This is an optimization exercise on Yosys and OpenROAD, whose aim is small area, not a production implementation. Only simulation tests tie the RTL to the original design; equivalence was not proved. Not every run is shown, and edits may drop behaviour that the tests do not exercise.

**Run 1: cell classes on the final placement**

Drawn at 1 px/um.
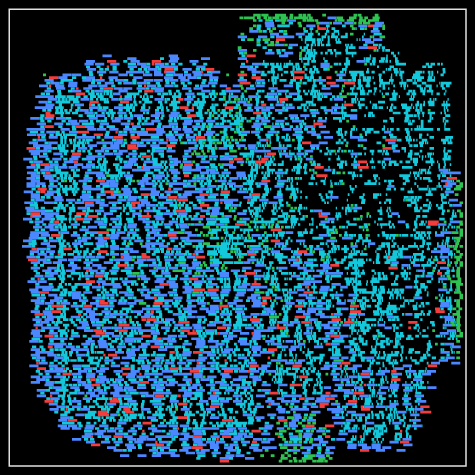
**Run 1: placement density heat map**

The die is cut into 23 by 23 equal tiles; black is low, pale yellow is high, 0 to 100% covered.
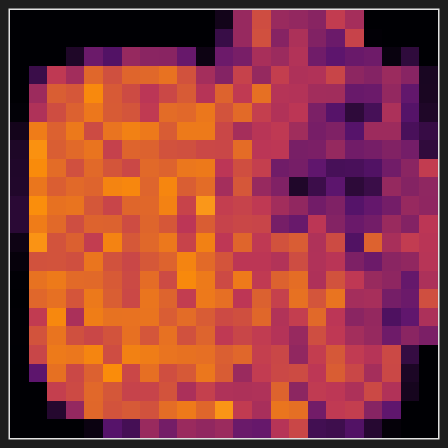
**Run 1: clock wiring as the flow saved it**

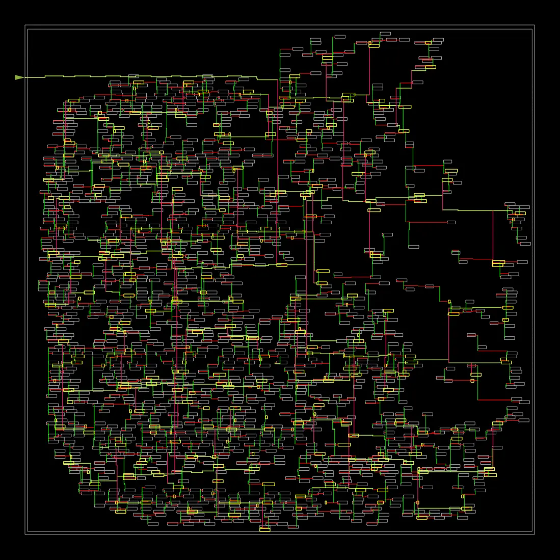
[flow/config.mk]
export PLATFORM = sky130hd
export DESIGN_NAME = mach
export DESIGN_NICKNAME = mach
export VERILOG_FILES = /design/flow/design.v
export SDC_FILE = /design/flow/constraint.sdc
export NUM_CORES = 4
export LEC_CHECK = 0
export CAP_MARGIN = 20
export CORE_MARGIN = 2
export CORE_UTILIZATION = 40
export SLEW_MARGIN = 20
[flow/constraint.sdc]
create_clock -name core_clock -period 12.0 [get_ports {clk}]
set_input_delay 2.4000 -clock core_clock [delete_from_list [all_inputs] [get_ports {clk}]]
set_output_delay 2.4000 -clock core_clock [all_outputs]
set_load 0.01 [all_outputs]
[flow/design.v]
module ALU(
    input ALU_Src,
    input [2:0]ALU_op,
    input [31:0]rs_in,rt_in,imm_in,
    output overflow,zero,bltzal_sign,
    output reg [32:0]result
    );
    always@(*)
    begin
        result = 33'b0;
        case(ALU_Src)  
            1'b0:
            begin
                case(ALU_op)
                    3'b000: result = rs_in + rt_in;    
                    3'b001: result = rs_in - rt_in;
                    3'b010: result = rs_in | rt_in;
                    3'b011: begin
                                if(rs_in[31]==1 && rt_in[31]==0 )     result = 1;
                                else if(rs_in[31]==0 && rt_in[31]==1) result = 0;
                                else if(rs_in[31]==0 && rt_in[31]==0) result = (rs_in<rt_in)?1:0;
                                else if(rs_in[31]==1 && rt_in[31]==1) result = (rs_in[30:0]<rs_in[30:0])?1:0;
                            end
                    3'b110: begin
                                if(rs_in[31] == 1) result = 1;
                                else result = 0;
                            end          
                endcase
            end
            1'b1:
            begin
                case(ALU_op)
                    3'b000: result = rs_in + imm_in;
                    3'b001: result = rs_in - imm_in;
                    3'b010: result = rs_in | imm_in;
                    3'b100: result={rs_in[31],rs_in[31:0]}+imm_in;
                    3'b101: result = imm_in; 
                endcase
            end
        endcase
    end
    assign zero=(result==0)?1:0;
    assign overflow=(ALU_op==3'b100)?( (result[32]!=result[31])?1:0 ):0;
    assign bltzal_sign = (ALU_op==3'b110 && result==1)?1:0;
endmodule
module CP0(
    input clk,rst,
    input [31:0]din,
    input [31:0]PC,
    input [5:0]HWInt,
    input [4:0]sel,
    input EPC_wr,CP0_wr,
    input EXL_set,EXL_clr,
    output reg [31:0]EPC,
    output [31:0]dout,
    output IntReq
);
    reg [15:10]IM;
    reg EXL,IE;
    wire [31:0]SR;
    assign SR={16'b0,IM,8'b0,EXL,IE};
    reg [15:10]HWInt_pend;
    wire [31:0]Cause;
    assign Cause = {16'b0,HWInt_pend,10'b0};
    reg [31:0]PRID;
    wire [31:0]prid;
    assign prid = PRID;
    assign dout = (sel==12)?SR:(sel==13)?Cause:(sel==14)?EPC:(sel==15)?prid:32'b0;
    assign IntReq = (|HWInt[5:0] & IM[15:10]) & IE & !EXL; 
    always @(posedge clk,posedge rst)
    begin
        if(rst)
        begin
            IM<=0;EXL<=0;IE<=0;PRID<=0;EPC<=0;HWInt_pend<=0;
        end
        else
        begin
            if(EXL_set) EXL<=1;
            if(EXL_clr) begin EXL<=0; HWInt_pend<=0; end
            else HWInt_pend<=HWInt;
            if(CP0_wr)
            begin
                case(sel)
                    12:
                    begin
                        IM <=din[15:10];
                        EXL<=din[1];
                        IE <=din[0];
                    end
                    15: PRID<=din;
                endcase
            end
            if(EPC_wr) EPC<=PC;
        end
    end
endmodule
module Controller_Mul (
    input clk,reset,zero,overflow,IntReq,bltzal_sign,
    input [4:0]rs,rt,      
    input [5:0]OpCode,func,
    input [31:0]addr,
    output  ALU_Src,Reg_Write,Mem_Write,Pc_Write,IR_Write,cp0_wr,EPC_wr,EXL_set,EXL_clr,wecpu,lb_sign,sb_sign,
    output  [1:0]Ext_op,Reg_Dst,
    output  [2:0]ALU_op,nPC_op,Mem_to_Reg
);
    reg [3:0] state;
    reg [3:0] next_state;
    parameter   IF        = 4'b0000;
    parameter   ID        = 4'b0001;
    parameter   EXE_ls    = 4'b0010;
    parameter   MEM_sa    = 4'b0011;
    parameter   MEM_ld    = 4'b0100;
    parameter   WB_dm     = 4'b0101;
    parameter   EXE_com   = 4'b0110;
    parameter   EXE_cal   = 4'b0111;
    parameter   WB_cal    = 4'b1000;
    parameter   WB_jal    = 4'b1001;
    parameter   EXE_jr    = 4'b1010;
    parameter   BRANCH    = 4'b1011;
    parameter   INT       = 4'b1100;
    always@(posedge clk,posedge reset)
    begin
        if(reset) state<=IF;
        else state<=next_state;
    end
    always@(*)
    begin
            next_state = IF;
            case(state)
            IF:
            begin
                next_state = ID;
            end
            ID:
            begin
                casex({OpCode,func})
                    12'b000010_xxxxxx  :next_state=BRANCH;
                    12'b000011_xxxxxx:next_state=WB_jal;
                    12'b000000_001000 :next_state=EXE_jr;
                    12'b101011_xxxxxx:next_state=EXE_ls;
                    12'b100011_xxxxxx:next_state=EXE_ls;
                    12'b101000_xxxxxx:next_state=EXE_ls;
                    12'b100000_xxxxxx:next_state=EXE_ls;
                    12'b000100_xxxxxx:next_state=EXE_com;
                    default:
                    begin
                        if(OpCode == 6'b010000)
                        begin
                            case(rs)
                                6'b00100:next_state=MEM_sa;
                                6'b00000:next_state=MEM_ld;
                                6'b10000:next_state=BRANCH;
                                default:next_state=EXE_cal;
                            endcase
                        end
                        if(OpCode==6'b000001)
                        begin
                            case(rt)
                                6'b10000:next_state=EXE_com;
                                default:next_state=ID;
                            endcase
                        end
                        else if(OpCode!=6'b010000) next_state=EXE_cal;
                    end
                endcase
            end
            EXE_ls:
            begin
                casex ({OpCode,func})
                    12'b100011_xxxxxx:next_state=MEM_ld;
                    12'b100000_xxxxxx:next_state=MEM_ld;
                    12'b101011_xxxxxx:next_state=MEM_sa;
                    12'b101000_xxxxxx:next_state=MEM_sa;
                    default:
                    begin
                        case(rs)
                            6'b00000:next_state=MEM_ld;
                            6'b00100:next_state=MEM_sa;
                            default:next_state=IF;
                        endcase
                    end 
                endcase
            end
            MEM_ld:
            begin
                next_state=WB_dm;
            end
            MEM_sa:
            begin
                next_state=IF;
            end
            WB_dm:
            begin
                if(IntReq) next_state=INT;
                else next_state=IF;
            end
            EXE_com:
            begin
                if(OpCode==6'b000001 && rt==6'b10000) next_state=WB_jal; 
                else next_state=BRANCH;
            end
            EXE_cal:
            begin
                next_state=WB_cal;
            end
            WB_cal:
            begin
                if(IntReq) next_state=INT;
                else next_state=IF;
            end
            WB_jal:
            begin
                next_state=BRANCH;
            end
            EXE_jr:
            begin
                next_state=BRANCH;
            end
            BRANCH:
            begin
                if(IntReq) next_state=INT;
                else next_state=IF;
            end
            INT:
            begin
                next_state=IF;
            end
            default: next_state=IF;
            endcase
    end
    assign ALU_Src       = (OpCode==6'b100000 || OpCode==6'b101000 || OpCode==6'b001101 || OpCode==6'b100011 || OpCode==6'b101011 || OpCode==6'b101000 || OpCode==6'b001111 || OpCode==6'b001000 || OpCode==6'b001001);
    assign Mem_to_Reg[2] = ((OpCode==6'b010000 && rs==6'b00000) || (state==WB_dm && addr>32'h7EFF));
    assign Mem_to_Reg[1] = (OpCode==6'b000011  || overflow || (state==WB_dm && addr>32'h7EFF) || (OpCode==6'b000001 && rt==6'b10000));
    assign Mem_to_Reg[0] = ((OpCode==6'b100011 && addr<32'h0000_3000) || (OpCode==6'b100000 && addr<32'h0000_3000) || overflow || (OpCode==6'b010000 && rs==6'b00000));
    assign Reg_Dst[1]    = (OpCode==6'b000011 || overflow || (OpCode==6'b000001 && rt==6'b10000));
    assign Reg_Dst[0]    = (OpCode==6'b0 && (func==6'b100001 || func==6'b100011 || func==6'b101010) || overflow);
    assign nPC_op[2]     = (state==INT || (OpCode==6'b010000 && rs==6'b10000));
    assign nPC_op[1]     = (state!=INT && state==BRANCH && (OpCode==6'b000010 || OpCode==6'b000011 || (OpCode==6'b0 && func==6'b001000)));
    assign nPC_op[0]     = (state!=INT && ((state==BRANCH && ((OpCode==6'b000001 && rt==6'b10000) || (OpCode==6'b000100 && zero==1) || (OpCode==6'b0 && func===6'b001000))) || (OpCode==6'b010000 && rs==6'b10000)));
    assign Ext_op[1]     = (OpCode==6'b001111);
    assign Ext_op[0]     = (OpCode==6'b100011 || OpCode==6'b101011 || OpCode==6'b100000 || OpCode==6'b101000 || OpCode==6'b100011 || OpCode==6'b001000 || OpCode==6'b001001);
    assign ALU_op[2]     = (OpCode==6'b001000 || OpCode==6'b001111 || (OpCode==6'b000001 && rt==6'b10000));   
    assign ALU_op[1]     = (OpCode==6'b001101 || (OpCode==0 && func==6'b101010) || (OpCode==6'b000001 && rt==6'b10000));   
    assign ALU_op[0]     = ((OpCode==6'b0 && func==6'b100011) || (OpCode==6'b0 && func==6'b101010) || OpCode==6'b001111 || OpCode==6'b000100);
    assign lb_sign       = (OpCode==6'b100000);
    assign sb_sign       = (OpCode==6'b101000);
    assign EXL_clr       = (OpCode==6'b010000 && rs==6'b10000);
    assign Pc_Write      = (state==INT || state==IF || (state==BRANCH && OpCode!=6'b000100 && OpCode!=6'b000001) || (state==BRANCH && OpCode==6'b000100 && zero) || (state==BRANCH && OpCode==6'b000001 && rt==6'b10000 && bltzal_sign));
    assign IR_Write      = (state==IF); 
    assign Reg_Write     = (state==WB_jal || state==WB_cal || state==WB_dm);
    assign Mem_Write     = (state==MEM_sa && OpCode!=6'b010000 && addr < 32'h0000_3000);
    assign cp0_wr        = ((state==MEM_sa && OpCode==6'b010000) || state==INT);
    assign EPC_wr        = (state==INT);
    assign EXL_set       = (state==INT);
    assign wecpu         = (state==MEM_sa && addr > 32'h0000_7EFF);
endmodule
module Extender(
    input [15:0]Imm,
    input [1:0]Ext_op,
    output reg [31:0]Ext_result
    );
    always@(*)
    begin
        Ext_result = 32'b0;
        case(Ext_op)
            2'b00: Ext_result = { {16{1'b0}} , Imm };
            2'b01: Ext_result = { {16{Imm[15]}} , Imm};
            2'b10: Ext_result = { Imm , {16{1'b0}} };
        endcase
    end
endmodule
module IR(
    input clk,rst,IR_Write,
    input [31:0] ins,
    output reg[5:0]OpCode,func,
    output reg[4:0]shamt,rt,rd,rs,
    output reg[15:0]Imm,
    output reg[25:0]Imm_abs
);
    reg [31:0]ins_out;
    always@(posedge clk,posedge rst)
    begin
        if(rst)
        begin
            ins_out<=0; Imm<=0; Imm_abs<=0; func<=0; shamt<=0; rd<=0; rt<=0; rs<=0; OpCode<=0;
        end
        else if(IR_Write)
        begin
            ins_out<=ins;
            Imm<=ins[15:0];
            Imm_abs<=ins[25:0];
            func<=ins[5:0];
            shamt<=ins[10:6];
            rd<=ins[15:11];
            rt<=ins[20:16];
            rs<=ins[25:21];
            OpCode<=ins[31:26];
        end
    end
endmodule
module Pc(
    input clk,rst,Pc_Write,
    input [31:0]pc_next,
    output reg[31:0] pc
);
    always@(posedge clk,posedge rst)
    begin
        if(rst) pc<=32'h0000_3000;
        else
        begin
            if(Pc_Write) pc<=pc_next;
            else pc<=pc;
        end
    end
endmodule
module RegFile(
    input reset,clk,Reg_Write,
    input [1:0]Reg_Dst,
    input [2:0]Mem_to_Reg,
    input [31:0]data_dm,data_CP0,data_PrRD,
    input [31:0]t0,  
    input [31:0]data_alu,
    input [4:0]rs,rt,rd,
    output [31:0]rs_out,rt_out
);
    reg[31:0] regfile[31:0];
    integer i;
    always@(posedge clk,posedge reset)
    begin
        if(reset)
            for(i=0;i<32;i=i+1) regfile[i]<=32'h0000_0000;
        else
        begin   
            if(regfile[30]==1) regfile[30]<=0;
            if(Reg_Write)       
            begin
                case(Reg_Dst)
                    2'b00: 
                    begin
                        if(rt!=5'b0)
                        begin
                            case(Mem_to_Reg)
                                3'b000: regfile[rt]<=data_alu;
                                3'b001: regfile[rt]<=data_dm;
                                3'b101: regfile[rt]<=data_CP0;
                                3'b110: regfile[rt]<=data_PrRD;
                            endcase
                        end
                    end   
                    2'b01:
                    begin
                        if(rd!=5'b0)
                        begin
                            case(Mem_to_Reg)
                                3'b000: regfile[rd]<=data_alu;
                                3'b001: regfile[rd]<=data_dm;
                            endcase
                        end
                    end    
                    2'b10: regfile[31]<=t0;
                endcase
                if(Reg_Dst==2'b11)
                begin
                    case(Mem_to_Reg)
                        3'b011: regfile[30]<=1;
                    endcase
                end
            end
        end
    end
    assign rs_out = regfile[rs];   
    assign rt_out = regfile[rt];
endmodule
module Temp_Reg_A(
    input clk,
    input [31:0]data_in,
    output reg [31:0]data_out
);
    always@(posedge clk)
    begin
        data_out<=data_in;
    end
endmodule
module Temp_Reg_ALU(
    input clk,
    input [31:0]data_in,
    output reg [31:0]data_out
);
    always@(posedge clk)
    begin
        data_out<=data_in;
    end
endmodule
module Temp_Reg_B(
    input clk,
    input [31:0]data_in,
    output reg [31:0]data_out
);
    always@(posedge clk)
    begin
        data_out<=data_in;
    end
endmodule
module Temp_Reg_DM(
    input clk,
    input lb_sign,
    input [31:0]data_in,
    output reg [31:0]data_out
);
    reg lb_pos;
    always@(posedge clk)
    begin
        if(!lb_sign) data_out<=data_in;
        else data_out<={ {24{data_in[7]}}  , data_in[7:0] };
    end
endmodule
module bridge (
    input [31:0]PrAddr,
    input [31:0]PrWD,
    input [31:0]dev0_rd,dev1_rd,dev2_rd,
    input IRQ,
    input wecpu,
    output we_dev0,we_dev2,
    output [5:0]HWInt,
    output [31:0]PrRD,
    output [31:0]DEV_WD,
    output [1:0]DEV_addr
);
    assign we_dev0 = wecpu && (PrAddr[31:4] == 'h0000_7F0);
    assign we_dev2 = wecpu && (PrAddr[31:4] == 'h0000_7F2);
    assign DEV_WD = PrWD;
    wire Hit_dev0,Hit_dev1,Hit_dev2;  
    assign Hit_dev0 = (PrAddr[31:4] == 'h0000_7F0);
    assign Hit_dev1 = (PrAddr[31:4] == 'h0000_7F1);
    assign Hit_dev2 = (PrAddr[31:4] == 'h0000_7F2);
    assign PrRD = (Hit_dev0)?dev0_rd:(Hit_dev1)?dev1_rd:(Hit_dev2)?dev2_rd:32'hffff_ffff;
    assign DEV_addr = PrAddr[3:2];
    assign HWInt = {5'b0,IRQ};
endmodule
module timer (
    input clk_i,rst_i,we_i,clk,
    input [3:2]addr_i,
    input [31:0]data_in,
    output [31:0]data_out,
    output reg IRQ
);
    reg [31:0]CTRL,PRESET,COUNT;
    assign data_out = 32'b0;
    always @(posedge clk,posedge rst_i) 
    begin
        if(rst_i) begin CTRL<=0;PRESET<=0;IRQ<=0; COUNT<=0;end
        else
        begin
            if(CTRL[2:1]==2'b00)
            begin
                if(COUNT!=0 && CTRL[0]==1) COUNT<=COUNT-1;
                if(COUNT==0)
                begin
                    CTRL[0]<=0;
                    if(CTRL[3]==1)
                    begin
                        IRQ<=1;
                        CTRL[3]<=0;
                    end
                end
            end
            if(CTRL[2:1]==2'b01)
            begin
                if(COUNT!=0 && CTRL[0]==1) COUNT<=COUNT-1;
                if(COUNT==0)
                begin
                    COUNT<=PRESET;
                    if(CTRL[3]==1)  IRQ<=1;
                end
            end
            if(IRQ==1) IRQ<=0;
            if(we_i)
            begin
                case(addr_i)  
                    2'b00: CTRL<=data_in;
                    2'b01: begin PRESET<=data_in;COUNT<=data_in; end
                endcase
            end
        end
    end
endmodule
module nPc(
    input rst,
    input [2:0]nPC_op,
    input [31:0]pc_now,
    input [15:0]imm_com,
    input [25:0]imm_abs,
    input [31:0]pc_jr,
    input [31:0]EPC,
    output reg [31:0] pc_next
);
    reg [31:0]t0;
    always@(*)
    begin
        t0 = pc_now+4;
        pc_next = t0;
        if(rst) pc_next = 32'h0000_3004;
        else
        begin
            t0 = pc_now+4;
            case(nPC_op)
                3'b000 : pc_next = t0;
                3'b001 : pc_next = pc_now + { {14{imm_com[15]}} , imm_com , 2'b00 };
                3'b010 : pc_next = { pc_now[31:28] , imm_abs , 2'b00 };
                3'b011 : pc_next = pc_jr;
                3'b100 : pc_next = 32'h0000_4180;
                3'b101 : pc_next = EPC;
            endcase 
        end
    end
endmodule
module sb (
    input sb_sign,
    input [31:0]data_in,
    input [23:0]pre_dm,
    output reg[31:0]data_out
);
    always@(*)
    begin
        if(!sb_sign) data_out = data_in;
        else data_out = {pre_dm,data_in[7:0] };
    end
endmodule
module output_equip(
    input clk,rst,WR_en,
    input addr,
    input [31:0]din,
    output [31:0]dout,
    output [31:0]out0,out1
);
    reg [31:0]regfile[1:0];
    assign out0 = regfile[0];
    assign out1 = regfile[1];
    assign dout = (addr == 1'b1)?regfile[1]:32'h0;
    always@(posedge clk,posedge rst)
    begin
        if(rst) begin regfile[0]<=0;regfile[1]<=0; end
        else begin
            if(WR_en)
            begin
                case(addr)
                    1'b0: regfile[0]<=din;
                    1'b1: regfile[1]<=din;
                endcase
            end
        end
    end
endmodule
module input_equip(
    input [31:0] din,
    output [31:0] dout
);
    reg [31:0] data_in;
    always@(*)
    begin
        data_in = din;
    end
    assign dout = data_in;
endmodule
module mips(clk,rst,PrAddr,PrRD,PrWD,wecpu,HWInt,imem_addr,imem_rdata,dmem_addr,dmem_wdata,dmem_we,dmem_rdata);
    input clk;
    input rst;
    input [5:0] HWInt;
    input [31:0] PrRD;
    output wecpu;
    output [31:0]PrAddr,PrWD;
    output [12:0] imem_addr;
    input  [31:0] imem_rdata;
    output [13:0] dmem_addr;
    output [31:0] dmem_wdata;
    output dmem_we;
    input  [31:0] dmem_rdata;
wire        EXL_clr,zero,overflow,ALU_Src,Reg_Write,Mem_Write,Pc_Write,IR_Write,condition,lb_sign,sb_sign,IntReq,CP0_wr,EPC_wr,EXL_set,bltzal_sign;
wire [1:0]  Reg_Dst,Ext_op;
wire [2:0]  ALU_op,Mem_to_Reg,nPC_op;
wire [4:0]  shamt,rs,rt,rd;
wire [5:0]  OpCode,func;
wire [15:0] Imm;
wire [23:0] pre_dm;
wire [25:0] Imm_abs;
wire [31:0] t0,pc_now,pc_next,rs_out,rt_out,Ext_out,dout_ins,dout_dm,data_dm,data_alu,rs_into_A,rt_into_B,rt_out_pro,data_CP0,EPC;
wire [32:0] result_alu;
assign PrWD = rt_out;
assign PrAddr = data_alu; 
Controller_Mul #(
    .IF      ( 4'b0000 ),
    .ID      ( 4'b0001 ),
    .EXE_ls  ( 4'b0010 ),
    .MEM_sa  ( 4'b0011 ),
    .MEM_ld  ( 4'b0100 ),
    .WB_dm   ( 4'b0101 ),
    .EXE_com ( 4'b0110 ),
    .EXE_cal ( 4'b0111 ),
    .WB_cal  ( 4'b1000 ),
    .WB_jal  ( 4'b1001 ),
    .EXE_jr  ( 4'b1010 ),
    .BRANCH  ( 4'b1011 ),
    .INT     ( 4'b1100 ))
 u_Controller_Mul (
    .clk                     ( clk                ),
    .reset                   ( rst                ),
    .zero                    ( zero               ),
    .overflow                ( overflow           ),
    .OpCode                  ( OpCode             ),
    .func                    ( func               ),
    .rs                      ( rs                 ),
    .rt                      ( rt                 ),
    .IntReq                  ( IntReq             ),
    .addr                    ( data_alu           ),
    .bltzal_sign             ( bltzal_sign        ),
    .ALU_Src                 ( ALU_Src      ),
    .Reg_Write               ( Reg_Write    ),
    .Mem_Write               ( Mem_Write    ),
    .Pc_Write                ( Pc_Write     ),
    .IR_Write                ( IR_Write     ),
    .Ext_op                  ( Ext_op       ),
    .Reg_Dst                 ( Reg_Dst      ),
    .nPC_op                  ( nPC_op       ),
    .Mem_to_Reg              ( Mem_to_Reg   ),
    .ALU_op                  ( ALU_op       ),
    .lb_sign                 ( lb_sign      ),
    .sb_sign                 ( sb_sign      ),
    .wecpu                   ( wecpu        ), 
    .cp0_wr                  ( CP0_wr       ),
    .EPC_wr                  ( EPC_wr       ),
    .EXL_set                 ( EXL_set      ),
    .EXL_clr                 ( EXL_clr      )
);
CP0  u_CP0 (
    .clk                     ( clk       ),
    .rst                     ( rst       ),
    .din                     ( rt_out    ),
    .PC                      ( pc_now    ),
    .HWInt                   ( HWInt     ),
    .sel                     ( rd        ),
    .EPC_wr                  ( EPC_wr    ),
    .CP0_wr                  ( CP0_wr    ),
    .EXL_set                 ( EXL_set   ),
    .EXL_clr                 ( EXL_clr   ),
    .EPC                     ( EPC       ),
    .dout                    ( data_CP0  ),
    .IntReq                  ( IntReq    )
);
nPc  u_nPc (
    .rst                     ( rst       ),
    .nPC_op                  ( nPC_op    ),
    .pc_now                  ( pc_now    ),
    .pc_jr                   ( rs_out    ),
    .imm_com                 ( Imm       ),
    .imm_abs                 ( Imm_abs   ),
    .EPC                     ( EPC       ),
    .pc_next                 ( pc_next   )
);
Pc  u_Pc (
    .clk                     ( clk           ),
    .rst                     ( rst           ),
    .Pc_Write                ( Pc_Write      ),
    .pc_next                 ( pc_next       ),
    .pc                      ( pc_now        )
);
assign imem_addr = pc_now[12:0];
assign dout_ins  = imem_rdata;
IR  u_IR (
    .clk                     ( clk              ),
    .rst                     ( rst              ),
    .IR_Write                ( IR_Write         ),
    .ins                     ( dout_ins         ),
    .OpCode                  ( OpCode           ),
    .func                    ( func             ),
    .shamt                   ( shamt            ),
    .rt                      ( rt               ),
    .rd                      ( rd               ),
    .rs                      ( rs               ),
    .Imm                     ( Imm              ),
    .Imm_abs                 ( Imm_abs          )
);
RegFile  u_RegFile (
    .reset                   ( rst            ),
    .clk                     ( clk            ),
    .Reg_Write               ( Reg_Write      ),
    .Mem_to_Reg              ( Mem_to_Reg     ),
    .Reg_Dst                 ( Reg_Dst        ),
    .data_dm                 ( data_dm        ),
    .t0                      ( pc_now         ),
    .data_alu                ( data_alu       ),
    .rs                      ( rs             ),
    .rt                      ( rt             ),
    .rd                      ( rd             ),
    .data_CP0                ( data_CP0       ),
    .data_PrRD               ( PrRD           ),
    .rs_out                  ( rs_into_A      ),
    .rt_out                  ( rt_into_B      )
);
Temp_Reg_A  u_Temp_Reg_A (
    .clk                     ( clk          ),
    .data_in                 ( rs_into_A    ),
    .data_out                ( rs_out       ) 
);
Temp_Reg_B  u_Temp_Reg_B (
    .clk                     ( clk          ),
    .data_in                 ( rt_into_B    ),
    .data_out                ( rt_out       ) 
);
Extender  u_Extender (
    .Imm                     ( Imm          ),
    .Ext_op                  ( Ext_op       ),
    .Ext_result              ( Ext_out      )
);
ALU  u_ALU (
    .ALU_Src                 ( ALU_Src      ),
    .ALU_op                  ( ALU_op       ),
    .rs_in                   ( rs_out       ),
    .rt_in                   ( rt_out       ),
    .imm_in                  ( Ext_out      ),
    .overflow                ( overflow     ),
    .zero                    ( zero         ),
    .result                  ( result_alu   ),
    .bltzal_sign             ( bltzal_sign  )
);
Temp_Reg_ALU  u_Temp_Reg_ALU (
    .clk                     ( clk                ),
    .data_in                 ( result_alu[31:0]   ),
    .data_out                ( data_alu           )
);
sb  u_sb (
    .sb_sign                 ( sb_sign             ),
    .data_in                 ( rt_out              ),
    .pre_dm                  ( dout_dm[31:8]       ),
    .data_out                ( rt_out_pro          )
);
assign dmem_addr  = data_alu[13:0];
assign dmem_wdata = rt_out_pro;
assign dmem_we    = Mem_Write;
assign dout_dm    = dmem_rdata;
Temp_Reg_DM  u_Temp_Reg_DM (  
    .clk                     ( clk             ),
    .data_in                 ( dout_dm         ),
    .lb_sign                 ( lb_sign         ),
    .data_out                ( data_dm         )
);
endmodule
module mach(
    input clk,rst,
    input [31:0] in,
    output [12:0] imem_addr,
    input  [31:0] imem_rdata,
    output [13:0] dmem_addr,
    output [31:0] dmem_wdata,
    output dmem_we,
    input  [31:0] dmem_rdata,
    output [31:0] out0,
    output [31:0] out1
);
wire wecpu,we_output_equip,we_timer;
wire [1:0]DEV_addr;
wire [5:0]HWInt;
wire [31:0] PrRD,PrAddr,PrWD,data_timer,data_input_equip,data_output_equip,DEV_WD;
wire IRQ;
mips  u_mips (
    .clk                     ( clk      ),
    .rst                     ( rst      ),
    .HWInt                   ( HWInt    ),
    .PrRD                    ( PrRD     ),
    .wecpu                   ( wecpu    ),
    .PrAddr                  ( PrAddr   ),
    .PrWD                    ( PrWD     ),
    .imem_addr               ( imem_addr  ),
    .imem_rdata              ( imem_rdata ),
    .dmem_addr               ( dmem_addr  ),
    .dmem_wdata              ( dmem_wdata ),
    .dmem_we                 ( dmem_we    ),
    .dmem_rdata              ( dmem_rdata )
);
bridge  u_bridge (
    .PrAddr                  ( PrAddr               ),
    .PrWD                    ( PrWD                 ),
    .dev0_rd                 ( data_timer           ),
    .dev1_rd                 ( data_input_equip     ),
    .dev2_rd                 ( data_output_equip    ),
    .IRQ                     ( IRQ                  ),
    .wecpu                   ( wecpu                ),
    .we_dev0                 ( we_timer           ),
    .we_dev2                 ( we_output_equip    ),
    .HWInt                   ( HWInt              ),
    .PrRD                    ( PrRD               ),
    .DEV_WD                  ( DEV_WD             ),
    .DEV_addr                ( DEV_addr           )
);
timer  u_timer (
    .clk                     ( clk             ),
    .clk_i                   ( 1'b0            ),
    .rst_i                   ( rst             ),
    .we_i                    ( we_timer        ),
    .addr_i                  ( DEV_addr        ),
    .data_in                 ( DEV_WD          ),
    .data_out                ( data_timer      ),
    .IRQ                     ( IRQ             )
);
input_equip  u_input_equip (
    .din                     ( in                    ),
    .dout                    ( data_input_equip      )
);
output_equip  u_output_equip (
    .clk                     ( clk                 ),
    .rst                     ( rst                 ),
    .WR_en                   ( we_output_equip     ),
    .addr                    ( DEV_addr[0]         ),
    .din                     ( DEV_WD              ),
    .dout                    ( data_output_equip   ),
    .out0                    ( out0                ),
    .out1                    ( out1                )
);
endmodule
[flow/run.sh]
#!/bin/bash
# synth_recipe.tcl (not shown) runs the flow's synth.tcl, then flattens the netlist and writes it again
# the make line also repeats each setting of config.mk as NAME=value (left out here)
make -C /OpenROAD-flow-scripts/flow DESIGN_CONFIG=/design/flow/config.mk WORK_HOME=/design/flow/orfs CLKGATE_MAP_FILE= SYNTH_SCRIPT=/design/flow/synth_recipe.tcl finish
==> metrics.cfg, run 1 <==
[sta]
setup_tns_ns = 0
fin_crit_sh_pct = 87.7
rsz0062_at_grt = no
setup_viol = 0
timing.fmax_mhz = 95.1
min_period_ns = 10.52
worst_slack_ns = 1.48
slew_violations = 0
slew-limit-headroom_pct = 10.0
tightest_slew_ns = 1.34
hold_ws_ns = 0.460
hold_viol_final = 0

[routing]
drt_iter0_drc = 14100
wl_um = 442000
firstDrtPassIters = 8
dr_wl_met3_um = 61700
routed-wl-met2_um = 179000
routed.top_layer = met5
viasPerCell = 7.32
wl_per_cell_um = 41.3
postRouteAntennaNets = 0
drc = 0
m1WireLength_um = 155000
via_count = 78300

[floorplanning]
io-pin-count = 222
taps = 2672
die_y_um = 455
rows = 165
die-area_mm2 = 0.207
die_w_um = 455
start_util_pct = 40.3
core-area_mm2 = 0.202

[finish]
multi_input_cells = 5564
finish.utilization_pct = 46.1
dominant_cells = multi-input combinational cells
layout-drive-gt1-share_pct = 15.9
regMostFlops = u_mips.u_RegFile.regfile
layout.area.seq_mm2 = 0.0350
layout_common_cells = dfrtp_1 (1,296), mux2_1 (647), mux2_2 (511), nand2_1 (439), o21ai_0 (418)
nFillCells = 18900
multi_input_area_share_pct = 46.9
seq_area_share_pct = 37.6
finalNetCount = 8162
fin_cells = 10700
largest_reg_flops = 1024
multi_input_area_mm2 = 0.0438
diodes = 44
final_common_cell = dfrtp_1
buffer_area_share_pct = 4.86
seq_cell_count = 1426
syn_to_final_growth_pct = 14.5
clk_share_pct = 6.21
final_area_mm2 = 0.0933
nNonClkInverters = 180
buffers = 502

[synth]
synth-xor-area-share_pct = 0.699
synthMuxAreaShare_pct = 16.3
yosysTopAreaCellShare_pct = 39.8
synth_compound_area_share_pct = 22.5
synth_commonest_cells = dfrtp_1 (1,296), mux2_1 (647), clkbuf_1 (555), mux2_2 (511), nand2_1 (444)
ys_ff_latch = 1426
yosys_warnings = 18
synth.most_common_cell = dfrtp_1
synth_edf_count = 0
synth_top_family_by_area = compound AO/OA/AOI/OAI gates
synthAdderAreaFrac_pct = 3.53
async_reset_ff_share_pct = 91.0
synth_cells = 7894
synth_area_mm2 = 0.0814
synth_cell_types = 96
yosys.area_share.simple_pct = 9.38
synthFlopType = dfrtp_1
ys_seq_area_share_pct = 43.0
yosysTopAreaCell = dfrtp_1
synth_area_leaders = dfrtp_1 (40%), mux2_1 (8.9%), mux2_2 (7.1%)

[placement]
dp_cells = 10300
routabilityCongestion = 1.04
dp.final_hpwl_um = 281000
placedInstanceArea_mm2 = 0.0873
io_buffers = 221

[critical_path]
crit_arrival_ns = 11.24
cp_slowest_cell = a2111oi_1
cpPeakStageDelay_ns = 1.04
critical_path_class = reg2reg
cp_num_cells = 37
cp.required_ns = 12.72
reg2reg_depth = 37
endpoint = u_mips.u_Pc.pc[28]$_DFFE_PP0P_
critical_path_buf_inv_count = 3
cp_common_cell = nand3_1
worst_path_dominant_cell_family = compound AO/OA/AOI/OAI gates
cp-end-kind = register
reg2reg_from = u_mips.u_IR.OpCode[0]$_DFFE_PP0P_
start_kind = register
r2r_setup_slack_ns = 1.48
crit_fanout = 29
regToRegEndpoint = u_mips.u_Pc.pc[28]$_DFFE_PP0P_

[hold_path]
hold_depth = 2
min_from = u_timer.PRESET[6]$_DFFE_PP0P_
hp-class = reg2reg
worst_hold_path.endpoint = u_timer.PRESET[6]$_DFFE_PP0P_

[global_route]
globalRouteMet1Util_pct = 48.7
antenna_found_initial = 47
grt_pass1_wl_um = 602000
grt.met3_usage_pct = 17.4
grt_use_met2_pct = 58.7
grt_max_degree = 187
globalRoute.busiestLayer = met2
grt_usage_pct = 41.4
first_global_vias = 74100
overflow = 0

[clock_tree]
cts_tree = yes
root_buffer = clkbuf_16
clock_sinks = 1426
post_cts_buffers = 0
ctsHoldBuffers = 0
cts_buffers = 163
cts_buffer_depth = 3
htreeDepth = 4
ctsResizeCount = 0

[run_status]
status = complete, no violations

[flow_run]
maxCapViolCount = 0

## Picture notes: 'cell classes on the final placement'
red -> clock drivers and dummy loads  # cells 308
blue -> registers  # cells 1,426
green -> remaining buffers and delay cells  # cells 502
cyan -> remaining logic cells  # cells 5,744

## Picture notes: 'placement density heat map'
emptiest ninth of the die = north-east
mean over tiles = 43%
fullest tile = 78%

## Picture notes: 'clock wiring as the flow saved it'
clock buf count: 229
clk_skew: 0.0620 ns
Clk Latency, worst-skew pair: 0.88 ns

==> run 2: a larger rewrite; changed files in full <==
==> flow/design.v <==
module mach(
    input clk,rst,
    input [31:0] in,
    output [12:0] imem_addr,
    input  [31:0] imem_rdata,
    output [13:0] dmem_addr,
    output [31:0] dmem_wdata,
    output dmem_we,
    input  [31:0] dmem_rdata,
    output [31:0] out0,
    output [31:0] out1
);
localparam IF      = 4'd0;
localparam ID      = 4'd1;
localparam EXE_ls  = 4'd2;
localparam MEM_sa  = 4'd3;
localparam MEM_ld  = 4'd4;
localparam WB_dm   = 4'd5;
localparam EXE_com = 4'd6;
localparam EXE_cal = 4'd7;
localparam WB_cal  = 4'd8;
localparam WB_jal  = 4'd9;
localparam EXE_jr  = 4'd10;
localparam BRANCH  = 4'd11;
localparam INT     = 4'd12;
reg [3:0]  state;
reg [31:0] IR, PC, A;
reg [4:0]  Prt;           
reg [3:0]  dq;            
reg        f30;           
reg [15:10] IM;
reg EXL, IE, pend;
reg [31:0] PRID, EPC;
reg [3:0]  CTRL;
reg [31:0] PRESET, COUNT;
reg IRQ;
reg [31:0] o0, o1;
assign out0 = o0;
assign out1 = o1;
wire [5:0]  op = IR[31:26];
wire [4:0]  rs = IR[25:21];
wire [4:0]  rt = IR[20:16];
wire [4:0]  rd = IR[15:11];
wire [5:0]  fn = IR[5:0];
wire [15:0] imm = IR[15:0];
wire d_rtype  = (op == 6'h00);
wire d_jr     = d_rtype & (fn == 6'h08);
wire d_subu   = d_rtype & (fn == 6'h23);
wire d_slt    = d_rtype & (fn == 6'h2a);
wire d_r3     = d_rtype & ((fn == 6'h21) | (fn == 6'h23) | (fn == 6'h2a));
wire d_bltzal = (op == 6'h01) & (rt == 5'd16);
wire d_op1    = (op == 6'h01);
wire d_j      = (op == 6'h02);
wire d_jal    = (op == 6'h03);
wire d_beq    = (op == 6'h04);
wire d_addi   = (op == 6'h08);
wire d_addiu  = (op == 6'h09);
wire d_ori    = (op == 6'h0d);
wire d_lui    = (op == 6'h0f);
wire d_cp0    = (op == 6'h10);
wire d_mtc0   = d_cp0 & (rs == 5'd4);
wire d_eret   = d_cp0 & (rs == 5'd16);
wire d_mfc0   = d_cp0 & (rs == 5'd0);
wire d_lw     = (op == 6'h23);
wire d_sw     = (op == 6'h2b);
wire d_lb     = (op == 6'h20);
wire d_sb     = (op == 6'h28);
wire d_mem    = d_lw | d_sw | d_lb | d_sb;
wire d_store  = op[3];           
wire nxt_mtc0 = (imem_rdata[31:26] == 6'h10) & (imem_rdata[25:21] == 5'd4);
reg [31:0] R [1:31];
reg [31:1] V;
wire [4:0] ridx = (state == IF) ? (nxt_mtc0 ? rs : imem_rdata[25:21]) :
                  (state == ID) ? Prt : rt;
reg [31:0] rport;
integer i;
always @(*) begin
    rport = 32'b0;
    for (i = 1; i < 32; i = i + 1)
        rport = rport | ({32{(ridx == i) & V[i]}} & R[i]);
end
wire c30 = V[30] & (R[30] == 32'd1);
wire [31:0] Bv = {rport[31:1], rport[0] | ((state == ID) & (Prt == 5'd30) & f30)};
wire use_imm = d_addi | d_addiu | d_mem;
wire [31:0] sext = {{16{imm[15]}}, imm};
wire [31:0] opb  = use_imm ? sext : Bv;
wire        sub  = d_subu | d_slt | d_beq;
wire [31:0] sum;
wire        cout;
assign {cout, sum} = {1'b0, A} + {1'b0, sub ? ~opb : opb} + {32'b0, sub};
wire        slt_r = ~Bv[31] & (A[31] | sum[31]);
wire [31:0] alu  = d_lui ? {imm, 16'b0} :
                   d_ori ? (A | {16'b0, imm}) :
                   d_slt ? {31'b0, slt_r} : sum;
wire ovf  = d_addi & (A[31] ^ cout ^ sum[31]);
wire zero = (sum == 32'b0);
wire lt3000 = (alu[31:14] == 18'b0) & ~(alu[13] & alu[12]);
wire gt7eff = (alu[31:15] != 17'b0) | (alu[14:8] == 7'h7f);
wire hit0   = (alu[31:4] == 28'h00007f0);
wire hit1   = (alu[31:4] == 28'h00007f1);
wire hit2   = (alu[31:4] == 28'h00007f2);
wire IntReq = IRQ & IM[10] & IE & ~EXL;
wire sel12 = (rd == 5'd12);
wire sel15 = (rd == 5'd15);
wire [31:0] cp0_rd = sel12 ? {16'b0, IM, 8'b0, EXL, IE} :
                     (rd == 5'd13) ? {21'b0, pend, 10'b0} :
                     (rd == 5'd14) ? EPC :
                     sel15 ? PRID : 32'b0;
wire wb_state = (state == WB_cal) | (state == WB_dm) | (state == BRANCH);
wire cp0w = (wb_state & IntReq) | ((state == MEM_sa) & d_cp0);
always @(posedge clk, posedge rst) begin
    if (rst) begin
        IM <= 0; EXL <= 0; IE <= 0; pend <= 0; PRID <= 0; EPC <= 0;
    end else begin
        pend <= d_eret ? 1'b0 : IRQ;
        if (state == INT) begin
            if (!sel12) EXL <= ~d_eret;
            EPC <= PC;
        end else begin
            if (cp0w & sel12) EXL <= Bv[1];
            else if (d_eret) EXL <= 1'b0;
        end
        if (cp0w & sel12) begin IM <= Bv[15:10]; IE <= Bv[0]; end
        if (cp0w & sel15) PRID <= Bv;
    end
end
wire [31:0] PrRD = hit0 ? 32'b0 : hit1 ? in : hit2 ? (alu[2] ? o1 : 32'b0) : 32'hffffffff;
wire we_t = (state == MEM_sa) & dq[3];
wire we_o = (state == MEM_sa) & dq[2];
always @(posedge clk, posedge rst) begin
    if (rst) begin
        CTRL <= 0; PRESET <= 0; IRQ <= 0; COUNT <= 0;
    end else begin
        if (CTRL[2:1] == 2'b00) begin
            if (COUNT != 0 && CTRL[0]) COUNT <= COUNT - 1;
            if (COUNT == 0) begin
                CTRL[0] <= 1'b0;
                if (CTRL[3]) begin IRQ <= 1'b1; CTRL[3] <= 1'b0; end
            end
        end
        if (CTRL[2:1] == 2'b01) begin
            if (COUNT != 0 && CTRL[0]) COUNT <= COUNT - 1;
            if (COUNT == 0) begin
                COUNT <= PRESET;
                if (CTRL[3]) IRQ <= 1'b1;
            end
        end
        if (IRQ) IRQ <= 1'b0;
        if (we_t) begin
            case (dq[1:0])
                2'b00: CTRL <= Bv[3:0];
                2'b01: begin PRESET <= Bv; COUNT <= Bv; end
                default: ;
            endcase
        end
    end
end
always @(posedge clk, posedge rst) begin
    if (rst) begin o0 <= 0; o1 <= 0; end
    else if (we_o) begin
        if (dq[0]) o1 <= Bv; else o0 <= Bv;
    end
end
assign dmem_addr  = alu[13:0];
assign dmem_wdata = d_sb ? {dmem_rdata[31:8], Bv[7:0]} : Bv;
assign dmem_we    = (state == MEM_sa) & ~d_cp0 & lt3000;
wire [31:0] data_dm = d_lb ? {{24{dmem_rdata[7]}}, dmem_rdata[7:0]} : dmem_rdata;
reg        wen;
reg [4:0]  wdst;
reg [31:0] wdat;
always @(*) begin
    wen = 1'b0; wdst = rt; wdat = alu;
    case (state)
        WB_jal: begin wen = 1'b1; wdst = 5'd31; wdat = PC; end
        WB_cal: begin
            wen = 1'b1;
            if (d_r3) wdst = rd;
            else if (ovf) begin wdst = 5'd30; wdat = 32'd1; end
        end
        WB_dm: begin
            if (d_mfc0) begin wen = ~gt7eff; wdat = cp0_rd; end
            else begin
                wen = 1'b1;
                if (lt3000) wdat = data_dm;
                else if (gt7eff) wdat = PrRD;
            end
        end
        default: ;
    endcase
end
always @(posedge clk) begin
    for (i = 1; i < 32; i = i + 1)
        if (wen && wdst == i) R[i] <= wdat;
end
always @(posedge clk, posedge rst) begin
    if (rst) V <= 0;
    else begin
        if (c30) V[30] <= 1'b0;
        if (wen && wdst != 5'd0) V[wdst] <= 1'b1;
    end
end
reg [3:0] ns;
always @(*) begin
    ns = IF;
    case (state)
        IF: ns = ID;
        ID: begin
            if (d_j | d_eret) ns = BRANCH;
            else if (d_jal) ns = WB_jal;
            else if (d_jr) ns = EXE_jr;
            else if (d_mem) ns = EXE_ls;
            else if (d_beq | d_bltzal) ns = EXE_com;
            else if (d_mtc0) ns = MEM_sa;
            else if (d_mfc0) ns = MEM_ld;
            else if (d_op1) ns = ID;
            else ns = EXE_cal;
        end
        EXE_ls:  ns = d_store ? MEM_sa : MEM_ld;
        MEM_ld:  ns = WB_dm;
        MEM_sa:  ns = IF;
        EXE_com: ns = d_bltzal ? WB_jal : BRANCH;
        EXE_cal: ns = WB_cal;
        WB_jal:  ns = BRANCH;
        EXE_jr:  ns = BRANCH;
        WB_dm, WB_cal, BRANCH: ns = IntReq ? INT : IF;
        default: ns = IF;
    endcase
end
always @(posedge clk, posedge rst) begin
    if (rst) state <= IF;
    else state <= ns;
end
always @(posedge clk, posedge rst) begin
    if (rst) IR <= 32'b0;
    else if (state == IF) IR <= imem_rdata;
end
always @(posedge clk) begin
    if (state == IF) begin
        A   <= {rport[31:1], rport[0] & ~(~nxt_mtc0 & (imem_rdata[25:21] == 5'd30) & c30)};
        Prt <= rt;
    end
    dq  <= {hit0, hit2, alu[3], alu[2]};
    f30 <= c30;
end
wire [31:0] pc4  = PC + 32'd4;
wire [31:0] pcbr = PC + {{14{imm[15]}}, imm, 2'b00};
always @(posedge clk, posedge rst) begin
    if (rst) PC <= 32'h00003000;
    else begin
        case (state)
            IF:  PC <= d_eret ? EPC : pc4;
            INT: PC <= 32'h00004180;
            BRANCH: begin
                if (d_j | d_jal) PC <= {PC[31:28], IR[25:0], 2'b00};
                else if (d_jr) PC <= A;
                else if (d_eret) PC <= EPC;
                else if (d_beq ? zero : A[31]) PC <= pcbr;
            end
            default: ;
        endcase
    end
end
assign imem_addr = PC[12:0];
endmodule
==> flow/config.mk <==
export PLATFORM = sky130hd
export DESIGN_NAME = mach
export DESIGN_NICKNAME = mach
export VERILOG_FILES = /design/flow/design.v
export SDC_FILE = /design/flow/constraint.sdc
export NUM_CORES = 4
export LEC_CHECK = 0
export ABC_AREA = 1
export CAP_MARGIN = 20
export CORE_MARGIN = 2
export CORE_UTILIZATION = 40
export SLEW_MARGIN = 20
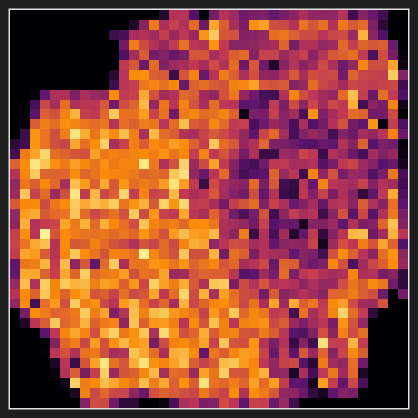
**Above:** run 2 (placement density heat map).
Drawn at 1 px/um. The die is cut into 40 by 40 equal tiles; black is low, pale yellow is high, 0 to 100% covered.
mean over tiles = 48%
emptiest ninth of the die = north-west
nearly empty tiles = 13%
tiles over 75% full = 14%

==> run 2 against run 1 <==
- via count is 34% lower
- register-to-register slack better by 0.61 ns
- count of clock-buffer cells in the layout shrank 40
- die area is 24% lower
- final cell count shrank 17%
==> metrics.cfg, run 2 <==
[run_status]
status = complete, no violations  ; unchanged

[finish]
final_common_cell = nand2_1  ; was dfrtp_1
largest_reg_flops = 992  ; was 1,024
multi_input_area_share_pct = 27.6  ; was 46.9%
layout_common_cells = nand2_1 (1,342), edfxtp_1 (1,029), buf_4 (564), inv_1 (428), nor2_1 (421)  ; was dfrtp_1 (1,296), mux2_1 (647), mux2_2 (511), nand2_1 (439), o21ai_0 (418)
diodes = 11  ; was 44
regMostFlops = R  ; was u_mips.u_RegFile.regfile
clk_share_pct = 6.36  ; was 6.21%
buffer_area_share_pct = 11.0  ; was 4.86%
layout-drive-gt1-share_pct = 18.2  ; was 15.9%
final_area_mm2 = 0.0781  ; was 0.0933 mm2
syn_to_final_growth_pct = 25.7  ; was 14.5%
nNonClkInverters = 460  ; was 180
fin_cells = 8845  ; was 10.7k
multi_input_cells = 3827  ; was 5,564
dominant_cells = flip-flops and latches  ; was multi-input combinational cells
seq_cell_count = 1339  ; was 1,426
multi_input_area_mm2 = 0.0216  ; was 0.0438 mm2
finalNetCount = 6846  ; was 8,162
clkbuf_count = 189  ; was 229
buffers = 893  ; was 502

[flow_run]
maxCapViolCount = 0  ; unchanged

[routing]
drc = 0  ; unchanged
wl_per_cell_um = 30.3  ; was 41.3 um
routed-wl-met2_um = 118000  ; was 179,000 um
wl_um = 268000  ; was 442,000 um
via_count = 52100  ; was 78.3k
dr_wl_met3_um = 26900  ; was 61,700 um
m1WireLength_um = 107000  ; was 155,000 um
routed.top_layer = met4  ; was met5
viasPerCell = 5.89  ; was 7.32
firstDrtPassIters = 5  ; was 8

[global_route]
globalRoute.busiestLayer = met2  ; unchanged
first_global_vias = 49100  ; was 74.1k
antenna_found_initial = 11  ; was 47
grt_max_degree = 143  ; was 187
globalRouteMet1Util_pct = 45.7  ; was 48.7%
grt_pass1_wl_um = 374000  ; was 602,000 um
grt.met3_usage_pct = 7.01  ; was 17.4%
grt_use_met2_pct = 50.1  ; was 58.7%
overflow = 0  ; unchanged

[placement]
placedInstanceArea_mm2 = 0.0725  ; was 0.0873 mm2
dp_cells = 8556  ; was 10.3k
io_buffers = 221  ; unchanged
dp.final_hpwl_um = 191000  ; was 281,000 um
routabilityCongestion = 1.01  ; was 1.04

[sta]
fin_crit_sh_pct = 96.9  ; was 87.7%
slew-limit-headroom_pct = 32.0  ; was 10.0%
worst_slack_ns = 0.374  ; was 1.48 ns
slew_violations = 0  ; unchanged
hold_viol_final = 0  ; unchanged
tightest_slew_ns = 1.01  ; was 1.34 ns
min_period_ns = 11.63  ; was 10.52 ns
hold_ws_ns = 0.467  ; was 0.460 ns
rsz0062_at_grt = yes  ; was no
fin_skew_ns = 0.0618  ; was 0.0620 ns
setup_viol = 0  ; unchanged
setup_tns_ns = 0  ; unchanged

[hold_path]
hp-class = reg2reg  ; unchanged
worst_hold_path.endpoint = V[27]$_DFFE_PP0P_  ; was u_timer.PRESET[6]$_DFFE_PP0P_
hold_depth = 2  ; unchanged
min_from = V[27]$_DFFE_PP0P_  ; was u_timer.PRESET[6]$_DFFE_PP0P_

[synth]
synth_area_mm2 = 0.0621  ; was 0.0814 mm2
synthFlopType = edfxtp_1  ; was dfrtp_1
yosysTopAreaCell = edfxtp_1  ; was dfrtp_1
synth_commonest_cells = nand2_1 (1,349), edfxtp_1 (1,029), nor2_1 (469), inv_1 (433), o21ai_0 (360)  ; was dfrtp_1 (1,296), mux2_1 (647), clkbuf_1 (555), mux2_2 (511), nand2_1 (444)
synth_cells = 5900  ; was 7,894
synth_edf_count = 1029  ; was 0
synth_cell_types = 71  ; was 96
synth-xor-area-share_pct = 1.40  ; was 0.699%
yosys.area_share.simple_pct = 17.4  ; was 9.38%
synth_top_family_by_area = simple AND/OR/NAND/NOR gates  ; was compound AO/OA/AOI/OAI gates
synth_compound_area_share_pct = 11.9  ; was 22.5%
synthAdderAreaFrac_pct = 1.60  ; was 3.53%
synth_area_leaders = edfxtp_1 (50%), dfrtp_1 (12%), nand2_1 (8.2%)  ; was dfrtp_1 (40%), mux2_1 (8.9%), mux2_2 (7.1%)
synthMuxAreaShare_pct = 0.816  ; was 16.3%
yosysTopAreaCellShare_pct = 49.8  ; was 39.8%
async_reset_ff_share_pct = 22.8  ; was 91.0%
synth.most_common_cell = nand2_1  ; was dfrtp_1
yosys_warnings = 2  ; was 18
ys_ff_latch = 1339  ; was 1,426

[clock_tree]
cts_buffers = 149  ; was 163
root_buffer = clkbuf_16  ; unchanged
cts_tree = yes  ; unchanged
ctsHoldBuffers = 0  ; unchanged
htreeDepth = 4  ; unchanged
post_cts_buffers = 5  ; was 0
ctsResizeCount = 92  ; was 0
clock_sinks = 1339  ; was 1,426
cts_buffer_depth = 3  ; unchanged

[critical_path]
crit_fanout = 14  ; was 29
cp-end-kind = output port  ; was register
crit_arrival_ns = 9.23  ; was 11.24 ns
critical_path_buf_inv_count = 16  ; was 3
endpoint = dmem_we  ; was u_mips.u_Pc.pc[28]$_DFFE_PP0P_
cp.required_ns = 9.60  ; was 12.72 ns
regToRegEndpoint = V[19]$_DFFE_PP0P_  ; was u_mips.u_Pc.pc[28]$_DFFE_PP0P_
cp_slowest_cell = clkdlybuf4s50_1  ; was a2111oi_1
reg2reg_depth = 70  ; was 37
cpPeakStageDelay_ns = 0.46  ; was 1.04 ns
start_kind = input port  ; was register
r2r_setup_slack_ns = 2.09  ; was 1.48 ns
critical_path_class = in2out  ; was reg2reg
cp_common_cell = nand2_1  ; was nand3_1
cp_num_cells = 47  ; was 37
worst_path_dominant_cell_family = simple AND/OR/NAND/NOR gates  ; was compound AO/OA/AOI/OAI gates
reg2reg_from = state[1]$_DFF_PP0_  ; was u_mips.u_IR.OpCode[0]$_DFFE_PP0P_

[floorplanning]
die_w_um = 398  ; was 455 um
rows = 144  ; was 165
taps = 2044  ; was 2,672
die-area_mm2 = 0.158  ; was 0.207 mm2
start_util_pct = 40.3  ; about the same
io-pin-count = 222  ; unchanged
die_y_um = 398  ; was 455 um

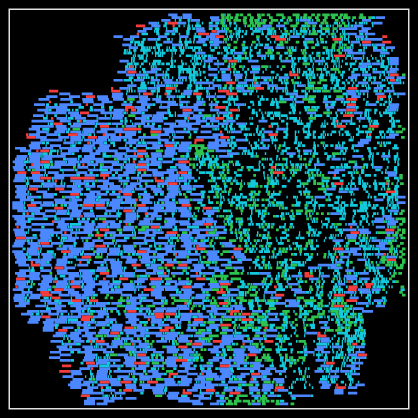
**Above:** run 2 (cell classes on the final placement).
Drawn at 1 px/um.
green -> remaining buffers and delay cells  # cells 893
red -> clock drivers and dummy loads  # cells 271
cyan -> remaining logic cells  # cells 4,287
blue -> registers  # cells 1,339
final core utilization: 50.7%
CORE AREA: 0.154 mm2
sequential share of cell area: 49.5%

==> run 3, diff against run 2 <==
--- a/flow/design.v
+++ b/flow/design.v
@@ -28,3 +28,4 @@
 reg [4:0]  Prt;           
-reg [3:0]  dq;            
+reg [13:0] aq;            
+reg        ltq, gtq, h0q, h1q, h2q;   
 reg        f30;           
@@ -33,2 +34,5 @@
 reg [31:0] PRID, EPC;
+reg PRIDv, EPCv, PRESETv;
+wire [31:0] PRIDe = PRIDv ? PRID : 32'b0;
+wire [31:0] EPCe  = EPCv ? EPC : 32'b0;
 reg [3:0]  CTRL;
@@ -69,7 +73,6 @@
 wire d_store  = op[3];           
-wire nxt_mtc0 = (imem_rdata[31:26] == 6'h10) & (imem_rdata[25:21] == 5'd4);
 reg [31:0] R [1:31];
 reg [31:1] V;
-wire [4:0] ridx = (state == IF) ? (nxt_mtc0 ? rs : imem_rdata[25:21]) :
-                  (state == ID) ? Prt : rt;
+wire ld_A = (state == IF) | ((state == ID) & ~d_mtc0);
+wire [4:0] ridx = ld_A ? rs : (state == ID) ? Prt : rt;
 reg [31:0] rport;
@@ -106,4 +109,4 @@
                      (rd == 5'd13) ? {21'b0, pend, 10'b0} :
-                     (rd == 5'd14) ? EPC :
-                     sel15 ? PRID : 32'b0;
+                     (rd == 5'd14) ? EPCe :
+                     sel15 ? PRIDe : 32'b0;
 wire wb_state = (state == WB_cal) | (state == WB_dm) | (state == BRANCH);
@@ -112,3 +115,3 @@
     if (rst) begin
-        IM <= 0; EXL <= 0; IE <= 0; pend <= 0; PRID <= 0; EPC <= 0;
+        IM <= 0; EXL <= 0; IE <= 0; pend <= 0; PRIDv <= 0; EPCv <= 0;
     end else begin
@@ -117,3 +120,3 @@
             if (!sel12) EXL <= ~d_eret;
-            EPC <= PC;
+            EPCv <= 1'b1;
         end else begin
@@ -123,11 +126,16 @@
         if (cp0w & sel12) begin IM <= Bv[15:10]; IE <= Bv[0]; end
-        if (cp0w & sel15) PRID <= Bv;
-    end
-end
-wire [31:0] PrRD = hit0 ? 32'b0 : hit1 ? in : hit2 ? (alu[2] ? o1 : 32'b0) : 32'hffffffff;
-wire we_t = (state == MEM_sa) & dq[3];
-wire we_o = (state == MEM_sa) & dq[2];
+        if (cp0w & sel15) PRIDv <= 1'b1;
+    end
+end
+always @(posedge clk) begin
+    if (state == INT) EPC <= PC;
+    if (cp0w & sel15) PRID <= Bv;
+end
+wire [31:0] PrRD = h0q ? 32'b0 : h1q ? in : h2q ? (aq[2] ? o1 : 32'b0) : 32'hffffffff;
+wire [1:0] dsel = aq[3:2];
+wire we_t = (state == MEM_sa) & h0q;
+wire we_o = (state == MEM_sa) & h2q;
 always @(posedge clk, posedge rst) begin
     if (rst) begin
-        CTRL <= 0; PRESET <= 0; IRQ <= 0; COUNT <= 0;
+        CTRL <= 0; PRESETv <= 0; IRQ <= 0; COUNT <= 0;
     end else begin
@@ -143,3 +151,3 @@
             if (COUNT == 0) begin
-                COUNT <= PRESET;
+                COUNT <= PRESETv ? PRESET : 32'b0;
                 if (CTRL[3]) IRQ <= 1'b1;
@@ -149,5 +157,5 @@
         if (we_t) begin
-            case (dq[1:0])
+            case (dsel)
                 2'b00: CTRL <= Bv[3:0];
-                2'b01: begin PRESET <= Bv; COUNT <= Bv; end
+                2'b01: begin PRESETv <= 1'b1; COUNT <= Bv; end
                 default: ;
@@ -157,2 +165,5 @@
 end
+always @(posedge clk) begin
+    if (we_t && dsel == 2'b01) PRESET <= Bv;
+end
 always @(posedge clk, posedge rst) begin
@@ -160,8 +171,8 @@
     else if (we_o) begin
-        if (dq[0]) o1 <= Bv; else o0 <= Bv;
-    end
-end
-assign dmem_addr  = alu[13:0];
+        if (dsel[0]) o1 <= Bv; else o0 <= Bv;
+    end
+end
+assign dmem_addr  = aq;
 assign dmem_wdata = d_sb ? {dmem_rdata[31:8], Bv[7:0]} : Bv;
-assign dmem_we    = (state == MEM_sa) & ~d_cp0 & lt3000;
+assign dmem_we    = (state == MEM_sa) & ~d_cp0 & ltq;
 wire [31:0] data_dm = d_lb ? {{24{dmem_rdata[7]}}, dmem_rdata[7:0]} : dmem_rdata;
@@ -180,7 +191,7 @@
         WB_dm: begin
-            if (d_mfc0) begin wen = ~gt7eff; wdat = cp0_rd; end
+            if (d_mfc0) begin wen = ~gtq; wdat = cp0_rd; end
             else begin
                 wen = 1'b1;
-                if (lt3000) wdat = data_dm;
-                else if (gt7eff) wdat = PrRD;
+                if (ltq) wdat = data_dm;
+                else if (gtq) wdat = PrRD;
             end
@@ -238,6 +249,11 @@
     if (state == IF) begin
-        A   <= {rport[31:1], rport[0] & ~(~nxt_mtc0 & (imem_rdata[25:21] == 5'd30) & c30)};
         Prt <= rt;
     end
-    dq  <= {hit0, hit2, alu[3], alu[2]};
+    if (ld_A) A <= rport;
+    aq  <= alu[13:0];
+    ltq <= lt3000;
+    gtq <= gt7eff;
+    h0q <= hit0;
+    h1q <= hit1;
+    h2q <= hit2;
     f30 <= c30;
@@ -250,3 +266,3 @@
         case (state)
-            IF:  PC <= d_eret ? EPC : pc4;
+            IF:  PC <= d_eret ? EPCe : pc4;
             INT: PC <= 32'h00004180;
@@ -255,3 +271,3 @@
                 else if (d_jr) PC <= A;
-                else if (d_eret) PC <= EPC;
+                else if (d_eret) PC <= EPCe;
                 else if (d_beq ? zero : A[31]) PC <= pcbr;
--- a/flow/config.mk
+++ b/flow/config.mk
@@ -7,6 +7,9 @@
 export LEC_CHECK = 0
-export ABC_AREA = 1
+export ABC_AREA = 0
 export CAP_MARGIN = 20
 export CORE_MARGIN = 2
-export CORE_UTILIZATION = 40
+export CORE_UTILIZATION = 55
+export CTS_BUF_LIST = sky130_fd_sc_hd__clkbuf_8 sky130_fd_sc_hd__clkbuf_16
+export CTS_CLUSTER_DIAMETER = 60
+export CTS_CLUSTER_SIZE = 30
 export SLEW_MARGIN = 20
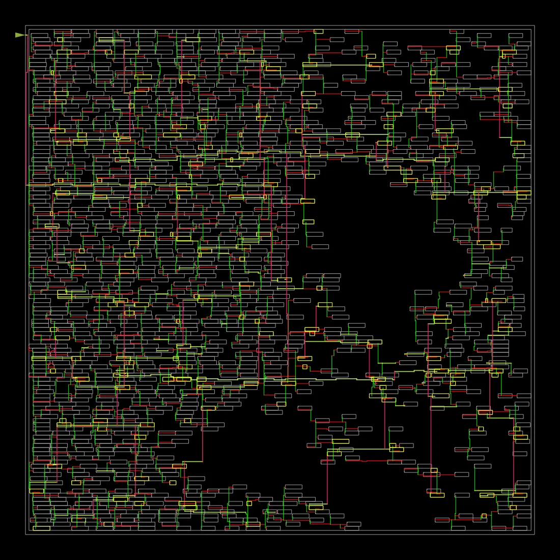
**Above:** run 3 (clock wiring as the flow saved it).
total CTS buffers: 108
Clk Latency, worst-skew pair: 0.78 ns
Num Clock Sinks: 1,357
clk_skew: 0.0919 ns
sequential cell count: 1,357

==> run 3 against run 2 <==
- largest cell class unchanged
- hold slack better by 0.026 ns
- sequential share of layout area up 7.6 points
- highest routed layer is now met5
- flip-flop and latch count increased by 18
- die area shrank 29%
- count of clock-buffer cells in the layout down 80
- critical endpoint is now V[11]$_DFFE_PP0P_
- non-clock buffer count is 453 lower
- still clean
==> metrics.cfg, run 3 <==
[run_status]
status = complete, no violations  ; unchanged

[critical_path]
crit_fanout = 30  ; was 14
regToRegEndpoint = V[11]$_DFFE_PP0P_  ; was V[19]$_DFFE_PP0P_
reg2reg_from = IR[27]$_DFFE_PP0P_  ; was state[1]$_DFF_PP0_
reg2reg_depth = 42  ; was 70
cp.required_ns = 12.70  ; was 9.60 ns
cpPeakStageDelay_ns = 0.67  ; was 0.46 ns
critical_path_class = reg2reg  ; was in2out
cp-end-kind = register  ; was output port
worst_path_dominant_cell_family = simple AND/OR/NAND/NOR gates  ; unchanged
critical_path_buf_inv_count = 3  ; was 16
cp_slowest_cell = nor3_1  ; was clkdlybuf4s50_1

[routing]
drc = 0  ; unchanged
dr_wl_met3_um = 25300  ; was 26,900 um
viasPerCell = 7.05  ; was 5.89
postRouteAntennaNets = 0  ; unchanged
routed-wl-met2_um = 104000  ; was 118,000 um
drt_iter0_drc = 6742  ; was 6,536
wl_per_cell_um = 36.2  ; was 30.3 um
firstDrtPassIters = 8  ; was 5

[hold_path]
min_from = o0[0]$_DFFE_PP0P_  ; was V[27]$_DFFE_PP0P_
worst_hold_path.endpoint = o0[0]$_DFFE_PP0P_  ; was V[27]$_DFFE_PP0P_
hp-class = reg2reg  ; unchanged

[finish]
layout.area.seq_mm2 = 0.0395  ; was 0.0386 mm2
multi_input_cells = 2841  ; was 3,827
nNonClkInverters = 59  ; was 460
final_area_mm2 = 0.0692  ; was 0.0781 mm2
fin_cells = 6318  ; was 8,845
largest_reg_flops = 992  ; unchanged
layout-drive-gt1-share_pct = 14.2  ; was 18.2%
finish.utilization_pct = 63.8  ; was 50.7%
buffer_area_share_pct = 5.83  ; was 11.0%
diodes = 4  ; was 11
final_common_cell = edfxtp_1  ; was nand2_1
clkbuf_count = 109  ; was 189
clk_share_pct = 5.78  ; was 6.36%

[synth]
synth_commonest_cells = edfxtp_1 (1,125), a22oi_1 (298), nor2_1 (270), a21oi_1 (238), nand2_1 (227)  ; was nand2_1 (1,349), edfxtp_1 (1,029), nor2_1 (469), inv_1 (433), o21ai_0 (360)
synth_cell_types = 101  ; was 71
yosys_warnings = 2  ; unchanged
synth_cells = 4547  ; was 5,900
synth.most_common_cell = edfxtp_1  ; was nand2_1
synthMuxAreaShare_pct = 3.38  ; was 0.816%
async_reset_ff_share_pct = 15.6  ; was 22.8%
synthAdderAreaFrac_pct = 1.63  ; was 1.60%
synth_compound_area_share_pct = 15.7  ; was 11.9%

[global_route]
antenna_found_initial = 5  ; was 11
grt_use_met2_pct = 63.2  ; was 50.1%
grt_pass1_wl_um = 319000  ; was 374,000 um
grt_usage_pct = 40.4  ; was 33.4%
first_global_vias = 41700  ; was 49.1k
globalRoute.busiestLayer = met2  ; unchanged
overflow = 0  ; unchanged

[floorplanning]
die_y_um = 334  ; was 398 um
die_w_um = 334  ; was 398 um
core-area_mm2 = 0.109  ; was 0.154 mm2
die-area_mm2 = 0.112  ; was 0.158 mm2
rows = 121  ; was 144

[placement]
dp.final_hpwl_um = 152000  ; was 191,000 um
dp_cells = 6111  ; was 8,556

[sta]
tightest_slew_ns = 1.30  ; was 1.01 ns
fin_crit_sh_pct = 93.3  ; was 96.9%
rsz0062_at_grt = no  ; was yes
timing.fmax_mhz = 89.3  ; was 86.0 MHz
setup_tns_ns = 0  ; unchanged
slew_violations = 0  ; unchanged

[clock_tree]
htreeDepth = 3  ; was 4
ctsHoldBuffers = 0  ; unchanged
ctsResizeCount = 0  ; was 92

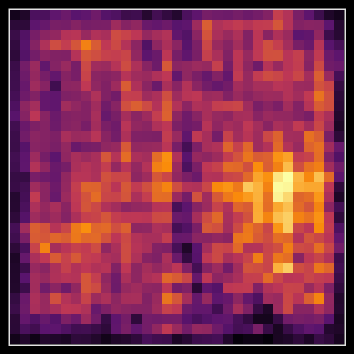
**Above:** run 3 (wiring heat map).
Drawn at 1 px/um. The die is cut into 33 by 33 equal tiles; black is low, pale yellow is high, scaled to the fullest tile. Values are wire area over tile area, all layers added.
tiles over half the peak = 29%
mean over tiles = 0.36
nearly empty tiles = 0.20%
densest ninth of the die = east
fullest tile = 0.86

==> run 4, diff against run 3 <==
--- a/flow/design.v
+++ b/flow/design.v
@@ -86,9 +86,12 @@
 wire [31:0] Bv = {rport[31:1], rport[0] | ((state == ID) & (Prt == 5'd30) & f30)};
+wire pc_mode = (state == IF) | (state == BRANCH);
 wire use_imm = d_addi | d_addiu | d_mem;
 wire [31:0] sext = {{16{imm[15]}}, imm};
-wire [31:0] opb  = use_imm ? sext : Bv;
-wire        sub  = d_subu | d_slt | d_beq;
+wire [31:0] opb  = pc_mode ? ((state == IF) ? 32'd4 : {sext[29:0], 2'b00}) :
+                   use_imm ? sext : Bv;
+wire [31:0] opa  = pc_mode ? PC : A;
+wire        sub  = ~pc_mode & (d_subu | d_slt | d_beq);
 wire [31:0] sum;
 wire        cout;
-assign {cout, sum} = {1'b0, A} + {1'b0, sub ? ~opb : opb} + {32'b0, sub};
+assign {cout, sum} = {1'b0, opa} + {1'b0, sub ? ~opb : opb} + {32'b0, sub};
 wire        slt_r = ~Bv[31] & (A[31] | sum[31]);
@@ -99,2 +102,3 @@
 wire zero = (sum == 32'b0);
+reg  zq, ovfq;
 wire lt3000 = (alu[31:14] == 18'b0) & ~(alu[13] & alu[12]);
@@ -188,3 +192,3 @@
             if (d_r3) wdst = rd;
-            else if (ovf) begin wdst = 5'd30; wdat = 32'd1; end
+            else if (ovfq) begin wdst = 5'd30; wdat = 32'd1; end
         end
@@ -253,2 +257,4 @@
     aq  <= alu[13:0];
+    zq  <= zero;
+    ovfq <= ovf;
     ltq <= lt3000;
@@ -260,4 +266,2 @@
 end
-wire [31:0] pc4  = PC + 32'd4;
-wire [31:0] pcbr = PC + {{14{imm[15]}}, imm, 2'b00};
 always @(posedge clk, posedge rst) begin
@@ -266,3 +270,3 @@
         case (state)
-            IF:  PC <= d_eret ? EPCe : pc4;
+            IF:  PC <= d_eret ? EPCe : sum;
             INT: PC <= 32'h00004180;
@@ -272,3 +276,3 @@
                 else if (d_eret) PC <= EPCe;
-                else if (d_beq ? zero : A[31]) PC <= pcbr;
+                else if (d_beq ? zq : A[31]) PC <= sum;
             end
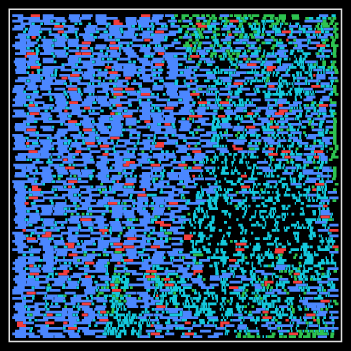
**Above:** run 4 (cell classes on the final placement).
Drawn at 1 px/um.
red -> clock drivers and dummy loads  # cells 199
green -> remaining buffers and delay cells  # cells 412
cyan -> remaining logic cells  # cells 2,832
blue -> registers  # cells 1,359
final core utilization: 63.8%
CORE AREA: 0.106 mm2
final instance area: 0.0673 mm2
# rows: 119

==> run 4 against run 3 <==
- critical path type unchanged
- highest routed layer unchanged
- fmax grew 6.1%
- clock skew decreased by 0.023 ns
- setup slack better by 0.65 ns
- still clean on timing, DRC and antenna
==> metrics.cfg, run 4 <==
[sta]
fin_crit_sh_pct = 87.9  ; was 93.3%
setup_viol = 0  ; unchanged
timing.fmax_mhz = 94.8  ; was 89.3 MHz
fin_skew_ns = 0.0687  ; was 0.0919 ns
tightest_slew_ns = 1.27  ; was 1.30 ns
slew_violations = 0  ; unchanged
rsz0062_at_grt = no  ; unchanged
slew-limit-headroom_pct = 14.8  ; was 12.5%

[clock_tree]
cts_buffer_depth = 3  ; unchanged
cts_buffers = 105  ; was 108
cts_tree = yes  ; unchanged
ctsResizeCount = 0  ; unchanged
clock_sinks = 1359  ; was 1,357
ctsHoldBuffers = 0  ; unchanged

[global_route]
grt_use_met2_pct = 62.3  ; was 63.2%
overflow = 0  ; unchanged
globalRoute.busiestLayer = met2  ; unchanged
grt_max_degree = 112  ; was 97
first_global_vias = 40800  ; was 41.7k

[routing]
drc = 0  ; unchanged
wl_per_cell_um = 36.4  ; was 36.2 um
postRouteAntennaNets = 0  ; unchanged
dr_wl_met3_um = 26000  ; was 25,300 um
firstDrtPassIters = 7  ; was 8
via_count = 43600  ; was 44.5k
routed-wl-met2_um = 101000  ; was 104,000 um

[floorplanning]
die_w_um = 331  ; was 334 um
taps = 1391  ; was 1,414
die-area_mm2 = 0.109  ; was 0.112 mm2
start_util_pct = 55.6  ; was 55.3%

[finish]
buffers = 412  ; was 440
clkbuf_count = 109  ; unchanged
seq_area_share_pct = 58.7  ; was 57.0%
dominant_cells = flip-flops and latches  ; unchanged
largest_reg_flops = 992  ; unchanged
layout_common_cells = edfxtp_1 (1,125), nand2_1 (446), nor2_1 (265), a21oi_1 (245), clkdlybuf4s50_1 (221)  ; was edfxtp_1 (1,125), a22oi_1 (298), a21oi_1 (236), nor2_1 (235), nand2_1 (227)
clk_share_pct = 5.82  ; was 5.78%
multi_input_cells = 2780  ; was 2,841
multi_input_area_share_pct = 27.1  ; was 28.4%
diodes = 0  ; was 4

[placement]
io_buffers = 221  ; unchanged
placedInstanceArea_mm2 = 0.0633  ; was 0.0652 mm2
dp.final_hpwl_um = 144000  ; was 152,000 um

[synth]
synth.most_common_cell = edfxtp_1  ; unchanged
ys_seq_area_share_pct = 67.4  ; was 65.8%
synth_cells = 4503  ; was 4,547
yosys.area_share.simple_pct = 10.1  ; was 9.39%
yosys_warnings = 2  ; unchanged
synth_commonest_cells = edfxtp_1 (1,125), nand2_1 (447), nor2_1 (307), clkbuf_1 (254), a21oi_1 (246)  ; was edfxtp_1 (1,125), a22oi_1 (298), nor2_1 (270), a21oi_1 (238), nand2_1 (227)
ys_ff_latch = 1359  ; was 1,357
yosysTopAreaCellShare_pct = 57.6  ; was 56.3%
synthFlopType = edfxtp_1  ; unchanged

[critical_path]
reg2reg_from = IR[26]$_DFFE_PP0P_  ; was IR[27]$_DFFE_PP0P_
critical_path_class = reg2reg  ; unchanged
cpPeakStageDelay_ns = 0.95  ; was 0.67 ns
cp.required_ns = 12.34  ; was 12.70 ns
critical_path_buf_inv_count = 2  ; was 3
cp-end-kind = register  ; unchanged
cp_num_cells = 29  ; was 42

[flow_run]
maxCapViolCount = 0  ; unchanged

[hold_path]
min_from = V[11]$_DFFE_PP0P_  ; was o0[0]$_DFFE_PP0P_
worst_hold_path.endpoint = V[11]$_DFFE_PP0P_  ; was o0[0]$_DFFE_PP0P_

[run_status]
status = complete, no violations  ; unchanged

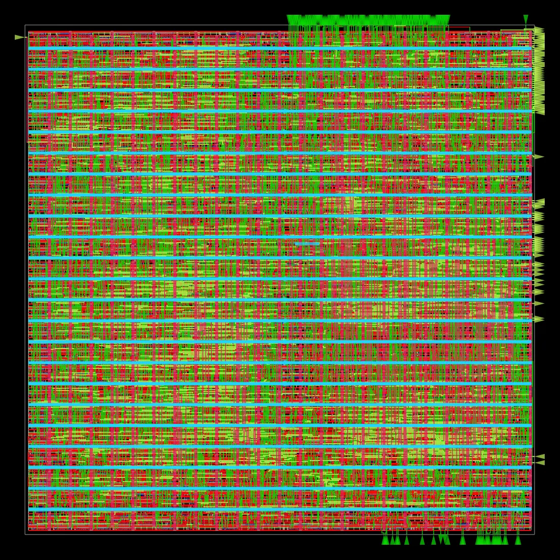
**Above:** run 4 (the whole layout, all layers).
IO Count: 222
WL final: 225,000 um
Finished Layout Cells: 6,193
die height: 331 um

==> run 5, diff against run 4 <==
--- a/flow/design.v
+++ b/flow/design.v
@@ -35,4 +35,2 @@
 reg PRIDv, EPCv, PRESETv;
-wire [31:0] PRIDe = PRIDv ? PRID : 32'b0;
-wire [31:0] EPCe  = EPCv ? EPC : 32'b0;
 reg [3:0]  CTRL;
@@ -97,5 +95,2 @@
 wire        slt_r = ~Bv[31] & (A[31] | sum[31]);
-wire [31:0] alu  = d_lui ? {imm, 16'b0} :
-                   d_ori ? (A | {16'b0, imm}) :
-                   d_slt ? {31'b0, slt_r} : sum;
 wire ovf  = d_addi & (A[31] ^ cout ^ sum[31]);
@@ -103,7 +98,7 @@
 reg  zq, ovfq;
-wire lt3000 = (alu[31:14] == 18'b0) & ~(alu[13] & alu[12]);
-wire gt7eff = (alu[31:15] != 17'b0) | (alu[14:8] == 7'h7f);
-wire hit0   = (alu[31:4] == 28'h00007f0);
-wire hit1   = (alu[31:4] == 28'h00007f1);
-wire hit2   = (alu[31:4] == 28'h00007f2);
+wire lt3000 = (sum[31:14] == 18'b0) & ~(sum[13] & sum[12]);
+wire gt7eff = (sum[31:15] != 17'b0) | (sum[14:8] == 7'h7f);
+wire hit0   = (sum[31:4] == 28'h00007f0);
+wire hit1   = (sum[31:4] == 28'h00007f1);
+wire hit2   = (sum[31:4] == 28'h00007f2);
 wire IntReq = IRQ & IM[10] & IE & ~EXL;
@@ -111,6 +106,2 @@
 wire sel15 = (rd == 5'd15);
-wire [31:0] cp0_rd = sel12 ? {16'b0, IM, 8'b0, EXL, IE} :
-                     (rd == 5'd13) ? {21'b0, pend, 10'b0} :
-                     (rd == 5'd14) ? EPCe :
-                     sel15 ? PRIDe : 32'b0;
 wire wb_state = (state == WB_cal) | (state == WB_dm) | (state == BRANCH);
@@ -137,3 +128,2 @@
 end
-wire [31:0] PrRD = h0q ? 32'b0 : h1q ? in : h2q ? (aq[2] ? o1 : 32'b0) : 32'hffffffff;
 wire [1:0] dsel = aq[3:2];
@@ -181,26 +171,37 @@
 assign dmem_we    = (state == MEM_sa) & ~d_cp0 & ltq;
-wire [31:0] data_dm = d_lb ? {{24{dmem_rdata[7]}}, dmem_rdata[7:0]} : dmem_rdata;
-reg        wen;
-reg [4:0]  wdst;
-reg [31:0] wdat;
-always @(*) begin
-    wen = 1'b0; wdst = rt; wdat = alu;
-    case (state)
-        WB_jal: begin wen = 1'b1; wdst = 5'd31; wdat = PC; end
-        WB_cal: begin
-            wen = 1'b1;
-            if (d_r3) wdst = rd;
-            else if (ovfq) begin wdst = 5'd30; wdat = 32'd1; end
-        end
-        WB_dm: begin
-            if (d_mfc0) begin wen = ~gtq; wdat = cp0_rd; end
-            else begin
-                wen = 1'b1;
-                if (ltq) wdat = data_dm;
-                else if (gtq) wdat = PrRD;
-            end
-        end
-        default: ;
-    endcase
-end
+wire wb_ld  = (state == WB_dm) & ~d_mfc0;      
+wire wb_mf  = (state == WB_dm) & d_mfc0;
+wire wb_cal = (state == WB_cal);
+wire s_sum  = (wb_cal & ~ovfq & ~d_ori & ~d_lui & ~d_slt) | (wb_ld & ~ltq & ~gtq);
+wire s_ori  = wb_cal & ~ovfq & d_ori;
+wire s_lui  = wb_cal & ~ovfq & d_lui;
+wire s_slt  = wb_cal & ~ovfq & d_slt;
+wire s_one  = wb_cal & ovfq;
+wire s_dmw  = wb_ld & ltq & ~d_lb;
+wire s_dmb  = wb_ld & ltq & d_lb;
+wire s_in   = wb_ld & gtq & h1q;
+wire s_o1   = wb_ld & gtq & h2q & aq[2];
+wire s_ff   = wb_ld & gtq & ~h0q & ~h1q & ~h2q;
+wire s_sr   = wb_mf & sel12;
+wire s_ca   = wb_mf & (rd == 5'd13);
+wire s_epc  = wb_mf & (rd == 5'd14) & EPCv;
+wire s_prid = wb_mf & sel15 & PRIDv;
+wire s_pc   = (state == WB_jal);
+wire [31:0] wdat =
+      ({32{s_sum}}  & sum)
+    | ({32{s_ori}}  & (A | {16'b0, imm}))
+    | ({32{s_lui}}  & {imm, 16'b0})
+    | {31'b0, (s_slt & slt_r) | s_one}
+    | ({32{s_dmw}}  & dmem_rdata)
+    | ({32{s_dmb}}  & {{24{dmem_rdata[7]}}, dmem_rdata[7:0]})
+    | ({32{s_in}}   & in)
+    | ({32{s_o1}}   & o1)
+    | {32{s_ff}}
+    | ({32{s_sr}}   & {16'b0, IM, 8'b0, EXL, IE})
+    | {21'b0, s_ca & pend, 10'b0}
+    | ({32{s_epc}}  & EPC)
+    | ({32{s_prid}} & PRID)
+    | ({32{s_pc}}   & PC);
+wire wen = s_pc | wb_cal | wb_ld | (wb_mf & ~gtq);
+wire [4:0] wdst = s_pc ? 5'd31 : (wb_cal & ovfq) ? 5'd30 : (wb_cal & d_r3) ? rd : rt;
 always @(posedge clk) begin
@@ -256,3 +257,3 @@
     if (ld_A) A <= rport;
-    aq  <= alu[13:0];
+    aq  <= sum[13:0];
     zq  <= zero;
@@ -266,17 +267,21 @@
 end
+wire st_br  = (state == BRANCH);
+wire p_sum  = ((state == IF) & ~d_eret) |
+              (st_br & ((d_beq & zq) | (d_bltzal & A[31])));
+wire p_epc  = ((state == IF) | st_br) & d_eret & EPCv;
+wire p_jt   = st_br & (d_j | d_jal);
+wire p_jr   = st_br & d_jr;
+wire p_vec  = (state == INT);
+wire p_hold = ~((state == IF) | st_br | p_vec) |
+              (st_br & ((d_beq & ~zq) | (d_bltzal & ~A[31])));
+wire [31:0] pc_next =
+      ({32{p_sum}}  & sum)
+    | ({32{p_epc}}  & EPC)
+    | ({32{p_jt}}   & {PC[31:28], IR[25:0], 2'b00})
+    | ({32{p_jr}}   & A)
+    | ({32{p_vec}}  & 32'h00004180)
+    | ({32{p_hold}} & PC);
 always @(posedge clk, posedge rst) begin
     if (rst) PC <= 32'h00003000;
-    else begin
-        case (state)
-            IF:  PC <= d_eret ? EPCe : sum;
-            INT: PC <= 32'h00004180;
-            BRANCH: begin
-                if (d_j | d_jal) PC <= {PC[31:28], IR[25:0], 2'b00};
-                else if (d_jr) PC <= A;
-                else if (d_eret) PC <= EPCe;
-                else if (d_beq ? zq : A[31]) PC <= sum;
-            end
-            default: ;
-        endcase
-    end
+    else PC <= pc_next;
 end
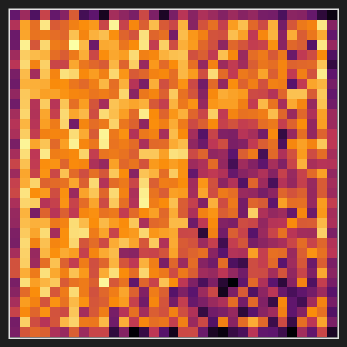
**Above:** run 5 (placement density heat map).
Drawn at 1 px/um. The die is cut into 33 by 33 equal tiles; black is low, pale yellow is high, 0 to 100% covered.
tiles over 75% full = 27%
emptiest ninth of the die = south-east
nearly empty tiles = 0.30%

==> run 5 against run 4 <==
- wire length is 4.7% lower
- global-route usage is 1.3 points lower
- register-to-register slack better by 0.75 ns
- clock skew is 0.018 ns higher
- synthesized cell count is 10% lower
- via count is 5.2% lower
==> metrics.cfg, run 5 <==
[synth]
yosysTopAreaCell = edfxtp_1  ; unchanged
ys_ff_latch = 1359  ; unchanged
yosysTopAreaCellShare_pct = 58.7  ; was 57.6%
synth_cell_types = 90  ; was 107
yosys.area_share.simple_pct = 8.20  ; was 10.1%
synth_edf_count = 1125  ; unchanged
synthFlopType = edfxtp_1  ; unchanged
synthMuxAreaShare_pct = 4.29  ; was 2.35%
synth.most_common_cell = edfxtp_1  ; unchanged
synth_area_mm2 = 0.0575  ; was 0.0587 mm2
async_reset_ff_share_pct = 15.6  ; unchanged
ys_seq_area_share_pct = 68.7  ; was 67.4%
synth_commonest_cells = edfxtp_1 (1,125), nand2_1 (262), clkbuf_1 (250), dfrtp_1 (210), a221oi_1 (178)  ; was edfxtp_1 (1,125), nand2_1 (447), nor2_1 (307), clkbuf_1 (254), a21oi_1 (246)
synth_area_leaders = edfxtp_1 (59%), dfrtp_1 (9.1%), mux2_2 (3.2%)  ; was edfxtp_1 (58%), dfrtp_1 (9.0%), nand2_1 (2.9%)
synth_top_family_by_area = compound AO/OA/AOI/OAI gates  ; unchanged
synthAdderAreaFrac_pct = 1.06  ; was 1.01%
synth-xor-area-share_pct = 1.15  ; was 1.21%
synth_compound_area_share_pct = 14.2  ; was 15.5%
synth_cells = 4046  ; was 4,503
yosys_warnings = 2  ; unchanged

[global_route]
grt_use_met2_pct = 62.7  ; was 62.3%
grt_usage_pct = 39.7  ; was 41.0%
grt_pass1_wl_um = 299000  ; was 313,000 um
grt.met3_usage_pct = 7.81  ; was 8.47%
first_global_vias = 39400  ; was 40.8k
overflow = 0  ; unchanged
globalRoute.busiestLayer = met2  ; unchanged
grt_max_degree = 88  ; was 112
globalRouteMet1Util_pct = 52.5  ; was 55.0%

[finish]
buffers = 380  ; was 412
syn_to_final_growth_pct = 14.9  ; was 14.7%
finalNetCount = 4381  ; was 4,855
fin_cells = 5709  ; was 6,193
nFillCells = 7648  ; was 7,988
regMostFlops = R  ; unchanged
layout.area.seq_mm2 = 0.0395  ; unchanged
multi_input_area_mm2 = 0.0174  ; was 0.0182 mm2
multi_input_area_share_pct = 26.3  ; was 27.1%
clk_share_pct = 5.85  ; was 5.82%
final_area_mm2 = 0.0661  ; was 0.0673 mm2
final_common_cell = edfxtp_1  ; unchanged
buffer_area_share_pct = 5.16  ; was 5.48%
seq_area_share_pct = 59.8  ; was 58.7%
layout-drive-gt1-share_pct = 15.3  ; was 12.7%
clkbuf_count = 106  ; was 109
nNonClkInverters = 47  ; was 52
multi_input_cells = 2341  ; was 2,780
finish.utilization_pct = 63.8  ; about the same
seq_cell_count = 1359  ; unchanged
largest_reg_flops = 992  ; unchanged
diodes = 2  ; was 0
dominant_cells = flip-flops and latches  ; unchanged
layout_common_cells = edfxtp_1 (1,125), nand2_1 (262), clkdlybuf4s50_1 (221), dfrtp_1 (209), a221oi_1 (178)  ; was edfxtp_1 (1,125), nand2_1 (446), nor2_1 (265), a21oi_1 (245), clkdlybuf4s50_1 (221)

[floorplanning]
taps = 1380  ; was 1,391
die_y_um = 327  ; was 331 um
rows = 118  ; was 119
start_util_pct = 55.5  ; was 55.6%
io-pin-count = 222  ; unchanged
die_w_um = 327  ; was 331 um
core-area_mm2 = 0.104  ; was 0.106 mm2
die-area_mm2 = 0.107  ; was 0.109 mm2

[routing]
viasPerCell = 7.24  ; was 7.04
routed.top_layer = met4  ; was met5
via_count = 41400  ; was 43.6k
drt_iter0_drc = 6778  ; was 6,752
wl_per_cell_um = 37.6  ; was 36.4 um
drc = 0  ; unchanged
m1WireLength_um = 76000  ; was 81,800 um
firstDrtPassIters = 7  ; unchanged
postRouteAntennaNets = 0  ; unchanged
routed-wl-met2_um = 98800  ; was 101,000 um
dr_wl_met3_um = 26300  ; was 26,000 um
wl_um = 215000  ; was 225,000 um

[clock_tree]
ctsHoldBuffers = 0  ; unchanged
cts_buffers = 106  ; was 105
post_cts_buffers = 0  ; unchanged
root_buffer = clkbuf_16  ; unchanged
cts_tree = yes  ; unchanged
htreeDepth = 3  ; unchanged
ctsResizeCount = 0  ; unchanged
clkLatencyLatePin_ns = 0.78  ; was 0.76 ns
clock_sinks = 1359  ; unchanged
cts_buffer_depth = 3  ; unchanged

[critical_path]
start_kind = register  ; unchanged
cp-end-kind = register  ; unchanged
endpoint = zq$_DFF_P_  ; was R[18][0]$_DFFE_PP_
critical_path_buf_inv_count = 3  ; was 2
worst_path_dominant_cell_family = simple AND/OR/NAND/NOR gates  ; was compound AO/OA/AOI/OAI gates
cp_slowest_cell = or4_4  ; was a221o_1
critical_path_class = reg2reg  ; unchanged
crit_fanout = 40  ; was 31
reg2reg_depth = 30  ; was 29
cpPeakStageDelay_ns = 0.68  ; was 0.95 ns
cp_num_cells = 30  ; was 29
cp.required_ns = 12.63  ; was 12.34 ns
crit_arrival_ns = 10.44  ; was 10.90 ns
regToRegEndpoint = zq$_DFF_P_  ; was R[18][0]$_DFFE_PP_
reg2reg_from = IR[27]$_DFFE_PP0P_  ; was IR[26]$_DFFE_PP0P_
r2r_setup_slack_ns = 2.19  ; was 1.45 ns

[sta]
slew_violations = 0  ; unchanged
fin_skew_ns = 0.0867  ; was 0.0687 ns
setup_tns_ns = 0  ; unchanged
min_period_ns = 9.81  ; was 10.55 ns
fin_crit_sh_pct = 81.7  ; was 87.9%
setup_viol = 0  ; unchanged
worst_slack_ns = 2.19  ; was 1.45 ns
hold_ws_ns = 0.472  ; was 0.490 ns
timing.fmax_mhz = 102  ; was 94.8 MHz
tightest_slew_ns = 1.15  ; was 1.27 ns

[placement]
routabilityCongestion = 0.973  ; was 1.02
dp_cells = 5505  ; was 5,992
placedInstanceArea_mm2 = 0.0622  ; was 0.0633 mm2
io_buffers = 221  ; unchanged
dp.final_hpwl_um = 130000  ; was 144,000 um

[hold_path]
min_from = PRIDv$_DFFE_PP0P_  ; was V[11]$_DFFE_PP0P_
hold_depth = 2  ; was 1
worst_hold_path.endpoint = PRIDv$_DFFE_PP0P_  ; was V[11]$_DFFE_PP0P_
hp-class = reg2reg  ; unchanged

[run_status]
status = complete, no violations  ; unchanged

[flow_run]
maxCapViolCount = 0  ; unchanged

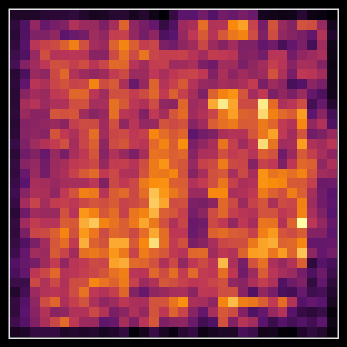
**Above:** run 5 (wiring heat map).
Drawn at 1 px/um. The die is cut into 33 by 33 equal tiles; black is low, pale yellow is high, scaled to the fullest tile. Values are wire area over tile area, all layers added.
tiles over half the peak = 43%
mean over tiles = 0.35
fullest tile = 0.77
nearly empty tiles = 0.60%

## re-timing with driven ports
How much do the figures lean on ideal ports? The routed layouts below were timed once more, with nothing changed but the port constraints.
Step 1: set_driving_cell puts a clkbuf_16 on clk and a buf_2 on each other input, an assumption about the parent block.
Step 2 adds t to the input delays and takes it off the output delays; t is the mean of the earliest and latest rising clock arrival at the registers after step 1. Input paths then give back, and output paths get back, about the clock's delay inside the block.
a / b / c = ideal ports / drivers / drivers and shift; a / b = the first two.
run | t, ns | slack for setup (ns) | worst setup path after step 2 | latest minus earliest clock arrival (ns) | worst slew at a driven data input, ns
run 1 | 0.929 | 1.481 / 1.481 / 1.481 | register to register | 0.062 / 0.062 | 0.07
run 2 | 0.865 | 0.374 / 0.351 / 0.039 | input to register | 0.062 / 0.062 | 0.08
run 3 | 0.809 | 0.801 / 0.801 / 0.801 | register to register | 0.092 / 0.092 | 0.08
run 4 | 0.805 | 1.446 / 1.446 / 1.446 | register to register | 0.069 / 0.068 | 0.06
run 5 | 0.821 | 2.191 / 2.191 / 2.191 | register to register | 0.086 / 0.087 | 0.09
After both steps every run listed still meets setup and hold. For run 2, which loses most, drivers alone change the setup slack by -0.023 ns; drivers and shift together by -0.335 ns.
